What follows belongs to an exercise in optimizing a design on an open flow for small area and a short achievable clock period; a production flow would make more cautious choices. RTL that was checked went through simulation tests only; none was proved equivalent to the original. The series may have gaps, and a smaller design here may also do less where the tests do not look. Only the layout flow was run in runs 2 and 3; the RTL was not checked for function there. Power figures rest on the tool's default switching activity, not on a simulated workload.

[flow/design.v]
`timescale 1ns / 1ps
module pcpu(
    input clock,
    input enable,
    input reset,
    input start,
    input [15:0] i_datain,
    input [15:0] d_datain,
    output [7:0] i_addr,
    output [7:0] d_addr,
    output d_we,
    output [15:0] d_dataout
    );
    reg cf_buf;
    reg [15:0] ALUo;
    reg state, next_state;
    reg [7:0] pc1;
    reg zf, nf, cf;
    reg dw;
    reg [15:0] id_ir, ex_ir, mem_ir, wb_ir;
    reg [15:0] reg_A, reg_B, reg_C, reg_C1, smdr, smdr1;
    reg [15:0] gr[0:7];
    wire [7:0] pc;
    wire branch_flag;
    integer i;
    always @(posedge clock)
        begin
            if (reset)
                state <= 1'b0;
            else
                state <= next_state;
        end
    always @(*)
        begin
            case (state)
                1'b0 :
                    if ((enable == 1'b1)
                            && (start == 1'b1))
                        next_state <= 1'b1;
                    else
                        next_state <= 1'b0;
                1'b1 :
                    if ((enable == 1'b0)
                            || (wb_ir[15:11] == 5'b0_0001))
                        next_state <= 1'b0;
                    else
                        next_state <= 1'b1;
            endcase
        end
    always @(posedge clock or posedge reset)
        begin
            if (reset)
                begin
                    id_ir <= {5'b0_0000, 11'b000_0000_0000};
                    pc1 <= 8'b0000_0000;
                end
            else if (state ==1'b1)
                begin
                    id_ir <= i_datain;
                    pc1 <= pc1 + 1'b1;
                    if(branch_flag)
                        pc1 <= reg_C[7:0];
                    else
                        pc1 <= pc + 1'b1;
                end
        end
    always @(posedge clock or posedge reset)
        begin
            if (reset)
                begin
                    ex_ir <= {5'b0_0000, 11'b000_0000_0000};
                    reg_A <= 16'b0000_0000_0000_0000;
                    reg_B <= 16'b0000_0000_0000_0000;
                    smdr <= 16'b0000_0000_0000_0000;
                end
            else if (state == 1'b1)
                begin
                    ex_ir <= id_ir;
                    if (id_ir[15:11] == 5'b0_0011)
                        smdr <= gr[id_ir[10:8]];
                    else
                        smdr <= smdr;
                    if (id_ir[15:11] == 5'b1_1000)
                        reg_A <= 16'b0000_0000_0000_0000;
                    else if (I_R1_TYPE(id_ir[15:11]))
                        reg_A <= gr[id_ir[10:8]];
                    else if (I_R2_TYPE(id_ir[15:11]))
                        reg_A <= gr[id_ir[6:4]];
                    else
                        reg_A <= reg_A;
                    if (I_V3_TYPE(id_ir[15:11]))
                        reg_B <= {12'b0000_0000_0000, id_ir[3:0]};
                    else if (I_ZEROV2V3_TYPE(id_ir[15:11]))
                        reg_B <= {8'b0000_0000, id_ir[7:0]};
                    else if (I_V2V3ZERO_TYPE(id_ir[15:11]))
                        reg_B <= {id_ir[7:0], 8'b0000_0000};
                    else if (I_R3_TYPE(id_ir[15:11]))
                        reg_B <= gr[id_ir[2:0]];
                    else
                        reg_B <= reg_B;
                end
        end
    always @(posedge clock or posedge reset)
        begin
            if (reset)
                begin
                    mem_ir <= {5'b0_0000, 11'b000_0000_0000};
                    reg_C <= 16'b0000_0000_0000_0000;
                    smdr1 <= 16'b0000_0000_0000_0000;
                    dw <= 1'b0;
                    zf <= 1'b0;
                    nf <= 1'b0;
                    cf <= 1'b0;
                end
            else if (state == 1'b1)
                begin
                    reg_C <= ALUo;
                    mem_ir <= ex_ir;
                    if ((ex_ir[15:11] == 5'b1_0000)
                            || (ex_ir[15:11] == 5'b1_0011)
                            || (ex_ir[15:11] == 5'b0_1000)
                            || (ex_ir[15:11] == 5'b0_1001)
                            || (ex_ir[15:11] == 5'b1_0001)
                            || (ex_ir[15:11] == 5'b0_1010)
                            || (ex_ir[15:11] == 5'b0_1011)
                            || (ex_ir[15:11] == 5'b1_0010)
                            || (ex_ir[15:11] == 5'b0_1100)
                            || (ex_ir[15:11] == 5'b0_1101)
                            || (ex_ir[15:11] == 5'b0_1110)
                            || (ex_ir[15:11] == 5'b0_1111)
                            || (ex_ir[15:11] == 5'b0_0100)
                            || (ex_ir[15:11] == 5'b0_0110)
                            || (ex_ir[15:11] == 5'b0_0101)
                            || (ex_ir[15:11] == 5'b0_0111))
                        begin
                            cf <= cf_buf;
                            if (ALUo == 16'b0000_0000_0000_0000)
                                zf <= 1'b1;
                            else
                                zf <= 1'b0;
                            if (ALUo[15] == 1'b1)
                                nf <= 1'b1;
                            else
                                nf <= 1'b0;
                        end
                    else
                        begin
                            zf <= zf;
                            nf <= nf;
                            cf <= cf;
                        end
                    if (ex_ir[15:11] == 5'b0_0011)
                        begin
                            dw <= 1'b1;
                            smdr1 <= smdr;
                        end
                    else
                        begin
                            dw <= 1'b0;
                            smdr1 <= smdr1;
                        end
                end
        end
    always @(*)
        begin
            if (ex_ir[15:11] == 5'b0_1101)
                begin
                    cf_buf <= 1'b0;
                    ALUo <= reg_A & reg_B;
                end
            else if (ex_ir[15:11] == 5'b0_1110)
                begin
                    cf_buf <= 1'b0;
                    ALUo <= reg_A | reg_B;
                end
            else if (ex_ir[15:11] == 5'b0_1111)
                begin
                    cf_buf <= 1'b0;
                    ALUo <= reg_A ^ reg_B;
                end
            else if (ex_ir[15:11] == 5'b0_0100)
                {cf_buf, ALUo[15:0]} <= {cf, reg_A[15:0]} << reg_B[3:0];
            else if (ex_ir[15:11] == 5'b0_0110)
                {ALUo[15:0], cf_buf} <= {reg_A[15:0], cf} >> reg_B[3:0];
            else if (ex_ir[15:11] == 5'b0_0101)
                {cf_buf, ALUo[15:0]} <= {cf, reg_A[15:0]} <<< reg_B[3:0];
            else if (ex_ir[15:11] == 5'b0_0111)
                {ALUo[15:0], cf_buf} <= {reg_A[15:0], cf} >>> reg_B[3:0];
            else if ((ex_ir[15:11] == 5'b0_1010)
                    || (ex_ir[15:11] == 5'b0_1011)
                    || (ex_ir[15:11] == 5'b0_1100)
                    || (ex_ir[15:11] == 5'b1_0011))
                {cf_buf, ALUo} <= reg_A - reg_B;
            else if (ex_ir[15:11] == 5'b1_0010)
                {cf_buf, ALUo} <= reg_A - reg_B - cf;
            else if (ex_ir[15:11] == 5'b1_0001)
                {cf_buf, ALUo} <= reg_A + reg_B + cf;
            else
                {cf_buf, ALUo} <= reg_A + reg_B;
        end
    assign pc=pc1;
    assign i_addr=pc1;
    assign d_addr = reg_C[7:0];
    assign d_we = dw;
    assign d_dataout = smdr1;
    assign branch_flag = ((mem_ir[15:11] == 5'b1_1000)
                        || (mem_ir[15:11] == 5'b1_1001)
                        || ((mem_ir[15:11] == 5'b1_1010) && (zf == 1'b1))
                        || ((mem_ir[15:11] == 5'b1_1011) && (zf == 1'b0))
                        || ((mem_ir[15:11] == 5'b1_1100) && (nf == 1'b1))
                        || ((mem_ir[15:11] == 5'b1_1101) && (nf == 1'b0))
                        || ((mem_ir[15:11] == 5'b1_1110) && (cf == 1'b1))
                        || ((mem_ir[15:11] == 5'b1_1111) && (cf == 1'b0)));
    always @(posedge clock or posedge reset)
		begin	        
            if (reset)
                begin
                    wb_ir <= {5'b0_0000, 11'b000_0000_0000};
                    reg_C1 <= 16'b0000_0000_0000_0000;
                end
            else if (state == 1'b1)
                begin
                    wb_ir <= mem_ir;
                    if (mem_ir[15:11] == 5'b0_0010)
                        reg_C1 <= d_datain;
                    else
                        reg_C1 <= reg_C;
                end
        end
    always @(posedge clock or posedge reset)
        begin
            if (reset)
                begin
                    for (i = 0; i < 8; i = i + 1)
                        gr[i] <= 16'b0000_0000_0000_0000;
                end
            else if (state == 1'b1)
                begin
                    if (I_REG_TYPE(wb_ir[15:11]))
                        gr[wb_ir[10:8]] <= reg_C1;
                end
        end
        function I_REG_TYPE;
            input [4:0] op1;
            begin
                I_REG_TYPE = ((op1 == 5'b0_0010)
                        || (op1 == 5'b1_0000)
                        || (op1 == 5'b0_1000)
                        || (op1 == 5'b0_1001)
                        || (op1 == 5'b1_0001)
                        || (op1 == 5'b1_0011)
                        || (op1 == 5'b0_1010)
                        || (op1 == 5'b0_1011)
                        || (op1 == 5'b1_0010)
                        || (op1 == 5'b0_1101)
                        || (op1 == 5'b0_1110)
                        || (op1 == 5'b0_1111)
                        || (op1 == 5'b0_0100)
                        || (op1 == 5'b0_0110)
                        || (op1 == 5'b0_0101)
                        || (op1 == 5'b0_0111));
            end
        endfunction
        function I_R1_TYPE;
            input [4:0] op1;
            begin
                I_R1_TYPE = ((op1 == 5'b1_0000)
                        || (op1 == 5'b1_0011)
                        || (op1 == 5'b0_1001)
                        || (op1 == 5'b0_1011)
                        || (op1 == 5'b1_1001)
                        || (op1 == 5'b1_1010)
                        || (op1 == 5'b1_1011)
                        || (op1 == 5'b1_1100)
                        || (op1 == 5'b1_1101)
                        || (op1 == 5'b1_1110)
                        || (op1 == 5'b1_1111));
            end
        endfunction
        function I_R2_TYPE;
            input [4:0] op1;
            begin
                I_R2_TYPE = ((op1 == 5'b0_0010)
                        || (op1 == 5'b0_0011)
                        || (op1 == 5'b0_1000)
                        || (op1 == 5'b1_0001)
                        || (op1 == 5'b0_1010)
                        || (op1 == 5'b1_0010)
                        || (op1 == 5'b0_1100)
                        || (op1 == 5'b0_1101)
                        || (op1 == 5'b0_1110)
                        || (op1 == 5'b0_1111)
                        || (op1 == 5'b0_0100)
                        || (op1 == 5'b0_0110)
                        || (op1 == 5'b0_0101)
                        || (op1 == 5'b0_0111));
            end
        endfunction
        function I_R3_TYPE;
            input [4:0] op1;
            begin
                I_R3_TYPE = ((op1 == 5'b0_1000)
                        || (op1 == 5'b1_0001)
                        || (op1 == 5'b0_1010)
                        || (op1 == 5'b1_0010)
                        || (op1 == 5'b0_1100)
                        || (op1 == 5'b0_1101)
                        || (op1 == 5'b0_1110)
                        || (op1 == 5'b0_1111));
            end
        endfunction
        function I_V3_TYPE;
            input [4:0] op1;
            begin
                I_V3_TYPE = ((op1 == 5'b0_0010)
                        || (op1 == 5'b0_0011)
                        || (op1 == 5'b0_0100)
                        || (op1 == 5'b0_0110)
                        || (op1 == 5'b0_0101)
                        || (op1 == 5'b0_0111));
            end
        endfunction
        function I_ZEROV2V3_TYPE;
            input [4:0] op1;
            begin
                I_ZEROV2V3_TYPE = ((op1 == 5'b0_1001)
                        || (op1 == 5'b0_1011)
                        || (op1 == 5'b1_1000)
                        || (op1 == 5'b1_1001)
                        || (op1 == 5'b1_1010)
                        || (op1 == 5'b1_1011)
                        || (op1 == 5'b1_1100)
                        || (op1 == 5'b1_1101)
                        || (op1 == 5'b1_1110)
                        || (op1 == 5'b1_1111));
            end
        endfunction
        function I_V2V3ZERO_TYPE;
            input [4:0] op1;
            begin
                I_V2V3ZERO_TYPE = ((op1 == 5'b1_0000)
                        || (op1 == 5'b1_0011));
            end
        endfunction
endmodule
[flow/run.sh]
#!/bin/bash
# synth_recipe.tcl (not shown) runs the flow's synth.tcl, then flattens the netlist and writes it again
# the make line also repeats each setting of config.mk as NAME=value (left out here)
make -C /OpenROAD-flow-scripts/flow DESIGN_CONFIG=/design/flow/config.mk WORK_HOME=/design/flow/orfs CLKGATE_MAP_FILE= SYNTH_SCRIPT=/design/flow/synth_recipe.tcl finish
[flow/config.mk]
export PLATFORM = sky130hd
export DESIGN_NAME = pcpu
export DESIGN_NICKNAME = pcpu
export VERILOG_FILES = /design/flow/design.v
export SDC_FILE = /design/flow/constraint.sdc
export NUM_CORES = 4
export LEC_CHECK = 0
export CAP_MARGIN = 20
export CORE_MARGIN = 2
export CORE_UTILIZATION = 40
export SLEW_MARGIN = 20
[flow/constraint.sdc]
create_clock -name core_clock -period 5.0 [get_ports {clock}]
set_input_delay 1.0000 -clock core_clock [delete_from_list [all_inputs] [get_ports {clock}]]
set_output_delay 1.0000 -clock core_clock [all_outputs]
set_load 0.01 [all_outputs]
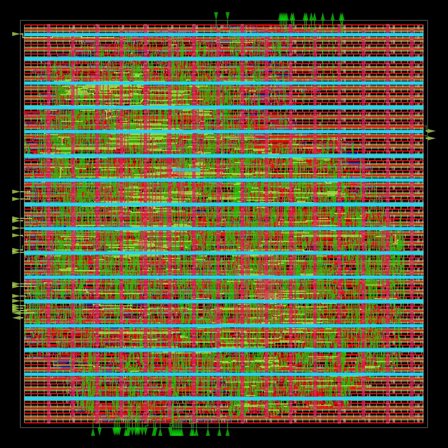
run_1/chip.png
Finished Cell Area: 22750 um2
row cnt: 82

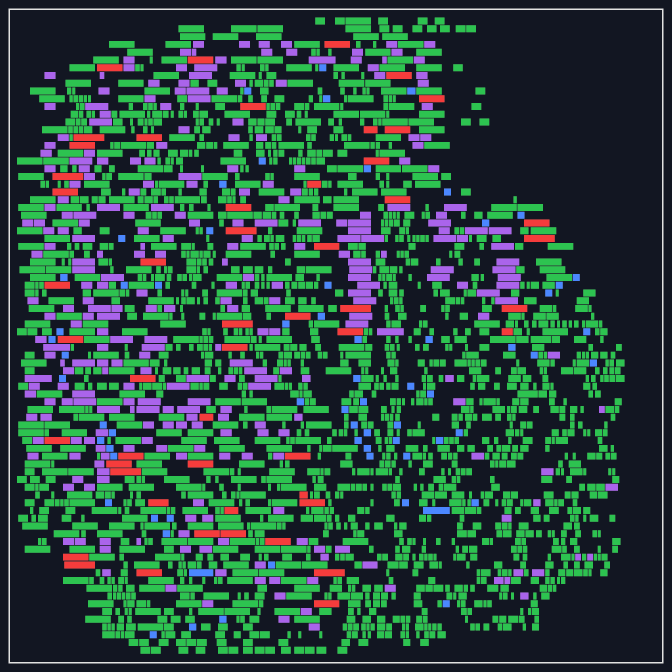
run_1/sizing.png
Key: x2 = purple [cells 294, share 13%]; x1 and smaller = green [cells 1770, share 81%]; x3 and x4 = blue [cells 65, share 3.0%]; x6 and larger = red [cells 51, share 2.3%]

==> metrics.cfg, run 1 <==
[yosys]
ys_top_cells_by_count = dfrtp_1 (276), mux2_2 (184), nor2_1 (172), o21ai_0 (169), nand2_1 (164)
synthMuxAreaShare_pct = 21.23
syn-cell-area_um2 = 20120
yosysTopAreaCellShare_pct = 34.33
synth-compound-area-share_pct = 19.82
synth_area_leader_cell = dfrtp_1
synth_top_flop_cell = dfrtp_1
synthArstFlopShare_pct = 99.64
synth.avg_cell_area_um2 = 9.324

[layout]
layout_commonest_cell = dfrtp_1
syn_to_final_growth_pct = 13.08
seqCellArea_um2 = 6935
largest_class = multi-input combinational cells
inverters = 91
fill_cells = 4877
fin_cells = 2852
clkbuf_count = 41

[power_and_ir_drop]
power_leader = combinational cells
internal_power_mw = 8.376
comb_power_share_pct = 55.9
swShare_pct = 47.51
p_sw_mw = 7.581
p_comb_mw = 8.91
power_mw = 15.96

[floorplanning]
tapCellCount = 672
start_util_pct = 40.35

[timing]
fmax_ghz = 0.2241
tns_ns = 0
report.final.slew_viol_count = 0
finalSetupViolations = 0

[critical_path]
slowest_delay_ns = 0.60
cp-end-kind = register
r2r_slack_ns = 0.54
cp_common_cell = inv_1
start_kind = register
arrival_ns = 4.94
crit_buf_inv = 2
crit_cells = 13

[global_routing]
grt-ovfl-total = 0
use_met2_pct = 44.91
grt_pass1_wl_um = 112500

[route]
routed-wl-met2_um = 34360
wl_met1_um = 31170
drtIter0Drc = 2241
antenna_left = 0

[status]
outcome = timing/DRC/antenna clean

[worst_hold_path]
hold_depth = 2
holdCritStartpoint = smdr[1]$_DFFE_PP0P_

[clock_tree]
numCtsBuffers = 34
clockBufferDepth = 3
ctsResizeCount = 0

[placed_design]
placed_cell_area_um2 = 21470

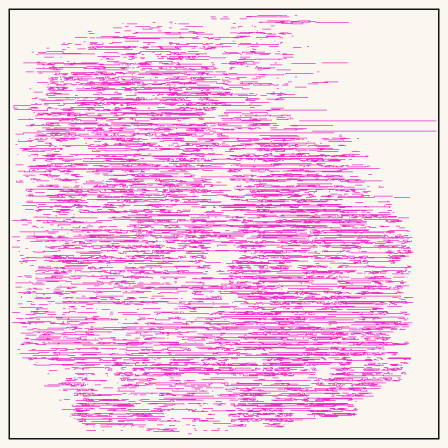
run_1/m1.png
The longest straight run is 122 um. The layer carries 31.2 mm of wire.
WL final: 74500 um
via count: 18121
M1 GR Usage: 37.80%

run_1/closeup.png
Window x 37 to 77, y 37 to 77 um. Cells in grey, sequential cells in the stronger grey; small squares are vias.
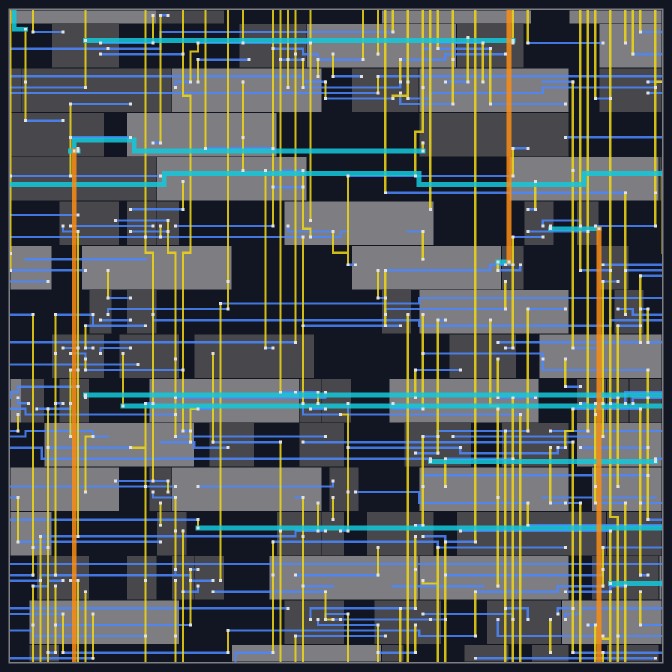

--- run 2 (changed files replaced; the others as in run 1) ---
==> flow/design.v <==
`timescale 1ns / 1ps
module pcpu(
    input clock,
    input enable,
    input reset,
    input start,
    input [15:0] i_datain,
    input [15:0] d_datain,
    output [7:0] i_addr,
    output [7:0] d_addr,
    output d_we,
    output [15:0] d_dataout
    );
    reg state;
    wire run = (state == 1'b1);
    reg w_halt;
    always @(posedge clock)
        if (reset)
            state <= 1'b0;
        else if (!run)
            state <= enable & start;
        else
            state <= enable & ~w_halt;
    reg [15:0] gr[0:7];
    reg [15:0] wdata;
    reg w_we;
    reg [2:0] w_dst;
    genvar g;
    generate
        for (g = 0; g < 8; g = g + 1) begin : rf
            always @(posedge clock)
                if (reset | (run & w_we & (w_dst == g)))
                    gr[g] <= wdata;
        end
    endgenerate
    reg [7:0] pc;
    reg [4:0] id_op;
    reg [10:0] id_f;
    reg [15:0] mem_c;
    wire taken;
    always @(posedge clock or posedge reset)
        if (reset) begin
            pc <= 8'b0;
            id_op <= 5'b0_0000;
        end else if (run) begin
            pc <= taken ? mem_c[7:0] : pc + 8'd1;
            id_op <= i_datain[15:11];
        end
    wire [4:0] f_op = i_datain[15:11];
    wire f_r1 = (f_op == 5'b1_0000) | (f_op == 5'b1_0011) | (f_op == 5'b0_1001) | (f_op == 5'b0_1011)
              | (f_op == 5'b1_1001) | (f_op[4:3] == 2'b11 && f_op[2:1] != 2'b00);
    wire f_store = (f_op == 5'b0_0011);
    reg [2:0] id_sa, id_sq;
    always @(posedge clock)
        if (run) begin
            id_f <= i_datain[10:0];
            id_sa <= f_r1 ? i_datain[10:8] : i_datain[6:4];
            id_sq <= f_store ? i_datain[10:8] : i_datain[2:0];
        end
    wire [4:0] op = id_op;
    wire [2:0] r1 = id_f[10:8];
    wire [7:0] imm = id_f[7:0];
    wire d_jump  = (op == 5'b1_1000);
    wire d_store = (op == 5'b0_0011);
    wire d_load  = (op == 5'b0_0010);
    wire d_shl   = (op == 5'b0_0100) | (op == 5'b0_0101);
    wire d_shr   = (op == 5'b0_0110) | (op == 5'b0_0111);
    wire d_and   = (op == 5'b0_1101);
    wire d_or    = (op == 5'b0_1110);
    wire d_xor   = (op == 5'b0_1111);
    wire d_subc  = (op == 5'b1_0010);
    wire d_addc  = (op == 5'b1_0001);
    wire d_sub   = (op == 5'b0_1010) | (op == 5'b0_1011) | (op == 5'b0_1100) | (op == 5'b1_0011);
    wire d_r3    = (op == 5'b0_1000) | (op == 5'b1_0001) | (op == 5'b0_1010) | (op == 5'b1_0010)
                 | (op == 5'b0_1100) | (op == 5'b0_1101) | (op == 5'b0_1110) | (op == 5'b0_1111);
    wire d_hi    = (op == 5'b1_0000) | (op == 5'b1_0011);
    wire d_v3    = d_load | d_store | d_shl | d_shr;
    wire d_fl    = d_shl | d_shr | d_and | d_or | d_xor | d_sub | d_subc | d_addc
                 | (op == 5'b0_1000) | (op == 5'b0_1001) | (op == 5'b1_0000);
    wire d_wr    = d_fl & (op != 5'b0_1100) | d_load;
    wire d_br    = (op[4:3] == 2'b11);
    wire d_halt  = (op == 5'b0_0001);
    wire [15:0] port_a = gr[id_sa];
    wire [15:0] port_q = gr[id_sq];
    wire [15:0] rev_a;
    genvar k;
    generate
        for (k = 0; k < 16; k = k + 1) begin : rv
            assign rev_a[k] = port_a[15 - k];
        end
    endgenerate
    wire [15:0] a_next;
    assign a_next[15:8] = d_shl ? rev_a[15:8] : port_a[15:8];
    assign a_next[7:0]  = d_jump ? 8'b0 : d_shl ? rev_a[7:0] : port_a[7:0];
    wire [15:0] b_val;
    assign b_val[3:0]  = d_r3 ? port_q[3:0] : d_hi ? 4'b0 : imm[3:0];
    assign b_val[7:4]  = d_r3 ? port_q[7:4] : (d_hi | d_v3) ? 4'b0 : imm[7:4];
    assign b_val[15:8] = d_r3 ? port_q[15:8] : d_hi ? imm : 8'b0;
    wire d_neg = d_sub | d_subc;
    reg [15:0] ex_a, ex_b, ex_s;
    reg ex_add, ex_and, ex_or, ex_xor, ex_shl, ex_shr, ex_ca, ex_cb;
    reg ex_ld;
    reg [2:0] ex_brt, ex_dst;
    reg ex_fl, ex_st, ex_br, ex_halt, ex_we;
    always @(posedge clock)
        if (run) begin
            ex_a <= a_next;
            ex_b <= d_neg ? ~b_val : b_val;
            ex_s <= port_q;
            ex_add <= ~(d_and | d_or | d_xor | d_shl | d_shr);
            ex_and <= d_and;
            ex_or <= d_or;
            ex_xor <= d_xor;
            ex_shl <= d_shl;
            ex_shr <= d_shr;
            ex_ca <= d_addc | d_subc;
            ex_cb <= d_neg;
            ex_ld <= d_load;
            ex_brt <= op[2:0];
            ex_dst <= r1;
        end
    always @(posedge clock or posedge reset)
        if (reset) begin
            ex_fl <= 1'b0;
            ex_st <= 1'b0;
            ex_br <= 1'b0;
            ex_halt <= 1'b0;
            ex_we <= 1'b0;
        end else if (run) begin
            ex_fl <= d_fl;
            ex_st <= d_store;
            ex_br <= d_br;
            ex_halt <= d_halt;
            ex_we <= d_wr;
        end
    reg zf, nf, cf;
    wire cin = ex_ca ? (cf ^ ex_cb) : ex_cb;
    wire [17:0] sum18 = {1'b0, ex_a, 1'b1} + {1'b0, ex_b, cin};
    wire [15:0] sum = sum18[16:1];
    wire cout = sum18[17];
    wire [16:0] sh = {ex_a, cf} >> ex_b[3:0];
    reg [15:0] alu;
    integer j;
    always @(*)
        for (j = 0; j < 16; j = j + 1)
            alu[j] = (ex_add & sum[j])
                   | (ex_and & (ex_a[j] & ex_b[j]))
                   | (ex_or  & (ex_a[j] | ex_b[j]))
                   | (ex_xor & (ex_a[j] ^ ex_b[j]))
                   | (ex_shl & sh[16 - j])
                   | (ex_shr & sh[j + 1]);
    wire cf_next = (ex_add & (cout ^ ex_cb)) | ((ex_shl | ex_shr) & sh[0]);
    reg [15:0] smdr1;
    reg m_ld;
    reg [2:0] m_brt, m_dst;
    reg dw, m_fl, m_br, m_halt, m_we;
    always @(posedge clock)
        if (run) begin
            mem_c <= alu;
            smdr1 <= ex_s;
            m_ld <= ex_ld;
            m_brt <= ex_brt;
            m_dst <= ex_dst;
        end
    always @(posedge clock or posedge reset)
        if (reset) begin
            cf <= 1'b0;
            dw <= 1'b0;
            m_fl <= 1'b0;
            m_br <= 1'b0;
            m_halt <= 1'b0;
            m_we <= 1'b0;
        end else if (run) begin
            if (ex_fl)
                cf <= cf_next;
            dw <= ex_st;
            m_fl <= ex_fl;
            m_br <= ex_br;
            m_halt <= ex_halt;
            m_we <= ex_we;
        end
    wire flag = m_brt[2] ? (m_brt[1] ? cf : nf) : zf;
    assign taken = m_br & ((m_brt[2:1] == 2'b00) | (flag ^ m_brt[0]));
    assign i_addr = pc;
    assign d_addr = mem_c[7:0];
    assign d_we = dw;
    assign d_dataout = smdr1;
    always @(posedge clock or posedge reset)
        if (reset) begin
            zf <= 1'b0;
            nf <= 1'b0;
            wdata <= 16'b0;
            w_halt <= 1'b0;
            w_we <= 1'b0;
        end else if (run) begin
            if (m_fl) begin
                zf <= (mem_c == 16'b0);
                nf <= mem_c[15];
            end
            wdata <= m_ld ? d_datain : mem_c;
            w_halt <= m_halt;
            w_we <= m_we;
        end
    always @(posedge clock)
        if (run)
            w_dst <= m_dst;
endmodule
==> flow/config.mk <==
export PLATFORM = sky130hd
export DESIGN_NAME = pcpu
export DESIGN_NICKNAME = pcpu
export VERILOG_FILES = /design/flow/design.v
export SDC_FILE = /design/flow/constraint.sdc
export NUM_CORES = 4
export LEC_CHECK = 0
export ABC_CLOCK_PERIOD_IN_PS = 2500
export CAP_MARGIN = 20
export CORE_MARGIN = 2
export CORE_UTILIZATION = 40
export SETUP_SLACK_MARGIN = 2.0
export SLEW_MARGIN = 20
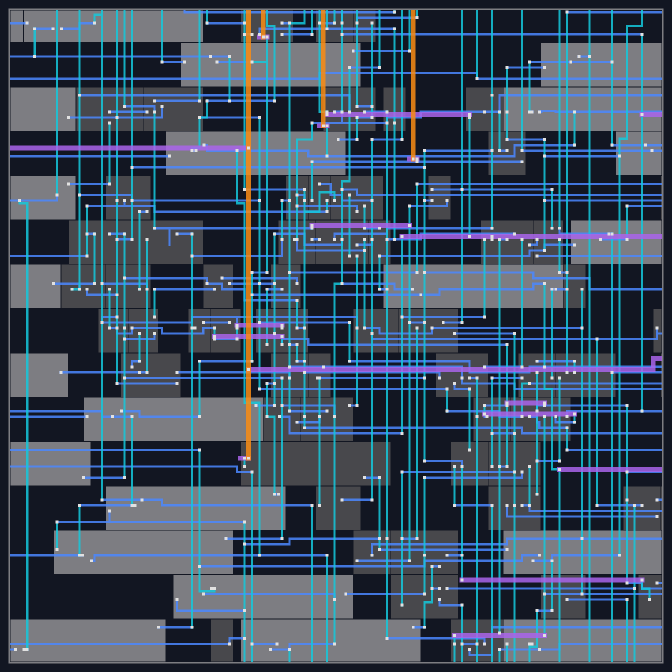
run_2/closeup.png
Window x 30 to 70, y 30 to 70 um. Cells in grey, sequential cells in the stronger grey; small squares are vias.
Key: M4 = orange; M1 = blue; M3 = purple; M2 = cyan
69 logic cells have their middle in the window. Sequential cells in the window: 15. Most frequent: edfxtp_1 (15). Netlist names of flops here include gr (15).

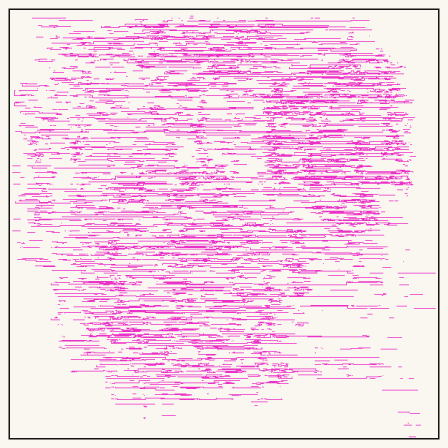
run_2/m1.png
The wires run mostly horizontal. The layer carries 19300 um of wire.
M1 GR Usage: 31.13%
via count: 10484
WL final: 42570 um

==> run 2 against run 1 <==
Highest routed layer is now met4. Via count down 42%. First-iteration DRC count is 63% lower. Synthesized area decreased by 24%. Critical endpoint is now mem_c[15]$_DFFE_PP_.
==> metrics.cfg, run 2 <==
[status]
outcome = timing/DRC/antenna clean

[power_and_ir_drop]
comb_power_share_pct = 18.8
p_comb_mw = 1.30
swShare_pct = 28.18
internal_power_mw = 4.970
p_leak_nw = 6.236
power_leader = registers
power_mw = 6.921
p_sw_mw = 1.951

[worst_hold_path]
hold_depth = 0

[yosys]
synth_area_leader_cell = edfxtp_1
synth.avg_cell_area_um2 = 12.27
ys_top_cells_by_count = edfxtp_1 (250), nand2_1 (114), a21oi_1 (90), nor2_1 (68), mux2i_1 (63)
synth_top_flop_cell = edfxtp_1
synthArstFlopShare_pct = 14.92
synth-simple-area-share_pct = 9.486
syn-cell-area_um2 = 15230
yosysTopAreaCellShare_pct = 49.28
synth-compound-area-share_pct = 13.07
synthMuxAreaShare_pct = 11.97

[route]
drtIter0Drc = 820
wl_met1_um = 19250
routed-wl-met2_um = 19630
antenna_left = 0
dr_wl_met3_um = 2437

[global_routing]
use_met2_pct = 34.95
grt_pass1_wl_um = 64410
grt-ovfl-total = 0

[critical_path]
crit_cells = 10
r2r_slack_ns = 2.11
start_kind = register
crit_buf_inv = 1
cp-end-kind = register
arrival_ns = 3.18

[timing]
report.final.slew_viol_count = 0
fmax_ghz = 0.3456
finalSetupViolations = 0
tns_ns = 0
setup_ws_ns = 2.107

[layout]
seqCellArea_um2 = 8633
inverters = 61
clkbuf_count = 44
layout_commonest_cell = edfxtp_1
stdcell_area_um2 = 17350
largest_class = sequential cells

[clock_tree]
ctsResizeCount = 1
clockBufferDepth = 3
numCtsBuffers = 30

[placed_design]
placed_cell_area_um2 = 16300

[floorplanning]
tapCellCount = 511
rows = 71

run_2/chip.png
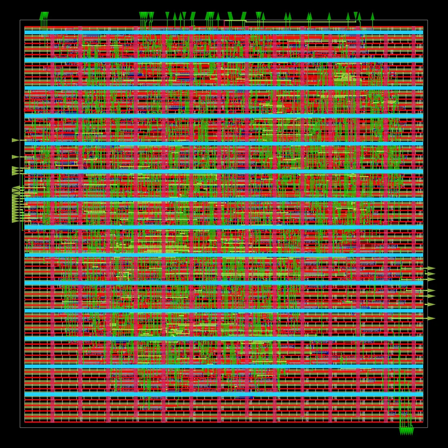

## Run 3: what changed since run 2
==> flow/config.mk (replaced) <==
export PLATFORM = sky130hd
export DESIGN_NAME = pcpu
export DESIGN_NICKNAME = pcpu
export VERILOG_FILES = /design/flow/design.v
export SDC_FILE = /design/flow/constraint.sdc
export NUM_CORES = 4
export LEC_CHECK = 0
export CAP_MARGIN = 20
export CORE_MARGIN = 2
export CORE_UTILIZATION = 40
export SLEW_MARGIN = 20
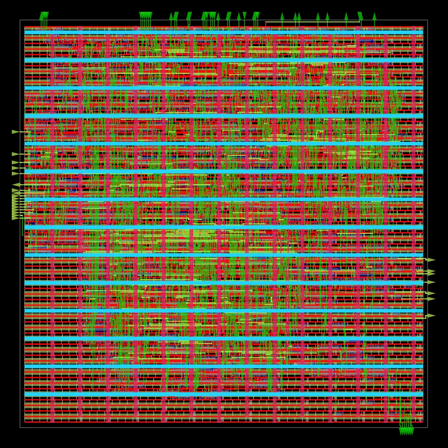
run_3/chip.png
row cnt: 71
die area: 39660 um2

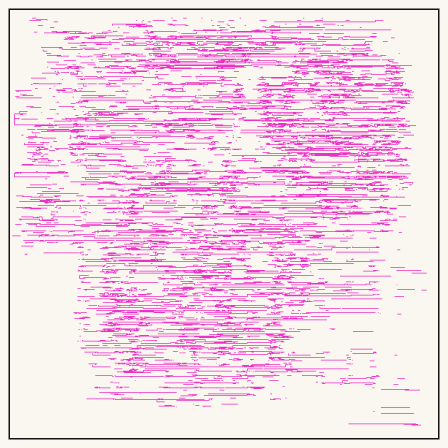
run_3/m1.png
The wires run mostly horizontal. The layer carries 18200 um of wire.

==> run 3 against run 2 <==
Global-route usage shrank 0.066 points. Count of clock-buffer cells in the layout shrank 3. Critical endpoint is now mem_c[14]$_DFFE_PP_. Highest routed layer unchanged. Sequential cell count is the same. Total power grew 1.5%. Combinational power is essentially flat. Worst hold slack lost 0.0013 ns. Largest cell class unchanged. Largest power group unchanged. Synthesized area is the same. Critical path type unchanged. Setup slack lost 0.41 ns. Design area is essentially flat. First-iteration DRC count grew 19%.
==> metrics.cfg, run 3 <==
[timing]
hold_viol = 0
fmax_ghz = 0.3023
tns_ns = 0
finalSetupViolations = 0
setup_ws_ns = 1.692
timing.slew.headroom_pct = 29.69
report.final.slew_viol_count = 0

[critical_path]
cp-end-kind = register
endpoint = mem_c[14]$_DFFE_PP_
slowest_delay_ns = 0.87
crit_buf_inv = 1
start_kind = register
r2r_slack_ns = 1.69
cp_top_family = compound AO/OA/AOI/OAI gates
crit_chain = inv_1 > ha_1 > a21oi_1 > a2bb2oi_1 > o21ai_1 > a211oi_1 > o41a_1 > nand3_1
arrival_ns = 3.55
crit_cells = 8

[layout]
clkbuf_count = 41
fin_cells = 1820
inverters = 61
seqCellArea_um2 = 8632
layout_commonest_cell = edfxtp_1
multi_input_area_share_pct = 34.38
nMultiInputCombCells = 804
stdcell_area_um2 = 17350
largest_class = sequential cells
largest_reg_flops = 128
regMostFlops = gr
final_cell_mix = edfxtp_1 (250), nand2_1 (114), a21oi_1 (90)
fill_cells = 3343
syn_to_final_growth_pct = 13.90

[placed_design]
placed_cell_area_um2 = 16300
dp_cells = 1760
dp_hpwl_um = 29810

[route]
antenna_left = 0
drc = 0
drtIter0Drc = 976
routed-wl-met2_um = 19670
top_layer = met4
wl_met1_um = 18150
dr_wl_met3_um = 3072
vias = 10442
routed_wl_um = 42050

[yosys]
ys_top_cells_by_count = edfxtp_1 (250), nand2_1 (114), a21oi_1 (90), nor2_1 (68), mux2i_1 (63)
syn-cell-area_um2 = 15230
synth.avg_cell_area_um2 = 12.27
synth_top_flop_cell = edfxtp_1
synth_area_leader_cell = edfxtp_1
synth-simple-area-share_pct = 9.486
synth_cell_types = 76
yosysTopAreaCellShare_pct = 49.28
synth_seq_cells = 295
synthArstFlopShare_pct = 14.92
synthMuxAreaShare_pct = 11.97
synth-compound-area-share_pct = 13.07
synthCells = 1242

[status]
outcome = timing/DRC/antenna clean

[global_routing]
antenna_found_initial = 1
use_met3_pct = 3.409
grt-ovfl-total = 0
busiest_layer = met2
use_met2_pct = 34.71
gr-usage-met1_pct = 30.17
grt_pass1_wl_um = 63680

[power_and_ir_drop]
vdd_drop_max_mv = 0.2827
internal_power_mw = 5.013
pwr-share-seq_pct = 48.2
power_mw = 7.023
p_comb_mw = 1.29
comb_power_share_pct = 18.4
p_sw_mw = 2.010
p_leak_nw = 6.267
swShare_pct = 28.62
power_leader = registers

[floorplanning]
tapCellCount = 511
start_util_pct = 40.54

[clock_tree]
clkSinkCount = 295
ctsHoldBuffers = 0
numCtsBuffers = 34
ctsResizeCount = 0
clockBufferDepth = 3

[worst_hold_path]
hp-class = register to register
holdCritStartpoint = ex_s[14]$_DFFE_PP_
hold_depth = 0
min_to = smdr1[14]$_DFFE_PP_

run_3/sizing.png
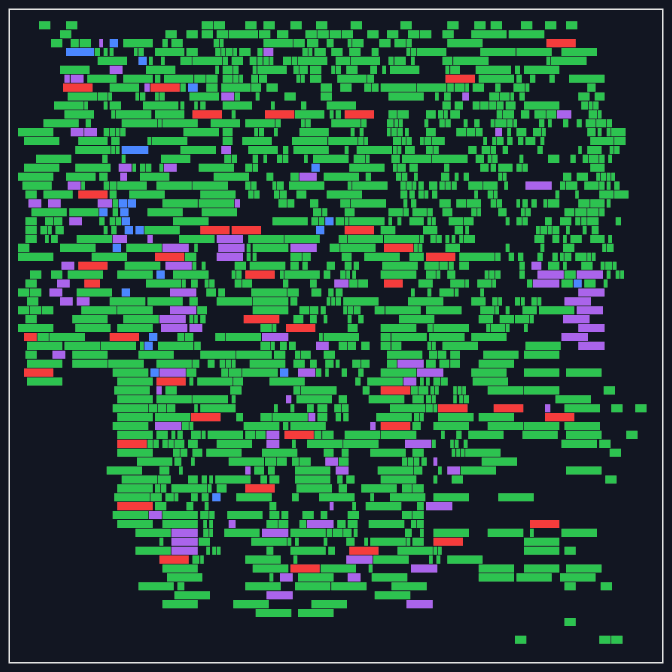

## Run 4: what changed since run 3
--- a/flow/design.v
+++ b/flow/design.v
@@ -46,19 +46,13 @@
             pc <= taken ? mem_c[7:0] : pc + 8'd1;
             id_op <= i_datain[15:11];
         end
-    wire [4:0] f_op = i_datain[15:11];
-    wire f_r1 = (f_op == 5'b1_0000) | (f_op == 5'b1_0011) | (f_op == 5'b0_1001) | (f_op == 5'b0_1011)
-              | (f_op == 5'b1_1001) | (f_op[4:3] == 2'b11 && f_op[2:1] != 2'b00);
-    wire f_store = (f_op == 5'b0_0011);
-    reg [2:0] id_sa, id_sq;
-    always @(posedge clock)
-        if (run) begin
+    always @(posedge clock)
+        if (run)
             id_f <= i_datain[10:0];
-            id_sa <= f_r1 ? i_datain[10:8] : i_datain[6:4];
-            id_sq <= f_store ? i_datain[10:8] : i_datain[2:0];
-        end
     wire [4:0] op = id_op;
     wire [2:0] r1 = id_f[10:8];
+    wire [2:0] r2 = id_f[6:4];
+    wire [2:0] r3 = id_f[2:0];
     wire [7:0] imm = id_f[7:0];
     wire d_jump  = (op == 5'b1_1000);
     wire d_store = (op == 5'b0_0011);
@@ -71,6 +65,8 @@
     wire d_subc  = (op == 5'b1_0010);
     wire d_addc  = (op == 5'b1_0001);
     wire d_sub   = (op == 5'b0_1010) | (op == 5'b0_1011) | (op == 5'b0_1100) | (op == 5'b1_0011);
+    wire d_r1    = (op == 5'b1_0000) | (op == 5'b1_0011) | (op == 5'b0_1001) | (op == 5'b0_1011)
+                 | (op == 5'b1_1001) | (op[4:3] == 2'b11 && op[2:1] != 2'b00);
     wire d_r3    = (op == 5'b0_1000) | (op == 5'b1_0001) | (op == 5'b0_1010) | (op == 5'b1_0010)
                  | (op == 5'b0_1100) | (op == 5'b0_1101) | (op == 5'b0_1110) | (op == 5'b0_1111);
     wire d_hi    = (op == 5'b1_0000) | (op == 5'b1_0011);
@@ -80,8 +76,10 @@
     wire d_wr    = d_fl & (op != 5'b0_1100) | d_load;
     wire d_br    = (op[4:3] == 2'b11);
     wire d_halt  = (op == 5'b0_0001);
-    wire [15:0] port_a = gr[id_sa];
-    wire [15:0] port_q = gr[id_sq];
+    wire [2:0] sel_a = d_r1 ? r1 : r2;
+    wire [2:0] sel_q = d_store ? r1 : r3;
+    wire [15:0] port_a = gr[sel_a];
+    wire [15:0] port_q = gr[sel_q];
     wire [15:0] rev_a;
     genvar k;
     generate
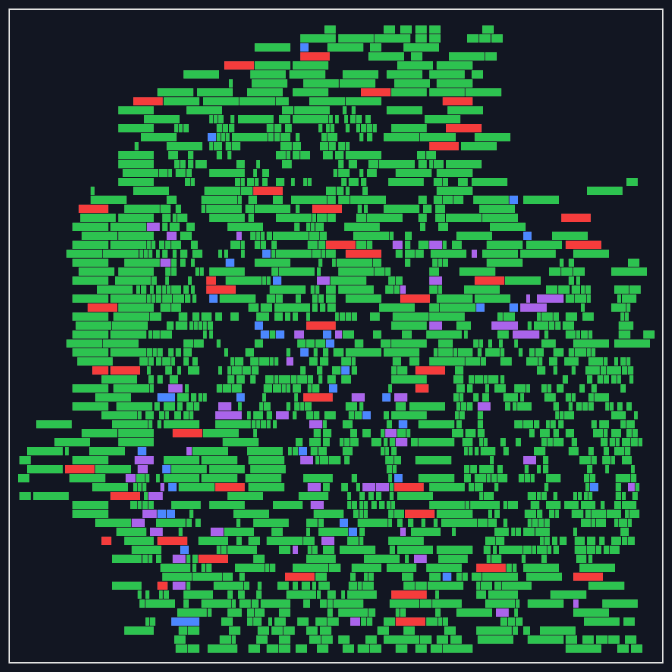
run_4/sizing.png
Key: x1 and smaller = green [cells 1291, share 91%]; x6 and larger = red [cells 40, share 2.8%]; x3 and x4 = blue [cells 36, share 2.5%]; x2 = purple [cells 55, share 3.9%]

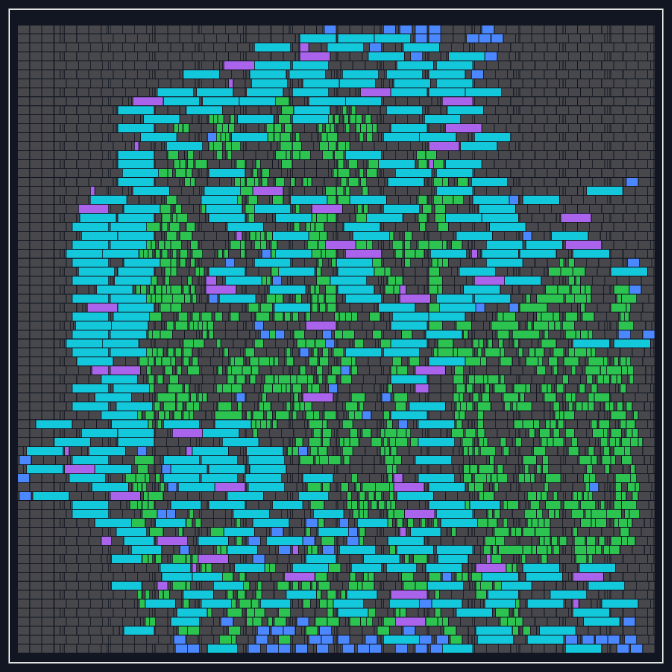
run_4/class_map.png
Fill, decap, tap and diode cells in grey.
Key: remaining buffers and delay cells = blue [cells 100, share of their area 5.6%]; clock drivers and dummy loads = purple [cells 56, share of their area 6.2%]; sequential cells = cyan [cells 289, share of their area 51%]; remaining logic cells = green [cells 977, share of their area 37%]
Layout Utilization: 46.66%
core area: 36790 um2
row cnt: 70

==> run 4 against run 3 <==
Sequential power shrank 1%. Sequential cell count down 6. Utilization is 0.48 points higher. Setup slack worse by 0.70 ns. Largest cell class unchanged. Critical path depth unchanged. Critical path type unchanged. Count of clock-buffer cells in the layout shrank 4. Synthesized cell count grew 9.3%. Sequential share of layout area is 0.50 points lower. Global-route usage up 2.2 points.
==> metrics.cfg, run 4 <==
[status]
outcome = timing/DRC/antenna clean

[floorplanning]
start_util_pct = 40.78
die_area_um2 = 39070

[route]
top_layer = met4
dr_wl_met3_um = 3666
vias = 11591
wl_met1_um = 18950
routed_wl_um = 46540
antenna_left = 0

[critical_path]
endpoint = ex_a[13]$_DFFE_PP_
slowest_delay_ns = 0.80
cp-end-kind = register
crit_cells = 8
crit_buf_inv = 1
arrival_ns = 4.33

[global_routing]
antenna_found_initial = 0
grt-ovfl-total = 0
grt_pass1_wl_um = 69540
busiest_layer = met2

[timing]
fmax_ghz = 0.2493
tns_ns = 0
timing.slew.headroom_pct = 31.77
hold_viol = 0

[power_and_ir_drop]
power_mw = 7.612
vdd_drop_max_mv = 0.2543
p_sw_mw = 2.474
comb_power_share_pct = 25.7
p_leak_nw = 6.282

[placed_design]
dp_hpwl_um = 33520
dp_cells = 1834
placed_cell_area_um2 = 16140

[yosys]
synthMuxAreaShare_pct = 6.072
yosysTopAreaCellShare_pct = 48.84
synthCells = 1358
synth_area_leader_cell = edfxtp_1
synth_seq_cells = 289
syn-cell-area_um2 = 15000
synth-simple-area-share_pct = 10.82
ys_top_cells_by_count = edfxtp_1 (244), nand2_1 (157), a21oi_1 (101), nor2_1 (89), o21ai_0 (88)
synthArstFlopShare_pct = 15.22
synth_top_flop_cell = edfxtp_1

[clock_tree]
clkSinkCount = 289
ctsHoldBuffers = 0
clockBufferDepth = 3

[worst_hold_path]
hp-class = register to register
min_to = smdr1[0]$_DFFE_PP_
holdCritStartpoint = ex_s[0]$_DFFE_PP_

[layout]
fin_cells = 1890
fill_cells = 3349
nMultiInputCombCells = 918
inverters = 59
multi_input_area_share_pct = 34.72
largest_class = sequential cells
layout_commonest_cell = edfxtp_1
syn_to_final_growth_pct = 14.40

run_4/chip.png
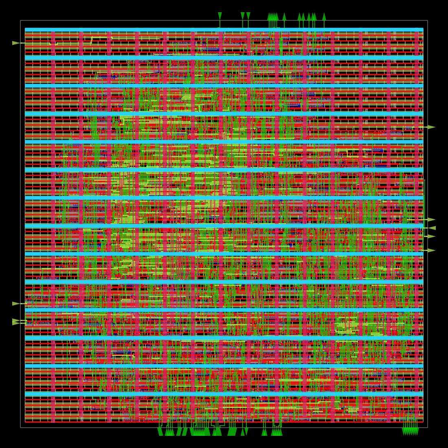

--- run 5 (changed files replaced; the others as in run 4) ---
==> flow/design.v <==
`timescale 1ns / 1ps
module pcpu(
    input clock,
    input enable,
    input reset,
    input start,
    input [15:0] i_datain,
    input [15:0] d_datain,
    output [7:0] i_addr,
    output [7:0] d_addr,
    output d_we,
    output [15:0] d_dataout
    );
    reg state;
    wire run = (state == 1'b1);
    reg w_halt;
    always @(posedge clock)
        if (reset)
            state <= 1'b0;
        else if (!run)
            state <= enable & start;
        else
            state <= enable & ~w_halt;
    reg [15:0] gr[0:7];
    reg [15:0] wdata;
    reg w_we;
    reg [2:0] w_dst;
    genvar g;
    generate
        for (g = 0; g < 8; g = g + 1) begin : rf
            always @(posedge clock)
                if (reset | (run & w_we & (w_dst == g)))
                    gr[g] <= wdata;
        end
    endgenerate
    reg [7:0] pc;
    reg [4:0] id_op;
    reg [10:0] id_f;
    reg [15:0] mem_c;
    wire taken;
    always @(posedge clock or posedge reset)
        if (reset) begin
            pc <= 8'b0;
            id_op <= 5'b0_0000;
        end else if (run) begin
            pc <= taken ? mem_c[7:0] : pc + 8'd1;
            id_op <= i_datain[15:11];
        end
    wire [4:0] f_op = i_datain[15:11];
    wire f_r1 = (f_op == 5'b1_0000) | (f_op == 5'b1_0011) | (f_op == 5'b0_1001) | (f_op == 5'b0_1011)
              | (f_op == 5'b1_1001) | (f_op[4:3] == 2'b11 && f_op[2:1] != 2'b00);
    wire f_store = (f_op == 5'b0_0011);
    reg [2:0] id_sa, id_sq;
    always @(posedge clock)
        if (run) begin
            id_f <= i_datain[10:0];
            id_sa <= f_r1 ? i_datain[10:8] : i_datain[6:4];
            id_sq <= f_store ? i_datain[10:8] : i_datain[2:0];
        end
    wire [4:0] op = id_op;
    wire [2:0] r1 = id_f[10:8];
    wire [7:0] imm = id_f[7:0];
    wire d_jump  = (op == 5'b1_1000);
    wire d_store = (op == 5'b0_0011);
    wire d_load  = (op == 5'b0_0010);
    wire d_shl   = (op == 5'b0_0100) | (op == 5'b0_0101);
    wire d_shr   = (op == 5'b0_0110) | (op == 5'b0_0111);
    wire d_and   = (op == 5'b0_1101);
    wire d_or    = (op == 5'b0_1110);
    wire d_xor   = (op == 5'b0_1111);
    wire d_subc  = (op == 5'b1_0010);
    wire d_addc  = (op == 5'b1_0001);
    wire d_sub   = (op == 5'b0_1010) | (op == 5'b0_1011) | (op == 5'b0_1100) | (op == 5'b1_0011);
    wire d_r3    = (op == 5'b0_1000) | (op == 5'b1_0001) | (op == 5'b0_1010) | (op == 5'b1_0010)
                 | (op == 5'b0_1100) | (op == 5'b0_1101) | (op == 5'b0_1110) | (op == 5'b0_1111);
    wire d_hi    = (op == 5'b1_0000) | (op == 5'b1_0011);
    wire d_v3    = d_load | d_store | d_shl | d_shr;
    wire d_fl    = d_shl | d_shr | d_and | d_or | d_xor | d_sub | d_subc | d_addc
                 | (op == 5'b0_1000) | (op == 5'b0_1001) | (op == 5'b1_0000);
    wire d_wr    = d_fl & (op != 5'b0_1100) | d_load;
    wire d_br    = (op[4:3] == 2'b11);
    wire d_halt  = (op == 5'b0_0001);
    wire [15:0] port_a = gr[id_sa];
    wire [15:0] port_q = gr[id_sq];
    wire [15:0] rev_a;
    genvar k;
    generate
        for (k = 0; k < 16; k = k + 1) begin : rv
            assign rev_a[k] = port_a[15 - k];
        end
    endgenerate
    wire [15:0] a_next;
    assign a_next[15:8] = d_shl ? rev_a[15:8] : port_a[15:8];
    assign a_next[7:0]  = d_jump ? 8'b0 : d_shl ? rev_a[7:0] : port_a[7:0];
    wire [15:0] b_val;
    assign b_val[3:0]  = d_r3 ? port_q[3:0] : d_hi ? 4'b0 : imm[3:0];
    assign b_val[7:4]  = (d_r3 | d_store) ? port_q[7:4] : (d_hi | d_v3) ? 4'b0 : imm[7:4];
    assign b_val[15:8] = (d_r3 | d_store) ? port_q[15:8] : d_hi ? imm : 8'b0;
    wire d_neg = d_sub | d_subc;
    reg [15:0] ex_a, ex_b;
    reg ex_add, ex_and, ex_or, ex_xor, ex_shl, ex_shr, ex_ca, ex_cb;
    reg ex_ld;
    reg [2:0] ex_brt, ex_dst;
    reg ex_fl, ex_st, ex_br, ex_halt, ex_we;
    always @(posedge clock)
        if (run) begin
            ex_a <= a_next;
            ex_b <= d_neg ? ~b_val : b_val;
            ex_add <= ~(d_and | d_or | d_xor | d_shl | d_shr);
            ex_and <= d_and;
            ex_or <= d_or;
            ex_xor <= d_xor;
            ex_shl <= d_shl;
            ex_shr <= d_shr;
            ex_ca <= d_addc | d_subc;
            ex_cb <= d_neg;
            ex_ld <= d_load;
            ex_brt <= {op[2:1], d_store ? port_q[3] : op[0]};
            ex_dst <= d_store ? port_q[2:0] : r1;
        end
    always @(posedge clock or posedge reset)
        if (reset) begin
            ex_fl <= 1'b0;
            ex_st <= 1'b0;
            ex_br <= 1'b0;
            ex_halt <= 1'b0;
            ex_we <= 1'b0;
        end else if (run) begin
            ex_fl <= d_fl;
            ex_st <= d_store;
            ex_br <= d_br;
            ex_halt <= d_halt;
            ex_we <= d_wr;
        end
    reg zf, nf, cf;
    wire cin = ex_ca ? (cf ^ ex_cb) : ex_cb;
    wire [15:0] b_add = {ex_b[15:8], ex_b[7:4] & {4{~ex_st}}, ex_b[3:0]};
    wire [17:0] sum18 = {1'b0, ex_a, 1'b1} + {1'b0, b_add, cin};
    wire [15:0] sum = sum18[16:1];
    wire cout = sum18[17];
    wire [16:0] sh = {ex_a, cf} >> ex_b[3:0];
    reg [15:0] alu;
    integer j;
    always @(*)
        for (j = 0; j < 16; j = j + 1)
            alu[j] = (ex_add & sum[j])
                   | (ex_and & (ex_a[j] & ex_b[j]))
                   | (ex_or  & (ex_a[j] | ex_b[j]))
                   | (ex_xor & (ex_a[j] ^ ex_b[j]))
                   | (ex_shl & sh[16 - j])
                   | (ex_shr & sh[j + 1]);
    wire cf_next = (ex_add & (cout ^ ex_cb)) | ((ex_shl | ex_shr) & sh[0]);
    reg [7:0] smdr1;
    reg m_ld;
    reg [2:0] m_brt, m_dst;
    reg dw, m_fl, m_br, m_halt, m_we;
    always @(posedge clock)
        if (run) begin
            mem_c[7:0] <= alu[7:0];
            mem_c[15:8] <= ex_st ? ex_b[15:8] : alu[15:8];
            smdr1 <= {ex_b[7:4], ex_brt[0], ex_dst};
            m_ld <= ex_ld;
            m_brt <= ex_brt;
            m_dst <= ex_dst;
        end
    always @(posedge clock or posedge reset)
        if (reset) begin
            cf <= 1'b0;
            dw <= 1'b0;
            m_fl <= 1'b0;
            m_br <= 1'b0;
            m_halt <= 1'b0;
            m_we <= 1'b0;
        end else if (run) begin
            if (ex_fl)
                cf <= cf_next;
            dw <= ex_st;
            m_fl <= ex_fl;
            m_br <= ex_br;
            m_halt <= ex_halt;
            m_we <= ex_we;
        end
    wire flag = m_brt[2] ? (m_brt[1] ? cf : nf) : zf;
    assign taken = m_br & ((m_brt[2:1] == 2'b00) | (flag ^ m_brt[0]));
    assign i_addr = pc;
    assign d_addr = mem_c[7:0];
    assign d_we = dw;
    assign d_dataout = {mem_c[15:8], smdr1};
    always @(posedge clock or posedge reset)
        if (reset) begin
            zf <= 1'b0;
            nf <= 1'b0;
            wdata <= 16'b0;
            w_halt <= 1'b0;
            w_we <= 1'b0;
        end else if (run) begin
            if (m_fl) begin
                zf <= (mem_c == 16'b0);
                nf <= mem_c[15];
            end
            wdata <= m_ld ? d_datain : mem_c;
            w_halt <= m_halt;
            w_we <= m_we;
        end
    always @(posedge clock)
        if (run)
            w_dst <= m_dst;
endmodule
==> flow/config.mk <==
export PLATFORM = sky130hd
export DESIGN_NAME = pcpu
export DESIGN_NICKNAME = pcpu
export VERILOG_FILES = /design/flow/design.v
export SDC_FILE = /design/flow/constraint.sdc
export NUM_CORES = 4
export LEC_CHECK = 0
export CAP_MARGIN = 20
export CORE_MARGIN = 2
export CORE_UTILIZATION = 40
export SETUP_SLACK_MARGIN = 2.6
export SLEW_MARGIN = 20
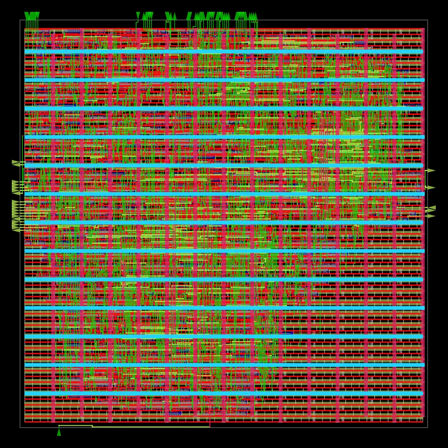
run_5/chip.png
Die Y: 194.6 um
row cnt: 69
Finished Cell Area: 17740 um2

==> run 5 against run 4 <==
First-iteration DRC count shrank 19%. Critical path depth did not move. Design area is 3.4% higher. Count of clock-buffer cells in the layout unchanged. Largest cell class unchanged. Fmax is 60% higher. Final cell count down 2.0%. Utilization rose by 3.1 points. Total power fell by 12%. Die area decreased by 3.1%. Critical endpoint is now mem_c[15]$_DFFE_PP_. Still clean. Clock skew is 0.0061 ns higher. Register-to-register slack better by 1.5 ns. Clock power decreased by 7%.
==> metrics.cfg, run 5 <==
[timing]
tns_ns = 0
timing.slew.headroom_pct = 39.00
fmax_ghz = 0.3999
finalSetupViolations = 0
hold_viol = 0

[worst_hold_path]
min_to = m_brt[2]$_DFFE_PP_

[layout]
nMultiInputCombCells = 842
final_cell_mix = edfxtp_1 (222), nand2_1 (102), buf_4 (90)
layout_commonest_cell = edfxtp_1
largest_class = sequential cells
final_util_pct = 49.77
syn_to_final_growth_pct = 22.14

[critical_path]
cp_top_family = compound AO/OA/AOI/OAI gates
crit_buf_inv = 1

[route]
antenna_left = 0
drc = 0
dr_wl_met3_um = 3663
top_layer = met4
drtIter0Drc = 1185
routed_wl_um = 44940

[power_and_ir_drop]
p_leak_nw = 6.577
internal_power_mw = 4.720
vdd_drop_max_mv = 0.2214
p_sw_mw = 1.968
power_leader = registers
swShare_pct = 29.43
pwr-share-seq_pct = 45.5
p_comb_mw = 1.49

[global_routing]
busiest_layer = met2
grt_pass1_wl_um = 66520
use_met3_pct = 3.731

[yosys]
synth-compound-area-share_pct = 14.85
synth_area_leader_cell = edfxtp_1
synthMuxAreaShare_pct = 11.64

[placed_design]
dp_cells = 1714
placed_cell_area_um2 = 15680
dp_hpwl_um = 30860

[floorplanning]
start_util_pct = 40.74
die_area_um2 = 37860

[clock_tree]
ctsResizeCount = 69

[status]
outcome = timing/DRC/antenna clean

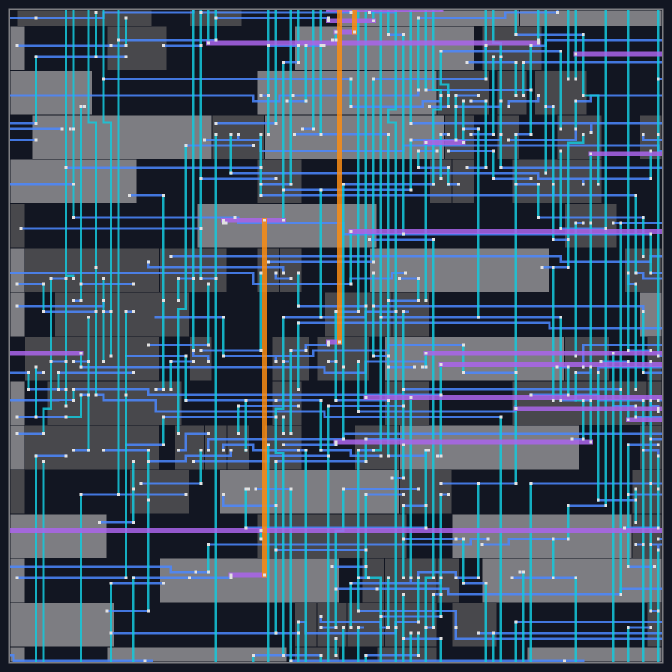
run_5/closeup.png
Window x 29 to 69, y 29 to 69 um. Cells in grey, sequential cells in the stronger grey; small squares are vias.
Key: M4 = orange; M3 = purple; M2 = cyan; M1 = blue
Most frequent: edfxtp_1 (15). 67 logic cells have their middle in the window. Sequential cells in the window: 15. Netlist names of flops here include gr (15).

run_5/m1.png
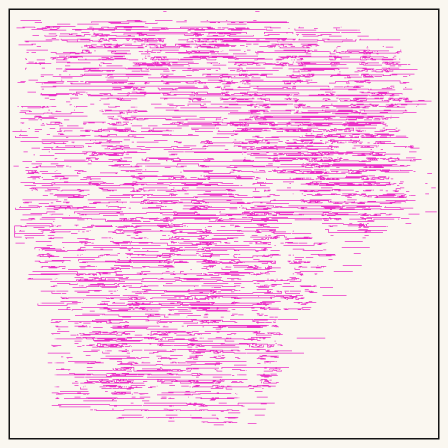

## Run 6: what changed since run 5
--- a/flow/config.mk
+++ b/flow/config.mk
@@ -8,5 +8,5 @@
 export CAP_MARGIN = 20
 export CORE_MARGIN = 2
 export CORE_UTILIZATION = 40
-export SETUP_SLACK_MARGIN = 2.6
+export SETUP_SLACK_MARGIN = 2.0
 export SLEW_MARGIN = 20
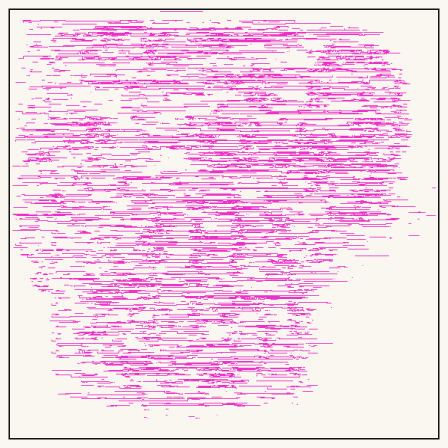
run_6/m1.png
The layer carries 19800 um of wire. The layer holds 44% of the routed length.

==> run 6 against run 5 <==
Still clean. Sequential cell count unchanged. Routed wire length down 0.71%. Clock skew about the same. Sequential power about the same. Non-clock buffer count is 57 lower.
==> metrics.cfg, run 6 <==
[status]
outcome = timing/DRC/antenna clean

[critical_path]
cp_top_family = compound AO/OA/AOI/OAI gates
crit_buf_inv = 1
crit_required_ns = 5.33
crit_cells = 6
arrival_ns = 3.24
crit_chain = inv_1 > a2bb2oi_1 > o32ai_1 > o21ai_0 > mux2i_1 > xnor2_1
crit_fanout = 15
slowest_delay_ns = 0.66
r2r_slack_ns = 2.09
cp-end-kind = register
start_kind = register
endpoint = ex_b[0]$_DFFE_PP_

[route]
dr_wl_met3_um = 3643
drtIter0Drc = 1297
wl_met1_um = 19790
antenna_left = 0
top_layer = met4
drc = 0
routed_wl_um = 44620
vias = 10806
routed-wl-met2_um = 20050

[worst_hold_path]
hp-class = register to register
hold_depth = 0
holdCritStartpoint = ex_brt[1]$_DFFE_PP_
min_to = m_brt[1]$_DFFE_PP_

[clock_tree]
numCtsBuffers = 30
cts-root-buf = clkbuf_16
clockBufferDepth = 3
htreeDepth = 1
ctsResizeCount = 1
ctsHoldBuffers = 0
clkSinkCount = 267

[yosys]
synth_area_leader_cell = edfxtp_1
synthCells = 1244
synthMuxAreaShare_pct = 11.64
syn-cell-area_um2 = 14530
synth-compound-area-share_pct = 14.85
synth_seq_cells = 267
synth-simple-area-share_pct = 10.84
ys_top_cells_by_count = edfxtp_1 (222), nand2_1 (104), a21oi_1 (85), nor2_1 (71), o21ai_0 (68)
synth_area_leaders = edfxtp_1 (46%), dfrtp_1 (7.6%), mux4_2 (4.5%)
synth_cell_types = 77
synthArstFlopShare_pct = 16.48
yosysTopAreaCellShare_pct = 45.89
synth.avg_cell_area_um2 = 11.68
synth_top_flop_cell = edfxtp_1
synth-edff-count = 222

[global_routing]
first_global_vias = 10287
busiest_layer = met2
antenna_found_initial = 0
gr-usage-met1_pct = 34.51
use_met2_pct = 36.43
use_met3_pct = 3.141
grt-ovfl-total = 0
grt_pass1_wl_um = 66740

[timing]
report.final.slew_viol_count = 0
timing.slew.headroom_pct = 22.30
finalSetupViolations = 0
setup_ws_ns = 2.090
tightest_slew_ns = 1.153
rsz0062_at_grt = false
tns_ns = 0
hold_ws_ns = 0.4169
hold_viol = 0
fmax_ghz = 0.3437

[floorplanning]
dieHeight_um = 194.6
rows = 69
start_util_pct = 40.74
tapCellCount = 461
core_um2 = 35660
die_area_um2 = 37860

[placed_design]
placed_cell_area_um2 = 15650
dp_hpwl_um = 31340
place_congestion = 0.9449
dp_cells = 1722

[layout]
multi_input_area_share_pct = 36.41
numSequentialCells = 267
largest_class = sequential cells
syn_to_final_growth_pct = 16.93
layout_commonest_cell = edfxtp_1
antenna_cells = 0
regMostFlops = gr
seqCellArea_um2 = 7792
clkbuf_count = 36
inverters = 58
nMultiInputCombCells = 842
largest_reg_flops = 128
buffers = 120
stdcell_area_um2 = 16990
final_cell_mix = edfxtp_1 (222), nand2_1 (104), a21oi_1 (85)
fill_cells = 3181

[power_and_ir_drop]
internal_power_mw = 4.896
power_mw = 6.886
swShare_pct = 28.91
pg_clk_mw = 2.47
vdd_drop_max_mv = 0.2673
p_leak_nw = 6.263
pwr-share-seq_pct = 44.6
power_leader = registers
comb_power_share_pct = 19.6
p_sw_mw = 1.991
p_comb_mw = 1.35

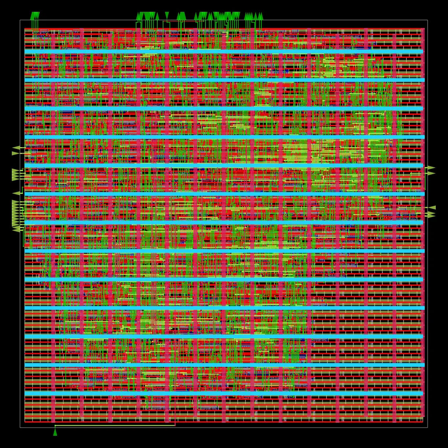
run_6/chip.png
Layout Utilization: 47.64%
final instance count without filler cells: 1804
IO Count: 69

run_6/closeup.png
Window x 29 to 69, y 29 to 69 um. Cells in grey, sequential cells in the stronger grey; small squares are vias.
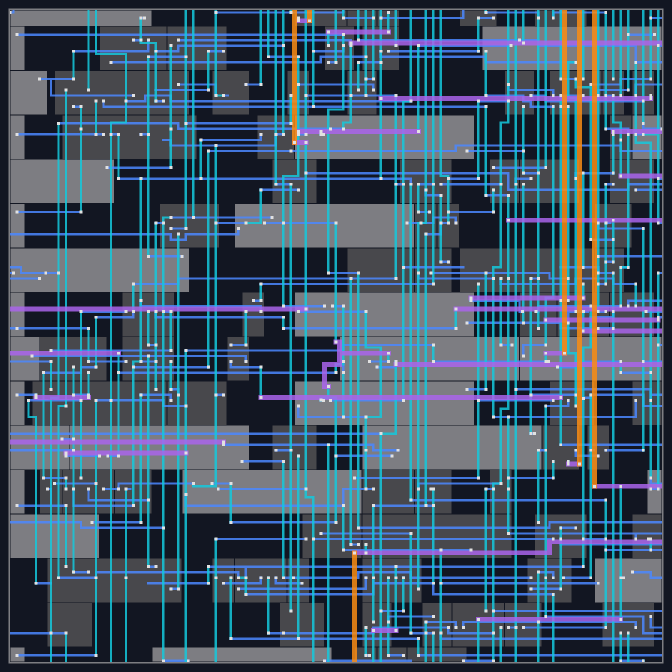

## Run 7: what changed since run 6
--- a/flow/config.mk
+++ b/flow/config.mk
@@ -8,5 +8,5 @@
 export CAP_MARGIN = 20
 export CORE_MARGIN = 2
 export CORE_UTILIZATION = 40
-export SETUP_SLACK_MARGIN = 2.0
+export SETUP_SLACK_MARGIN = 3.0
 export SLEW_MARGIN = 20
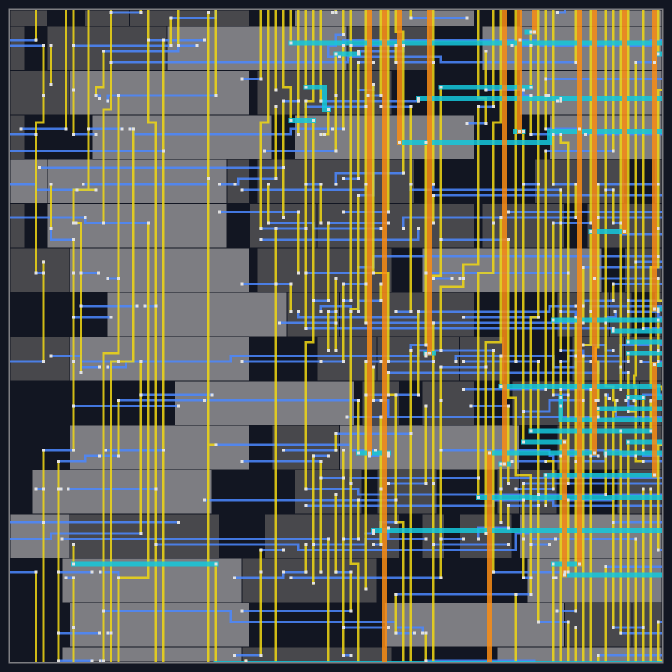
run_7/closeup.png
Window x 29 to 69, y 29 to 69 um. Cells in grey, sequential cells in the stronger grey; small squares are vias.
Key: M3 = cyan; M2 = yellow; M1 = blue; M4 = orange
Netlist names of flops here include gr (22). Most frequent: edfxtp_1 (22), mux4_2 (5), mux2_2 (4). 60 logic cells have their middle in the window. Sequential cells in the window: 22.

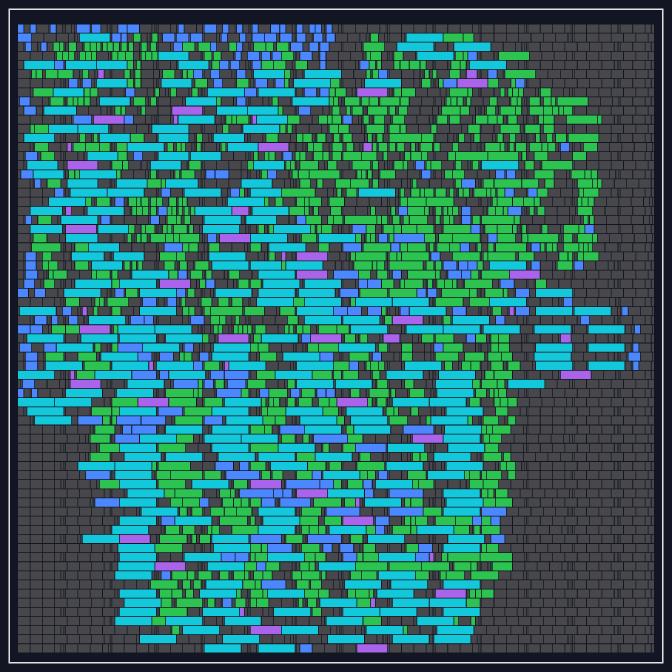
run_7/class_map.png
Fill, decap, tap and diode cells in grey.
Key: sequential cells = cyan [cells 267, share of their area 41%]; clock drivers and dummy loads = purple [cells 49, share of their area 4.4%]; remaining buffers and delay cells = blue [cells 254, share of their area 14%]; remaining logic cells = green [cells 901, share of their area 41%]

==> run 7 against run 6 <==
Combinational power up 33%. Non-clock buffer count up 134. Sequential cell count unchanged. Die area unchanged. Utilization up 7.2 points. Count of clock-buffer cells in the layout up 4. Critical path depth up 1. Critical endpoint is now mem_c[10]$_DFFE_PP_.
==> metrics.cfg, run 7 <==
[timing]
tightest_slew_ns = 0.9417
report.final.slew_viol_count = 0
finalSetupViolations = 0
hold_viol = 0
setup_ws_ns = 2.523
timing.slew.headroom_pct = 37.22
rsz0062_at_grt = true
tns_ns = 0

[yosys]
synthMuxAreaShare_pct = 11.64
synth_seq_cells = 267
synthArstFlopShare_pct = 16.48
synth_area_leaders = edfxtp_1 (46%), dfrtp_1 (7.6%), mux4_2 (4.5%)
synth_cell_types = 77
synth-simple-area-share_pct = 10.84
synth-edff-count = 222
synth-compound-area-share_pct = 14.85
yosysTopAreaCellShare_pct = 45.89
ys_top_cells_by_count = edfxtp_1 (222), nand2_1 (104), a21oi_1 (85), nor2_1 (71), o21ai_0 (68)
syn-cell-area_um2 = 14530

[route]
wl_met1_um = 20130
dr_wl_met3_um = 3758
vias = 11587
routed_wl_um = 48380
top_layer = met5
routed-wl-met2_um = 22440
antenna_left = 0

[worst_hold_path]
holdCritStartpoint = ex_brt[2]$_DFFE_PP_
hp-class = register to register
min_to = m_brt[2]$_DFFE_PP_
hold_depth = 0

[floorplanning]
rows = 69
dieHeight_um = 194.6
core_um2 = 35660
die_area_um2 = 37860
io_pins = 69
tapCellCount = 461

[layout]
antenna_cells = 0
seqCellArea_um2 = 7799
clkbuf_count = 40
largest_class = sequential cells
syn_to_final_growth_pct = 34.55
final_util_pct = 54.82
fill_cells = 2887
fin_cells = 1932
numSequentialCells = 267
multi_input_area_share_pct = 38.39
layout_commonest_cell = edfxtp_1
final_cell_mix = edfxtp_1 (222), buf_4 (115), nand2_1 (93)
regMostFlops = gr
inverters = 59

[global_routing]
use_met2_pct = 40.14
antenna_found_initial = 1
grt_pass1_wl_um = 71730
grt-ovfl-total = 0
busiest_layer = met2
gr-usage-met1_pct = 33.59

[power_and_ir_drop]
pg_clk_mw = 1.94
comb_power_share_pct = 26.5
p_comb_mw = 1.80
vdd_drop_max_mv = 0.2404
power_mw = 6.802
internal_power_mw = 4.722
swShare_pct = 30.58
pwr-share-seq_pct = 45.0
p_sw_mw = 2.080
power_leader = registers

[placed_design]
placed_cell_area_um2 = 15790
dp_hpwl_um = 30250
place_congestion = 0.9203
dp_cells = 1710

[clock_tree]
numCtsBuffers = 29
htreeDepth = 1
clkSinkCount = 267
cts-root-buf = clkbuf_16
clockBufferDepth = 3
ctsHoldBuffers = 0

[critical_path]
r2r_slack_ns = 2.52
endpoint = mem_c[10]$_DFFE_PP_
arrival_ns = 2.77
crit_required_ns = 5.29
slowest_delay_ns = 0.49
start_kind = register

[status]
outcome = timing/DRC/antenna clean

run_7/chip.png
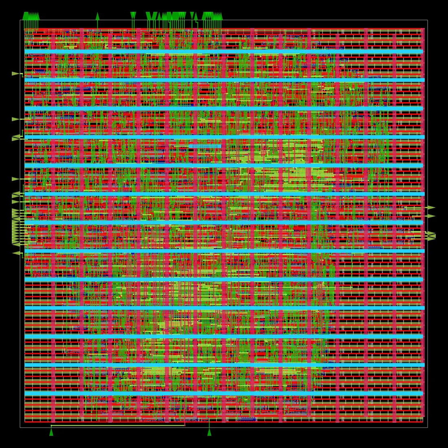

## Run 8: what changed since run 7
--- a/flow/config.mk
+++ b/flow/config.mk
@@ -8,5 +8,7 @@
 export CAP_MARGIN = 20
 export CORE_MARGIN = 2
 export CORE_UTILIZATION = 40
-export SETUP_SLACK_MARGIN = 3.0
+export CTS_CLUSTER_DIAMETER = 100
+export CTS_CLUSTER_SIZE = 30
+export SETUP_SLACK_MARGIN = 2.6
 export SLEW_MARGIN = 20
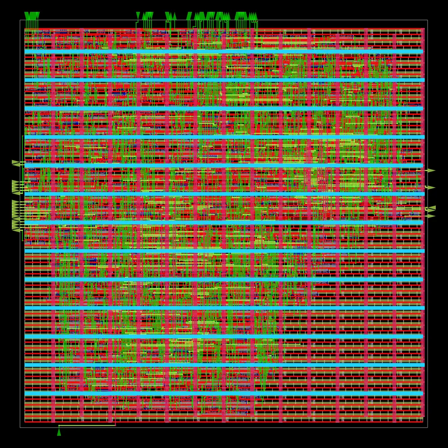
run_8/chip.png
final instance count without filler cells: 1817
die extent in x: 194.6 um
Finished Cell Area: 17130 um2
die area: 37860 um2
Layout Utilization: 48.04%

==> run 8 against run 7 <==
Worst hold slack improved by 0.017 ns. Still clean on timing, DRC and antenna. Total power decreased by 13%. Register-to-register slack got worse by 0.07 ns.
==> metrics.cfg, run 8 <==
[timing]
finalSetupViolations = 0
timing.slew.headroom_pct = 38.25
setup_ws_ns = 2.456
tightest_slew_ns = 0.9262
fmax_ghz = 0.3931

[route]
drc = 0
dr_wl_met3_um = 3470
drtIter0Drc = 1206
routed_wl_um = 44580
vias = 10910
antenna_left = 0
top_layer = met4
routed-wl-met2_um = 20750

[yosys]
synth_area_leader_cell = edfxtp_1
synth-compound-area-share_pct = 14.85
synth.avg_cell_area_um2 = 11.68
synth_top_flop_cell = edfxtp_1
synth_seq_cells = 267
yosysTopAreaCellShare_pct = 45.89
synthCells = 1244
synth-edff-count = 222
synth_area_leaders = edfxtp_1 (46%), dfrtp_1 (7.6%), mux4_2 (4.5%)
synth-simple-area-share_pct = 10.84
synthArstFlopShare_pct = 16.48
synthMuxAreaShare_pct = 11.64

[power_and_ir_drop]
p_comb_mw = 1.52
vdd_drop_max_mv = 0.2585

[clock_tree]
cts-root-buf = clkbuf_16
ctsHoldBuffers = 0
htreeDepth = 1
clockBufferDepth = 3

[layout]
fill_cells = 3205
syn_to_final_growth_pct = 17.91
nMultiInputCombCells = 842
antenna_cells = 0
multi_input_area_share_pct = 37.89
numSequentialCells = 267
largest_class = sequential cells
final_cell_mix = edfxtp_1 (222), nand2_1 (102), buf_4 (83)
buffers = 168

[placed_design]
dp_hpwl_um = 30860
placed_cell_area_um2 = 15680
dp_cells = 1714

[critical_path]
crit_required_ns = 5.40
cp_top_family = multiplexers
crit_fanout = 7
crit_chain = buf_12 > buf_4 > mux4_2 > mux2i_2 > nor2_1 > o22ai_1 > o21ai_1 > or3b_1
crit_cells = 8

[global_routing]
gr-usage-met1_pct = 33.21
busiest_layer = met2
use_met3_pct = 2.950
first_global_vias = 10503
antenna_found_initial = 0

[floorplanning]
rows = 69
tapCellCount = 461
core_um2 = 35660
start_util_pct = 40.74

[status]
outcome = timing/DRC/antenna clean

[worst_hold_path]
hp-class = register to register
holdCritStartpoint = ex_brt[2]$_DFFE_PP_

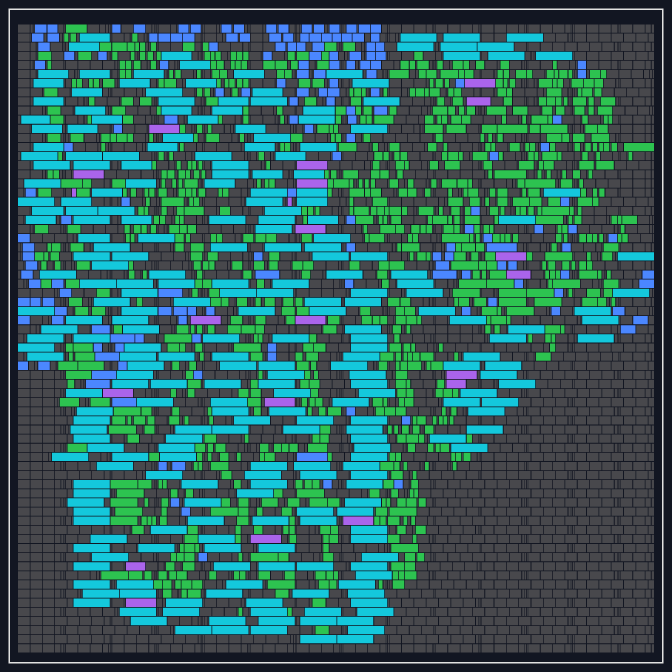
run_8/class_map.png
Fill, decap, tap and diode cells in grey.
Key: clock drivers and dummy loads = purple [cells 21, share of their area 2.8%]; sequential cells = cyan [cells 267, share of their area 47%]; remaining buffers and delay cells = blue [cells 168, share of their area 9.5%]; remaining logic cells = green [cells 900, share of their area 41%]

run_8/sizing.png
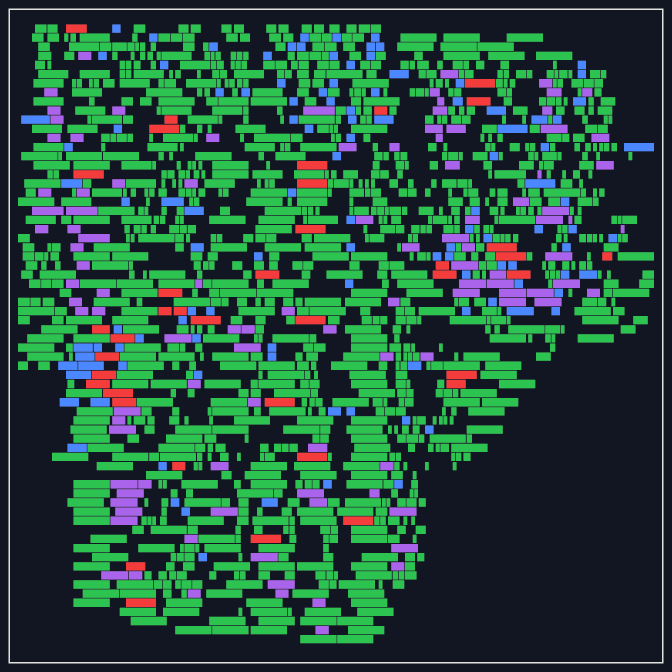

## Run 9: what changed since run 8
--- a/flow/config.mk
+++ b/flow/config.mk
@@ -7,8 +7,7 @@
 export LEC_CHECK = 0
 export CAP_MARGIN = 20
 export CORE_MARGIN = 2
-export CORE_UTILIZATION = 40
-export CTS_CLUSTER_DIAMETER = 100
-export CTS_CLUSTER_SIZE = 30
-export SETUP_SLACK_MARGIN = 2.6
+export CORE_UTILIZATION = 60
+export CTS_BUF_LIST = sky130_fd_sc_hd__clkbuf_4 sky130_fd_sc_hd__clkbuf_8
+export SETUP_SLACK_MARGIN = 2.8
 export SLEW_MARGIN = 20
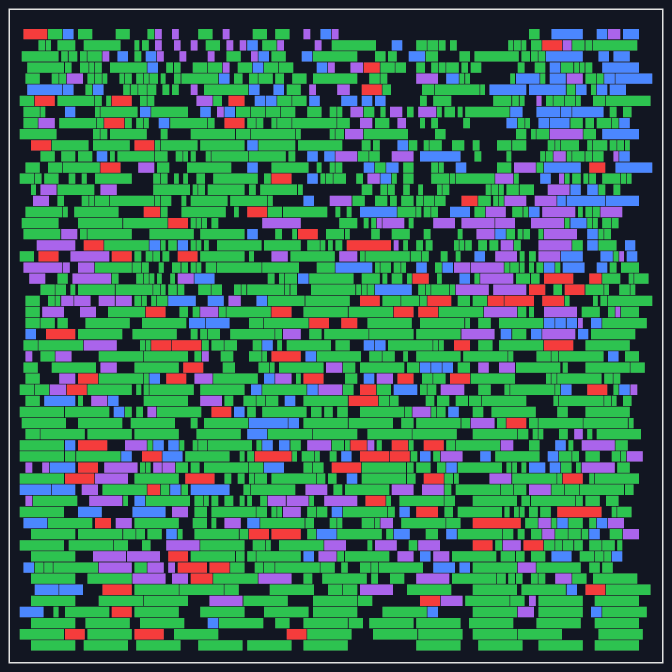
run_9/sizing.png
Key: x1 and smaller = green [cells 998, share 68%]; x2 = purple [cells 184, share 13%]; x6 and larger = red [cells 93, share 6.3%]; x3 and x4 = blue [cells 191, share 13%]
Area Overhead vs Synth: 26.72%
Final WS setup: 2.458 ns
Non-clock buffers: 214

==> run 9 against run 8 <==
Critical path type unchanged. Final cell count decreased by 1.8%. Sequential cell count unchanged. First-iteration DRC count up 57%. Critical path depth grew 1. Count of clock-buffer cells in the layout rose by 48. Still clean on timing, DRC and antenna. Register-to-register slack barely moved. Combinational power is 11% higher.
==> metrics.cfg, run 9 <==
[power_and_ir_drop]
pwr-share-seq_pct = 45.1
swShare_pct = 30.93
p_leak_nw = 6.925
p_sw_mw = 2.106
comb_power_share_pct = 24.7
vdd_drop_max_mv = 0.3955
power_mw = 6.810
internal_power_mw = 4.703

[worst_hold_path]
holdCritStartpoint = ex_brt[2]$_DFFE_PP_
hp-class = register to register

[critical_path]
crit_fanout = 4
cp-end-kind = register
crit_chain = xor2_4 > fa_2 > nor2b_4 > o31ai_4 > a311o_2 > buf_6 > and3_4 > o21ai_2 > a22oi_2
start_kind = register
arrival_ns = 2.83
endpoint = mem_c[9]$_DFFE_PP_
slowest_delay_ns = 0.50
crit_required_ns = 5.29
crit_buf_inv = 1

[layout]
antenna_cells = 0
largest_class = sequential cells
layout_commonest_cell = edfxtp_1
numSequentialCells = 267
regMostFlops = gr
largest_reg_flops = 128
final_cell_mix = edfxtp_1 (222), buf_4 (110), nand2_1 (98)
inverters = 59
fill_cells = 1488
nMultiInputCombCells = 843
fin_cells = 1785

[global_routing]
grt-ovfl-total = 0
first_global_vias = 11195
antenna_found_initial = 1
busiest_layer = met2
grt_pass1_wl_um = 66650

[yosys]
yosysTopAreaCellShare_pct = 45.89
syn-cell-area_um2 = 14530
synthCells = 1244
synth-compound-area-share_pct = 14.85
synth_cell_types = 77
synthMuxAreaShare_pct = 11.64
synthArstFlopShare_pct = 16.48
ys_top_cells_by_count = edfxtp_1 (222), nand2_1 (104), a21oi_1 (85), nor2_1 (71), o21ai_0 (68)
synth_area_leaders = edfxtp_1 (46%), dfrtp_1 (7.6%), mux4_2 (4.5%)
synth_area_leader_cell = edfxtp_1
synth-simple-area-share_pct = 10.84
synth.avg_cell_area_um2 = 11.68

[route]
drtIter0Drc = 1898
dr_wl_met3_um = 5336
routed_wl_um = 46320
drc = 0
routed-wl-met2_um = 21140
top_layer = met5
vias = 11888
wl_met1_um = 17800

[floorplanning]
start_util_pct = 61.53
io_pins = 69
die_area_um2 = 25470
rows = 56
tapCellCount = 319

[status]
outcome = timing/DRC/antenna clean

[clock_tree]
numCtsBuffers = 45
ctsHoldBuffers = 0
htreeDepth = 2
clockBufferDepth = 3
ctsResizeCount = 191
clkSinkCount = 267

[timing]
hold_viol = 0
tightest_slew_ns = 0.9085
report.final.slew_viol_count = 0
timing.slew.headroom_pct = 39.43
finalSetupViolations = 0
fmax_ghz = 0.3935
tns_ns = 0

[placed_design]
place_congestion = 0.9955
dp_cells = 1570
placed_cell_area_um2 = 15580

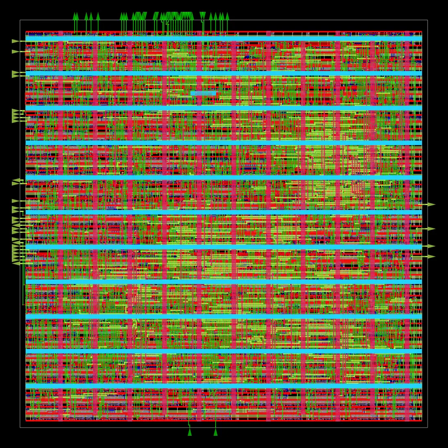
run_9/chip.png
Layout Utilization: 77.96%
Die Y: 159.6 um
Finished Cell Area: 18410 um2

run_9/class_map.png
Fill, decap, tap and diode cells in grey.
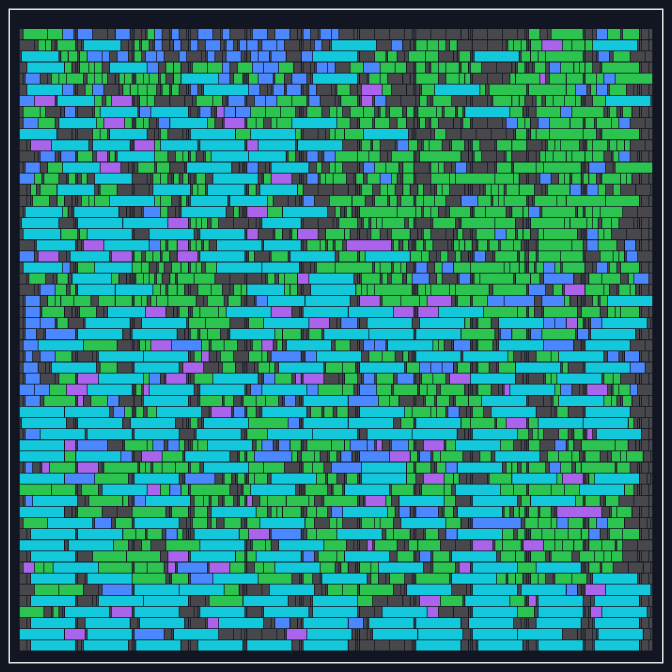

## Run 10: what changed since run 9
==> flow/flow/run.sh (new file) <==
#!/bin/bash
# The standard layout, with the port buffers made of buf_2 cells instead of the
# resizer's default pick; each tool's output is in flow.log here.
set -euo pipefail
bash standard.sh BUFFER_PORTS_ARGS="-buffer_cell sky130_fd_sc_hd__buf_2" finish > flow.log 2>&1
==> flow/standard.sh (new file) <==
#!/bin/bash
# synth_recipe.tcl (not shown) runs the flow's synth.tcl, then flattens the netlist and writes it again
# the make line also repeats each setting of config.mk as NAME=value (left out here)
make -C /OpenROAD-flow-scripts/flow DESIGN_CONFIG=/design/flow/config.mk WORK_HOME=/design/flow/orfs CLKGATE_MAP_FILE= SYNTH_SCRIPT=/design/flow/synth_recipe.tcl "${@:-finish}"
==> flow/config.mk (replaced) <==
export PLATFORM = sky130hd
export DESIGN_NAME = pcpu
export DESIGN_NICKNAME = pcpu
export VERILOG_FILES = /design/flow/design.v
export SDC_FILE = /design/flow/constraint.sdc
export NUM_CORES = 4
export LEC_CHECK = 0
export CAP_MARGIN = 0
export CORE_MARGIN = 2
export CORE_UTILIZATION = 40
export CTS_CLUSTER_DIAMETER = 100
export CTS_CLUSTER_SIZE = 20
export SETUP_SLACK_MARGIN = 2.6
export SLEW_MARGIN = 0
removed: flow/run.sh
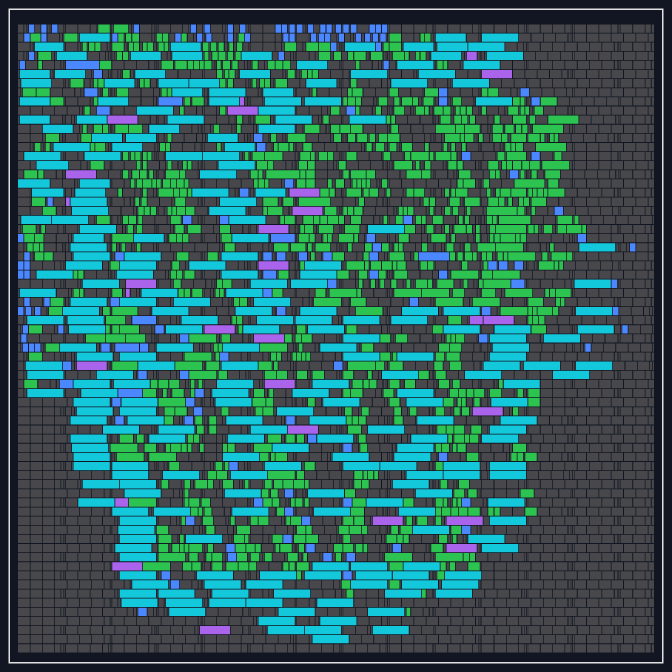
run_10/class_map.png
Fill, decap, tap and diode cells in grey.
Key: remaining logic cells = green [cells 900, share of their area 42%]; remaining buffers and delay cells = blue [cells 157, share of their area 6.9%]; clock drivers and dummy loads = purple [cells 27, share of their area 3.5%]; sequential cells = cyan [cells 267, share of their area 48%]
Layout Utilization: 47.17%
core area: 35660 um2

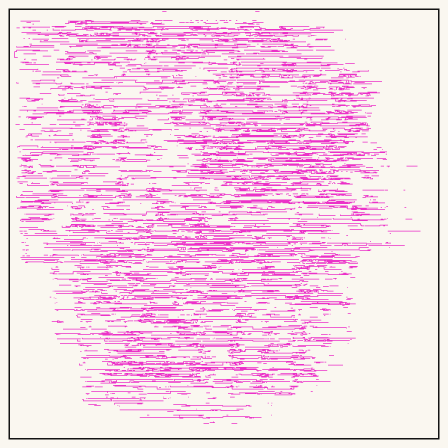
run_10/m1.png
The longest straight run is 67.6 um. The layer carries 18900 um of wire.

==> run 10 against run 9 <==
Non-clock buffer count down 57. Die area up 49%. Largest cell class unchanged. Worst hold slack better by 0.0040 ns. Total power down 11%. Still clean. Clock skew down 0.024 ns. Fmax up 0.39%. Clock power down 24%. Synthesized cell count unchanged.
==> metrics.cfg, run 10 <==
[global_routing]
busiest_layer = met2
antenna_found_initial = 0
grt_pass1_wl_um = 65400
gr-usage-met1_pct = 31.87
use_met2_pct = 35.51
use_met3_pct = 4.078
first_global_vias = 10433

[power_and_ir_drop]
p_sw_mw = 1.860
power_leader = registers
p_comb_mw = 1.40
swShare_pct = 30.85
p_leak_nw = 6.232
pg_clk_mw = 1.57
pwr-share-seq_pct = 50.7
p_per_area_nw_per_um2 = 358.5
power_mw = 6.030
internal_power_mw = 4.170

[yosys]
synth-edff-count = 222
synth.avg_cell_area_um2 = 11.68
ys_top_cells_by_count = edfxtp_1 (222), nand2_1 (104), a21oi_1 (85), nor2_1 (71), o21ai_0 (68)
syn-cell-area_um2 = 14530
synth-simple-area-share_pct = 10.84
synthMuxAreaShare_pct = 11.64
synthArstFlopShare_pct = 16.48
synth_seq_cells = 267
yosysTopAreaCellShare_pct = 45.89
synth_area_leader_cell = edfxtp_1
synth-compound-area-share_pct = 14.85

[critical_path]
start_kind = register
crit_required_ns = 5.27
slowest_delay_ns = 0.49
crit_chain = xor2_4 > fa_2 > nor2b_4 > o31ai_2 > a311o_2 > a211oi_2 > o31a_1 > a22oi_2
endpoint = mem_c[15]$_DFFE_PP_
cp-end-kind = register
r2r_slack_ns = 2.47
rr_worst_depth = 8
arrival_ns = 2.80
crit_buf_inv = 0
crit_fanout = 4
crit_cells = 8
cp_top_family = compound AO/OA/AOI/OAI gates

[floorplanning]
die_area_um2 = 37860
die_x_um = 194.6
rows = 69
dieHeight_um = 194.6
start_util_pct = 40.74
io_pins = 69

[clock_tree]
clkSinkCount = 267
clk_latency_ns = 0.52
clockBufferDepth = 3
ctsResizeCount = 32
cts-root-buf = clkbuf_16
htreeDepth = 1

[timing]
finalSetupViolations = 0
rsz0062_at_grt = true
fmax_ghz = 0.3950
tns_ns = 0
tightest_slew_ns = 0.8711
hold_ws_ns = 0.4216
hold_viol = 0
report.final.slew_viol_count = 0
timing.slew.headroom_pct = 41.71
setup_ws_ns = 2.468

[layout]
multi_input_area_share_pct = 38.70
seqCellArea_um2 = 7795
layout_commonest_cell = edfxtp_1
buffers = 157
largest_class = sequential cells
stdcell_area_um2 = 16820
largest_reg_flops = 128
fill_cells = 3246
regMostFlops = gr
syn_to_final_growth_pct = 15.78
final_cell_mix = edfxtp_1 (222), nand2_1 (102), a21oi_1 (82)
fin_cells = 1812
numSequentialCells = 267
antenna_cells = 0
clkbuf_count = 23

[placed_design]
place_congestion = 0.9430
dp_hpwl_um = 30310
dp_cells = 1717

[worst_hold_path]
hold_depth = 0
hp-class = register to register
holdCritStartpoint = ex_brt[1]$_DFFE_PP_
min_to = m_brt[1]$_DFFE_PP_

[route]
top_layer = met4
vias = 10895
dr_wl_met3_um = 3333
drtIter0Drc = 1326
wl_met1_um = 18950
routed_wl_um = 43810
routed-wl-met2_um = 19700

[status]
outcome = timing/DRC/antenna clean

run_10/closeup.png
Window x 29 to 69, y 29 to 69 um. Cells in grey, sequential cells in the stronger grey; small squares are vias.
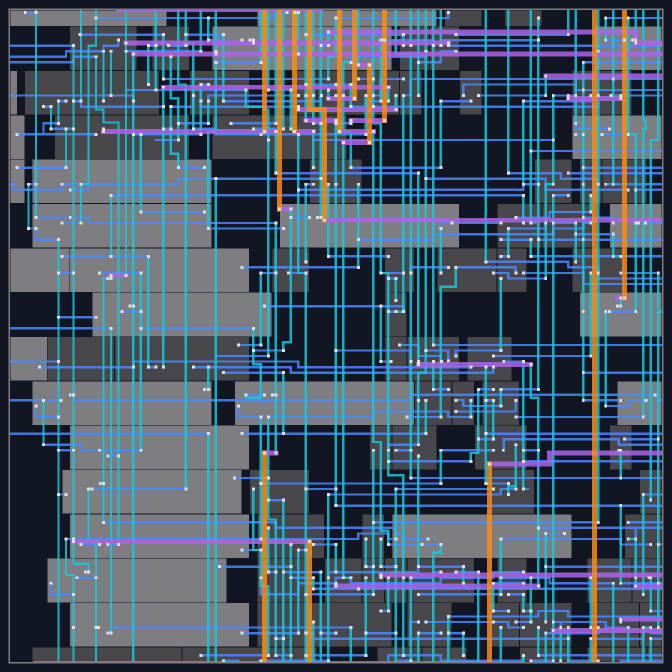

## Run 11: what changed since run 10
--- a/flow/config.mk
+++ b/flow/config.mk
@@ -5,6 +5,7 @@
 export SDC_FILE = /design/flow/constraint.sdc
 export NUM_CORES = 4
 export LEC_CHECK = 0
+export ABC_AREA = 1
 export CAP_MARGIN = 0
 export CORE_MARGIN = 2
 export CORE_UTILIZATION = 40
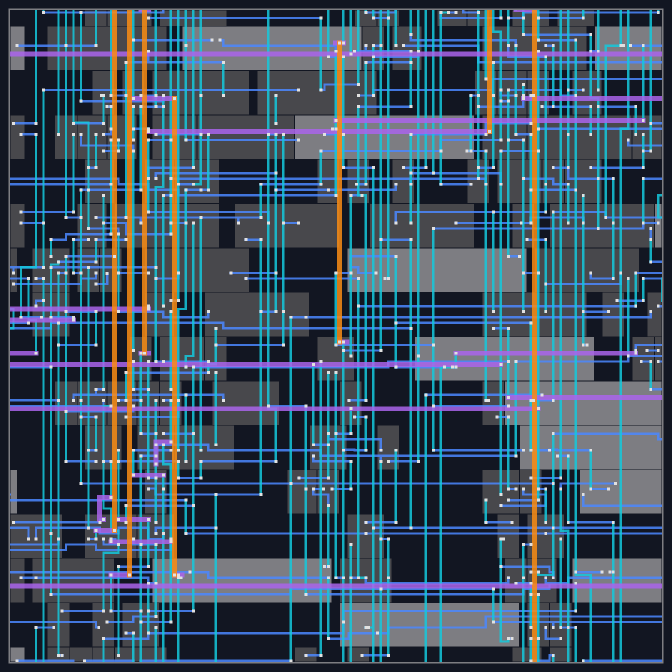
run_11/closeup.png
Window x 29 to 69, y 29 to 69 um. Cells in grey, sequential cells in the stronger grey; small squares are vias.
Key: M1 = blue; M3 = purple; M2 = cyan; M4 = orange
95 logic cells have their middle in the window. Most frequent: inv_1 (13), nor2_1 (11), nand3_4 (10). Sequential cells in the window: 8. Netlist names of flops here include gr (8).

==> run 11 against run 10 <==
Still clean. Utilization down 0.79 points. Sequential share of layout area up 0.67 points. Non-clock buffer count decreased by 49. Largest cell class unchanged. Largest power group unchanged. Clock skew rose by 0.0034 ns. Setup slack gained 0.16 ns. Worst hold slack better by 0.0032 ns. Fmax increased by 6.8%. Synthesized cell count rose by 37%.
==> metrics.cfg, run 11 <==
[timing]
tns_ns = 0
hold_viol = 0
hold_ws_ns = 0.4248
setup_ws_ns = 2.629
report.final.slew_viol_count = 0

[layout]
clkbuf_count = 29
antenna_cells = 0
final_util_pct = 46.38
regMostFlops = gr
buffers = 108
largest_class = sequential cells
final_cell_mix = nand2_1 (348), inv_1 (238), edfxtp_1 (222)
seqCellArea_um2 = 7794
stdcell_area_um2 = 16580
numSequentialCells = 267
fill_cells = 3562

[power_and_ir_drop]
p_leak_nw = 7.122
internal_power_mw = 3.974
vdd_drop_max_mv = 0.2412
comb_power_share_pct = 22.8
pg_clk_mw = 1.56
p_comb_mw = 1.36

[worst_hold_path]
hp-class = register to register
holdCritStartpoint = ex_brt[1]$_DFFE_PP_
hold_depth = 0

[floorplanning]
start_util_pct = 40.78
rows = 69
die_x_um = 194.9
dieHeight_um = 194.9
die_area_um2 = 37980
core_um2 = 35740

[global_routing]
grt-ovfl-total = 0
use_met2_pct = 38.08
antenna_found_initial = 1

[critical_path]
slowest_delay_ns = 0.79
rr_worst_depth = 2
crit_required_ns = 5.16
start_kind = register
arrival_ns = 2.53
crit_fanout = 56
r2r_slack_ns = 2.63

[route]
antenna_left = 0
drtIter0Drc = 1203
drc = 0

[yosys]
synthMuxAreaShare_pct = 0
synth-simple-area-share_pct = 22.26
yosysTopAreaCellShare_pct = 45.74
synth_area_leaders = edfxtp_1 (46%), nand2_1 (9.1%), dfrtp_1 (7.6%)
synth-edff-count = 222
synth_area_leader_cell = edfxtp_1
synth_cell_types = 44

[clock_tree]
ctsHoldBuffers = 0
ctsResizeCount = 23
clk_latency_ns = 0.52
htreeDepth = 1
cts-root-buf = clkbuf_16
numCtsBuffers = 18

[placed_design]
placed_cell_area_um2 = 15310
dp_hpwl_um = 34440

[status]
outcome = timing/DRC/antenna clean

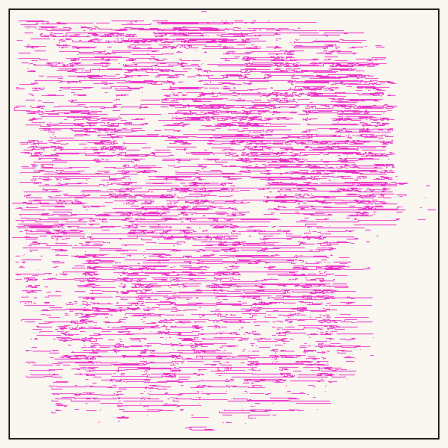
run_11/m1.png
The layer holds 43% of the routed length. 1720 nets have wire on it. The layer carries 20.0 mm of wire.
WL final: 46910 um
M1 GR Usage: 33.38%
via count: 12483

run_11/sizing.png
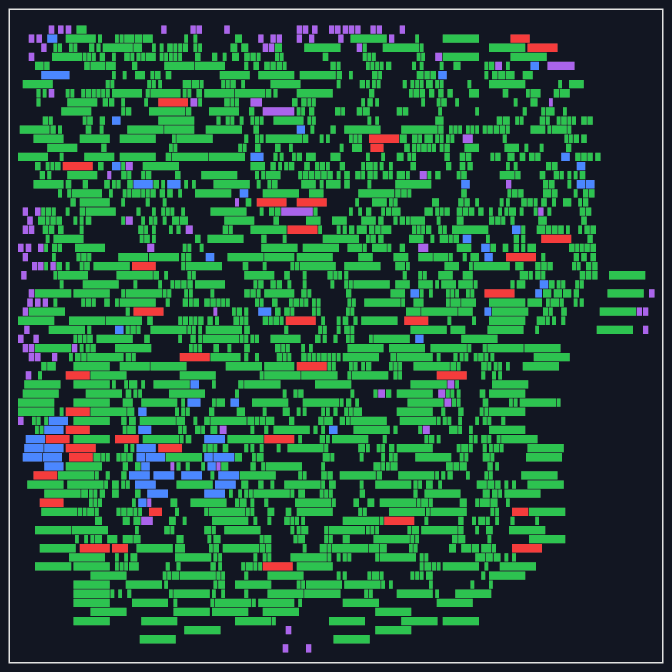

## Run 12: what changed since run 11
--- a/flow/config.mk
+++ b/flow/config.mk
@@ -11,5 +11,5 @@
 export CORE_UTILIZATION = 40
 export CTS_CLUSTER_DIAMETER = 100
 export CTS_CLUSTER_SIZE = 20
-export SETUP_SLACK_MARGIN = 2.6
+export SETUP_SLACK_MARGIN = 2.8
 export SLEW_MARGIN = 0
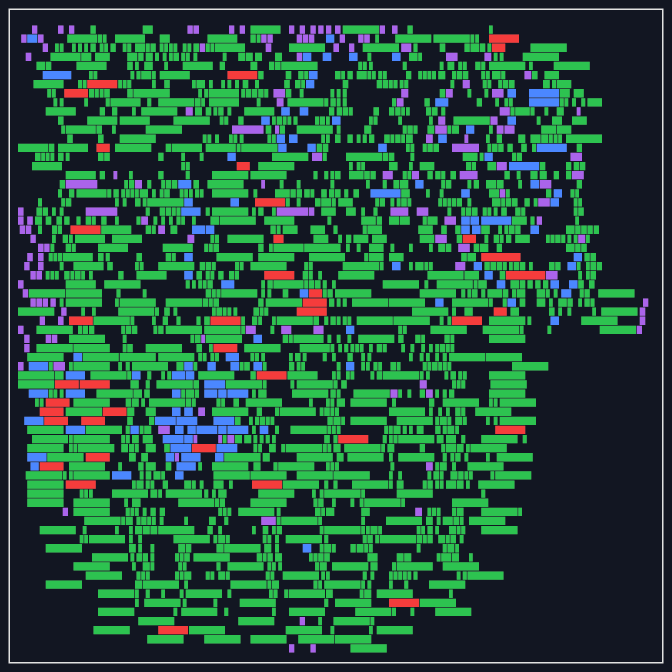
run_12/sizing.png
Key: x1 and smaller = green [cells 1542, share 84%]; x6 and larger = red [cells 39, share 2.1%]; x3 and x4 = blue [cells 111, share 6.1%]; x2 = purple [cells 139, share 7.6%]
Final WS setup: 2.630 ns
Non-clock buffers: 160

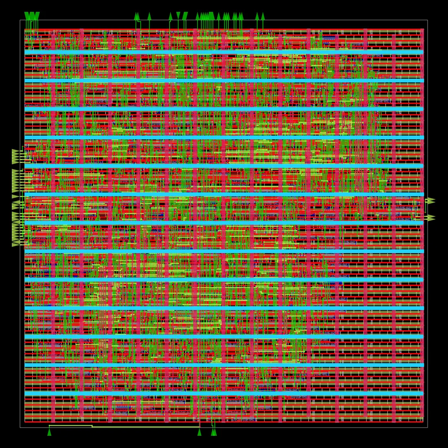
run_12/chip.png
die area: 37980 um2
die extent in x: 194.9 um
final instance count without filler cells: 2293

==> run 12 against run 11 <==
Largest cell class unchanged. Utilization is 1.7 points higher. Critical path depth grew 10. Highest routed layer unchanged. First-iteration DRC count rose by 33%. Global-route usage up 0.69 points. Still clean. Combinational power is about 10% higher. Routed wire length is 2.5% higher. Sequential power about the same. Worst hold slack worse by 0.0072 ns. Via count increased by 2.6%. Synthesized cell count unchanged. Clock power decreased by 9.6%. Sequential cell count is the same.
==> metrics.cfg, run 12 <==
[critical_path]
arrival_ns = 2.58
rr_worst_depth = 12
crit_required_ns = 5.21
crit_chain = nand2_1 > nand2_1 > nand2_2 > inv_2 > fa_2 > nand3b_1 > nand2_2 > nand3_2 > nand2_2 > a21oi_1 > o21ai_1 > nand4_1
crit_cells = 12
crit_fanout = 4
slowest_delay_ns = 0.44
start_kind = register

[placed_design]
dp_hpwl_um = 33450
place_congestion = 0.9429
dp_cells = 2174

[route]
dr_wl_met3_um = 3648
routed_wl_um = 48080
vias = 12807
top_layer = met4
drc = 0
drtIter0Drc = 1595

[global_routing]
use_met3_pct = 2.585
use_met2_pct = 38.80
grt_pass1_wl_um = 71750
first_global_vias = 11949
busiest_layer = met2
grt-ovfl-total = 0

[yosys]
synthArstFlopShare_pct = 16.48
synth_area_leaders = edfxtp_1 (46%), nand2_1 (9.1%), dfrtp_1 (7.6%)
synth_seq_cells = 267
synthMuxAreaShare_pct = 0
synth.avg_cell_area_um2 = 8.579
synth_cell_types = 44
synth-edff-count = 222

[timing]
tns_ns = 0
timing.slew.headroom_pct = 49.76
report.final.slew_viol_count = 0
hold_viol = 0
rsz0062_at_grt = true
hold_ws_ns = 0.4177
tightest_slew_ns = 0.7457

[power_and_ir_drop]
pwr-share-seq_pct = 50.9
p_sw_mw = 1.968
power_leader = registers
power_mw = 5.936

[layout]
antenna_cells = 1
clkbuf_count = 27
largest_class = sequential cells
numSequentialCells = 267
fill_cells = 3427
seqCellArea_um2 = 7796
final_cell_mix = nand2_1 (337), inv_1 (236), edfxtp_1 (222)
multi_input_area_share_pct = 35.39
syn_to_final_growth_pct = 17.85
final_util_pct = 48.06

[worst_hold_path]
hp-class = register to register
holdCritStartpoint = ex_brt[1]$_DFFE_PP_
hold_depth = 0
min_to = m_brt[1]$_DFFE_PP_

[floorplanning]
start_util_pct = 40.78
core_um2 = 35740
io_pins = 69
tapCellCount = 461

[clock_tree]
numCtsBuffers = 17
ctsResizeCount = 58
clockBufferDepth = 3
ctsHoldBuffers = 0

[status]
outcome = timing/DRC/antenna clean

run_12/m1.png
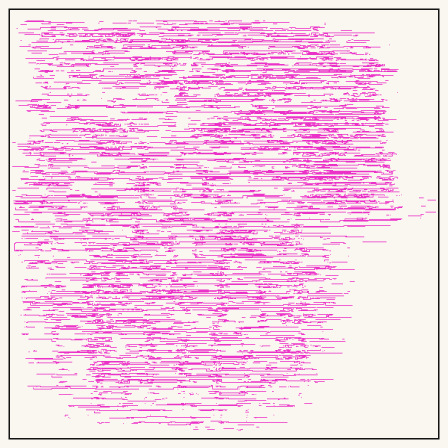

## Run 13: what changed since run 12
==> flow/config.mk (replaced) <==
export PLATFORM = sky130hd
export DESIGN_NAME = pcpu
export DESIGN_NICKNAME = pcpu
export VERILOG_FILES = /design/flow/design.v
export SDC_FILE = /design/flow/constraint.sdc
export NUM_CORES = 4
export LEC_CHECK = 0
export CAP_MARGIN = 20
export CORE_MARGIN = 2
export CORE_UTILIZATION = 55
export CTS_CLUSTER_DIAMETER = 100
export CTS_CLUSTER_SIZE = 20
export SETUP_SLACK_MARGIN = 2.6
export SLEW_MARGIN = 20
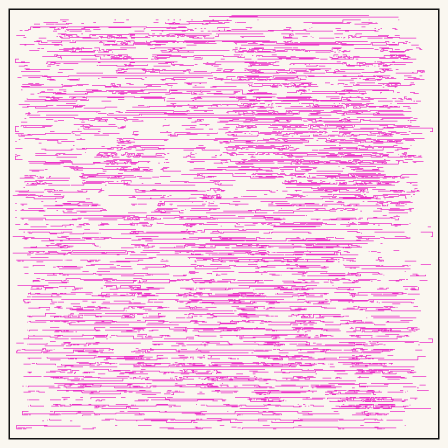
run_13/m1.png
The wires run mostly horizontal. The layer holds 43% of the routed length.

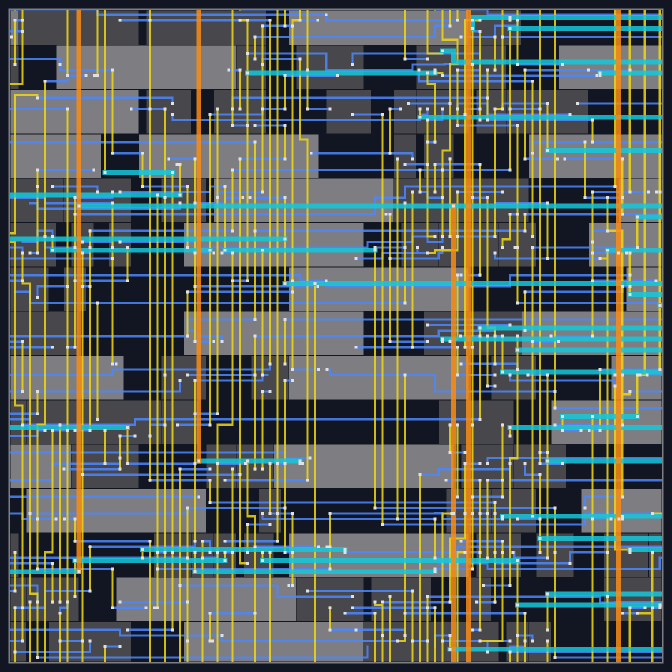
run_13/closeup.png
Window x 22 to 62, y 22 to 62 um. Cells in grey, sequential cells in the stronger grey; small squares are vias.
Key: M2 = yellow; M3 = cyan; M4 = orange; M1 = blue
Sequential cells in the window: 20. Netlist names of flops here include gr (19), id_sa (1). 77 logic cells have their middle in the window. Most frequent: edfxtp_1 (20), nand2_1 (6), buf_4 (6).

==> run 13 against run 12 <==
Sequential power hardly changed. Routed wire length is 10% lower. Synthesized cell count is 27% lower. Clock skew is 0.021 ns higher. Global-route usage is 5.6 points higher. First-iteration DRC count is 12% lower. Non-clock buffer count is 13 lower. Synthesized area is 0.33% lower. Worst hold slack better by 0.0053 ns. Largest cell class unchanged.
==> metrics.cfg, run 13 <==
[clock_tree]
ctsHoldBuffers = 0
htreeDepth = 1
ctsResizeCount = 41
cts-root-buf = clkbuf_16
numCtsBuffers = 17
clk_latency_ns = 0.53
clockBufferDepth = 3

[global_routing]
use_met2_pct = 46.62
gr-usage-met1_pct = 44.85
busiest_layer = met2
antenna_found_initial = 1
grt_pass1_wl_um = 63610

[yosys]
synth_cell_types = 77
synth-edff-count = 222
yosysTopAreaCellShare_pct = 45.89
synthCells = 1244
syn-cell-area_um2 = 14530
synth-compound-area-share_pct = 14.85
synth_seq_cells = 267
synthArstFlopShare_pct = 16.48
synth.avg_cell_area_um2 = 11.68
synth_top_flop_cell = edfxtp_1
synthMuxAreaShare_pct = 11.64

[floorplanning]
start_util_pct = 55.91
die_x_um = 166.5
die_area_um2 = 27730
dieHeight_um = 166.5
rows = 59
core_um2 = 25980
io_pins = 69

[critical_path]
cp-end-kind = register
r2r_slack_ns = 2.43
slowest_delay_ns = 0.51
crit_required_ns = 5.26
crit_buf_inv = 1
endpoint = mem_c[13]$_DFFE_PP_
crit_fanout = 5
cp_top_family = compound AO/OA/AOI/OAI gates
crit_chain = xor2_4 > fa_2 > nor2b_4 > o31ai_4 > a311o_1 > buf_4 > a21oi_2 > or4_1 > nand3_2
crit-reg2reg-capture = mem_c[13]$_DFFE_PP_
crit_cells = 9
rr_worst_depth = 9
start_kind = register

[placed_design]
dp_cells = 1589
place_congestion = 0.9612
placed_cell_area_um2 = 15220
dp_hpwl_um = 29580

[timing]
hold_viol = 0
hold_ws_ns = 0.4229
setup_ws_ns = 2.429
fmax_ghz = 0.3890
tightest_slew_ns = 0.9343
tns_ns = 0
finalSetupViolations = 0
report.final.slew_viol_count = 0
timing.slew.headroom_pct = 37.72

[power_and_ir_drop]
pg_clk_mw = 1.40
swShare_pct = 31.06
power_leader = registers
internal_power_mw = 4.044
p_comb_mw = 1.41
p_sw_mw = 1.822
comb_power_share_pct = 24.0
vdd_drop_max_mv = 0.3571
p_per_area_nw_per_um2 = 352.5
p_leak_nw = 6.194

[status]
outcome = timing/DRC/antenna clean

[layout]
fill_cells = 2111
stdcell_area_um2 = 16640
largest_reg_flops = 128
seqCellArea_um2 = 7796
final_nets = 1407
buffers = 147
largest_class = sequential cells
fin_cells = 1679
numSequentialCells = 267
multi_input_area_share_pct = 39.37
antenna_cells = 0
regMostFlops = gr
syn_to_final_growth_pct = 14.56
inverters = 58
clkbuf_count = 28
layout_commonest_cell = edfxtp_1

[route]
drc = 0
drtIter0Drc = 1405
dr_wl_met3_um = 3660
top_layer = met5
routed-wl-met2_um = 19550
antenna_left = 0
wl_met1_um = 18580
routed_wl_um = 43260
vias = 10981

[worst_hold_path]
holdCritStartpoint = ex_brt[0]$_DFFE_PP_
hold_depth = 0
min_to = smdr1[3]$_DFFE_PP_

run_13/sizing.png
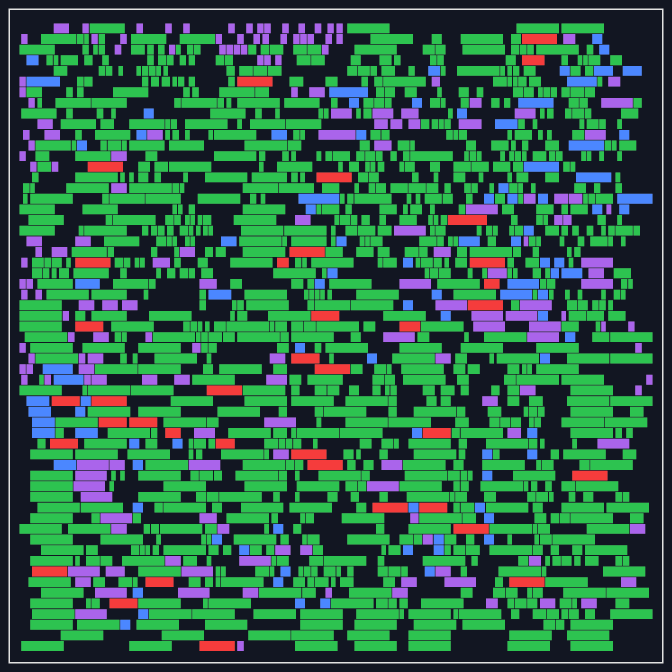

## Run 14: what changed since run 13
--- a/flow/config.mk
+++ b/flow/config.mk
@@ -7,8 +7,8 @@
 export LEC_CHECK = 0
 export CAP_MARGIN = 20
 export CORE_MARGIN = 2
-export CORE_UTILIZATION = 55
+export CORE_UTILIZATION = 40
 export CTS_CLUSTER_DIAMETER = 100
-export CTS_CLUSTER_SIZE = 20
+export CTS_CLUSTER_SIZE = 30
 export SETUP_SLACK_MARGIN = 2.6
 export SLEW_MARGIN = 20
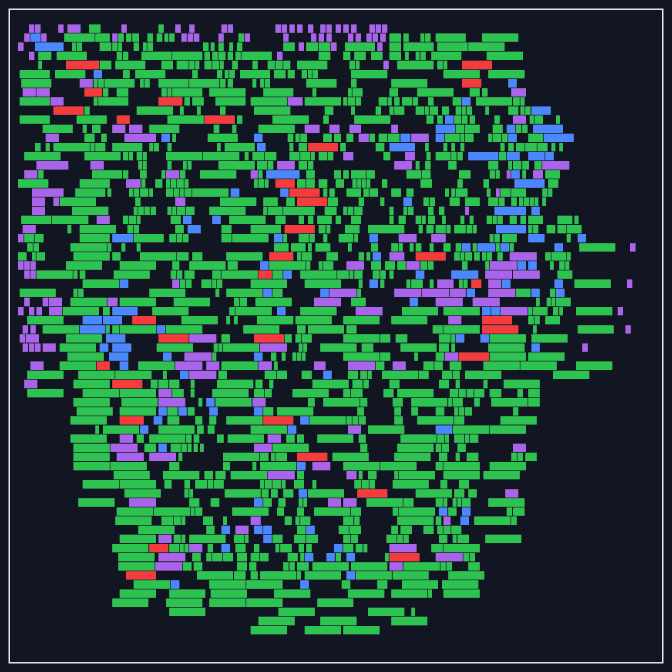
run_14/sizing.png
Key: x2 = purple [cells 176, share 13%]; x6 and larger = red [cells 32, share 2.4%]; x1 and smaller = green [cells 1032, share 76%]; x3 and x4 = blue [cells 110, share 8.1%]

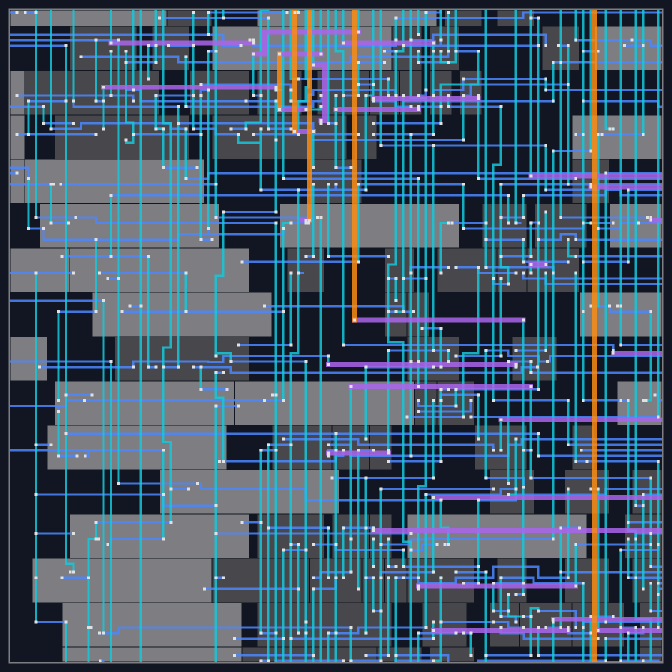
run_14/closeup.png
Window x 29 to 69, y 29 to 69 um. Cells in grey, sequential cells in the stronger grey; small squares are vias.
Key: M2 = cyan; M4 = orange; M3 = purple; M1 = blue
Most frequent: edfxtp_1 (14), nand2_1 (6), mux4_2 (5). Netlist names of flops here include gr (14). 70 logic cells have their middle in the window. Sequential cells in the window: 14.

==> run 14 against run 13 <==
Via count rose by 0.44%. Global-route usage fell by 7.6 points. Sequential share of layout area fell by 0.36 points. Still clean on timing, DRC and antenna. Combinational power barely moved. Highest routed layer is now met4. Clock skew rose by 0.0030 ns.
==> metrics.cfg, run 14 <==
[critical_path]
arrival_ns = 2.83
crit_cells = 8
start_kind = register
rr_worst_depth = 8
crit-reg2reg-capture = mem_c[15]$_DFFE_PP_
r2r_slack_ns = 2.44
cp-end-kind = register
crit_required_ns = 5.27
crit_fanout = 5
crit_chain = inv_1 > fa_2 > nor2b_4 > o31ai_2 > a311o_2 > a211oi_2 > o31a_1 > a22oi_2
crit_buf_inv = 1
r2r_start = ex_a[0]$_SDFFCE_PN0P_
cp_top_family = compound AO/OA/AOI/OAI gates

[layout]
fill_cells = 3225
final_cell_mix = edfxtp_1 (222), nand2_1 (102), a21oi_1 (82)
numSequentialCells = 267
final_util_pct = 47.03
regMostFlops = gr
fin_cells = 1811
clkbuf_count = 20
syn_to_final_growth_pct = 15.43
stdcell_area_um2 = 16770
seq_share_pct = 46.48
inverters = 58
layout_commonest_cell = edfxtp_1
multi_input_area_share_pct = 38.89
largest_reg_flops = 128
seqCellArea_um2 = 7795
buffers = 159

[route]
drc = 0
routed_wl_um = 44310
dr_wl_met3_um = 3177
vias = 11029
drtIter0Drc = 1198
top_layer = met4
routed-wl-met2_um = 20230
antenna_left = 0

[timing]
rsz0062_at_grt = true
tns_ns = 0
fmax_ghz = 0.3912
setup_ws_ns = 2.443
tightest_slew_ns = 0.8888
hold_ws_ns = 0.4302
hold_viol = 0
finalSetupViolations = 0

[global_routing]
first_global_vias = 10543
use_met3_pct = 3.158
busiest_layer = met2
grt_pass1_wl_um = 65470
antenna_found_initial = 0
use_met2_pct = 35.64
grt-ovfl-total = 0
gr-usage-met1_pct = 32.14

[power_and_ir_drop]
power_leader = registers
p_comb_mw = 1.42
pg_clk_mw = 1.38
comb_power_share_pct = 24.2
internal_power_mw = 3.983
vdd_drop_max_mv = 0.3435
p_leak_nw = 6.201
p_sw_mw = 1.872
pwr-share-seq_pct = 52.3
p_per_area_nw_per_um2 = 349.2

[worst_hold_path]
hp-class = register to register
min_to = m_brt[1]$_DFFE_PP_
holdCritStartpoint = ex_brt[1]$_DFFE_PP_
hold_depth = 0

[yosys]
ys_top_cells_by_count = edfxtp_1 (222), nand2_1 (104), a21oi_1 (85), nor2_1 (71), o21ai_0 (68)
synth_cell_types = 77
synth.avg_cell_area_um2 = 11.68
synth_top_flop_cell = edfxtp_1
synth_seq_cells = 267
synth-edff-count = 222
synth-compound-area-share_pct = 14.85
synth-simple-area-share_pct = 10.84
synth_area_leaders = edfxtp_1 (46%), dfrtp_1 (7.6%), mux4_2 (4.5%)
synthMuxAreaShare_pct = 11.64
syn-cell-area_um2 = 14530
synth_area_leader_cell = edfxtp_1
synthCells = 1244

[floorplanning]
tapCellCount = 461
io_pins = 69
die_x_um = 194.6
core_um2 = 35660
die_area_um2 = 37860
start_util_pct = 40.74
rows = 69

[clock_tree]
ctsResizeCount = 36
clkSinkCount = 267
clk_latency_ns = 0.53
htreeDepth = 1
ctsHoldBuffers = 0
clockBufferDepth = 3

[placed_design]
dp_cells = 1717
placed_cell_area_um2 = 15370
dp_hpwl_um = 30290
place_congestion = 0.9430

[status]
outcome = timing/DRC/antenna clean


## Gallery

The whole layout, all layers.
image #1
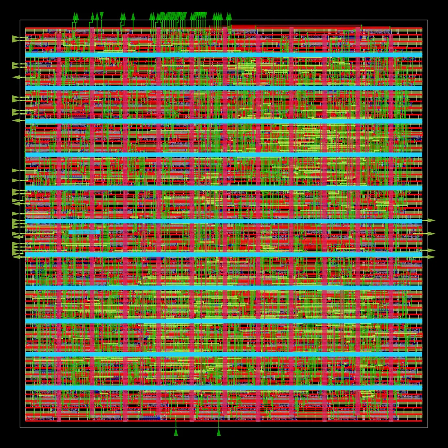
image #2
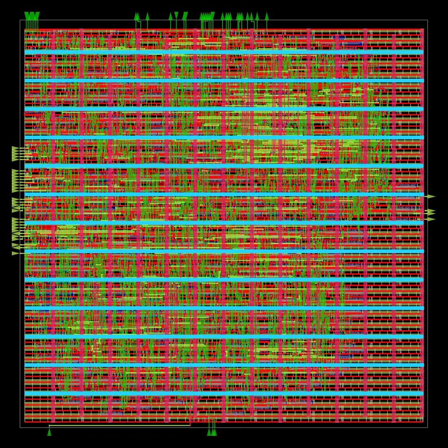
run 13 -> image #1
run 11 -> image #2
Of these, largest die: image #2
Of these, highest utilization: image #1

-- re-timing with driven ports --
Ports are ideal in the flow. The routed layouts listed here were re-timed in OpenROAD.
Step 1: set_driving_cell puts a clkbuf_16 on clock and a buf_2 on each other input, an assumption about the parent block.
Step 2 times the ports against the registers' clock, not the clock port: input delays grow and output delays shrink by t, the midpoint of the rising clock arrivals with the driver on.
Slacks: no drivers / after step 1 / after step 2; pairs: no drivers / after step 1.
| run | t (ns) | slack for setup (ns) | worst setup path at the end | pins driven straight from the clock port |
|---|---|---|---|---|
| run 1 | 0.597 | 0.537 / 0.537 / 0.537 | register to register | 1 |
| run 2 | 0.605 | 2.107 / 2.107 / 2.107 | register to register | 1 |
| run 3 | 0.557 | 1.692 / 1.692 / 1.692 | register to register | 1 |
| run 4 | 0.608 | 0.990 / 0.990 / 0.990 | register to register | 1 |
| run 5 | 0.594 | 2.499 / 2.499 / 2.185 | input to register | 1 |
| run 6 | 0.609 | 2.090 / 2.090 / 2.036 | input to register | 1 |
| run 7 | 0.599 | 2.523 / 2.523 / 2.484 | input to register | 1 |
| run 8 | 0.561 | 2.456 / 2.456 / 2.193 | input to register | 1 |
| run 9 | 0.609 | 2.458 / 2.458 / 2.274 | input to register | 1 |
| run 10 | 0.560 | 2.468 / 2.468 / 2.393 | input to register | 1 |
| run 11 | 0.561 | 2.629 / 2.629 / 2.518 | input to register | 1 |
| run 12 | 0.566 | 2.630 / 2.630 / 2.527 | input to register | 1 |
| run 13 | 0.564 | 2.429 / 2.429 / 2.318 | input to register | 1 |
| run 14 | 0.559 | 2.443 / 2.443 / 2.409 | input to register | 1 |
After both steps setup and hold are still met in every run listed. For run 5, which loses most, drivers alone change the setup slack by 0.000 ns; drivers and shift together by -0.314 ns.
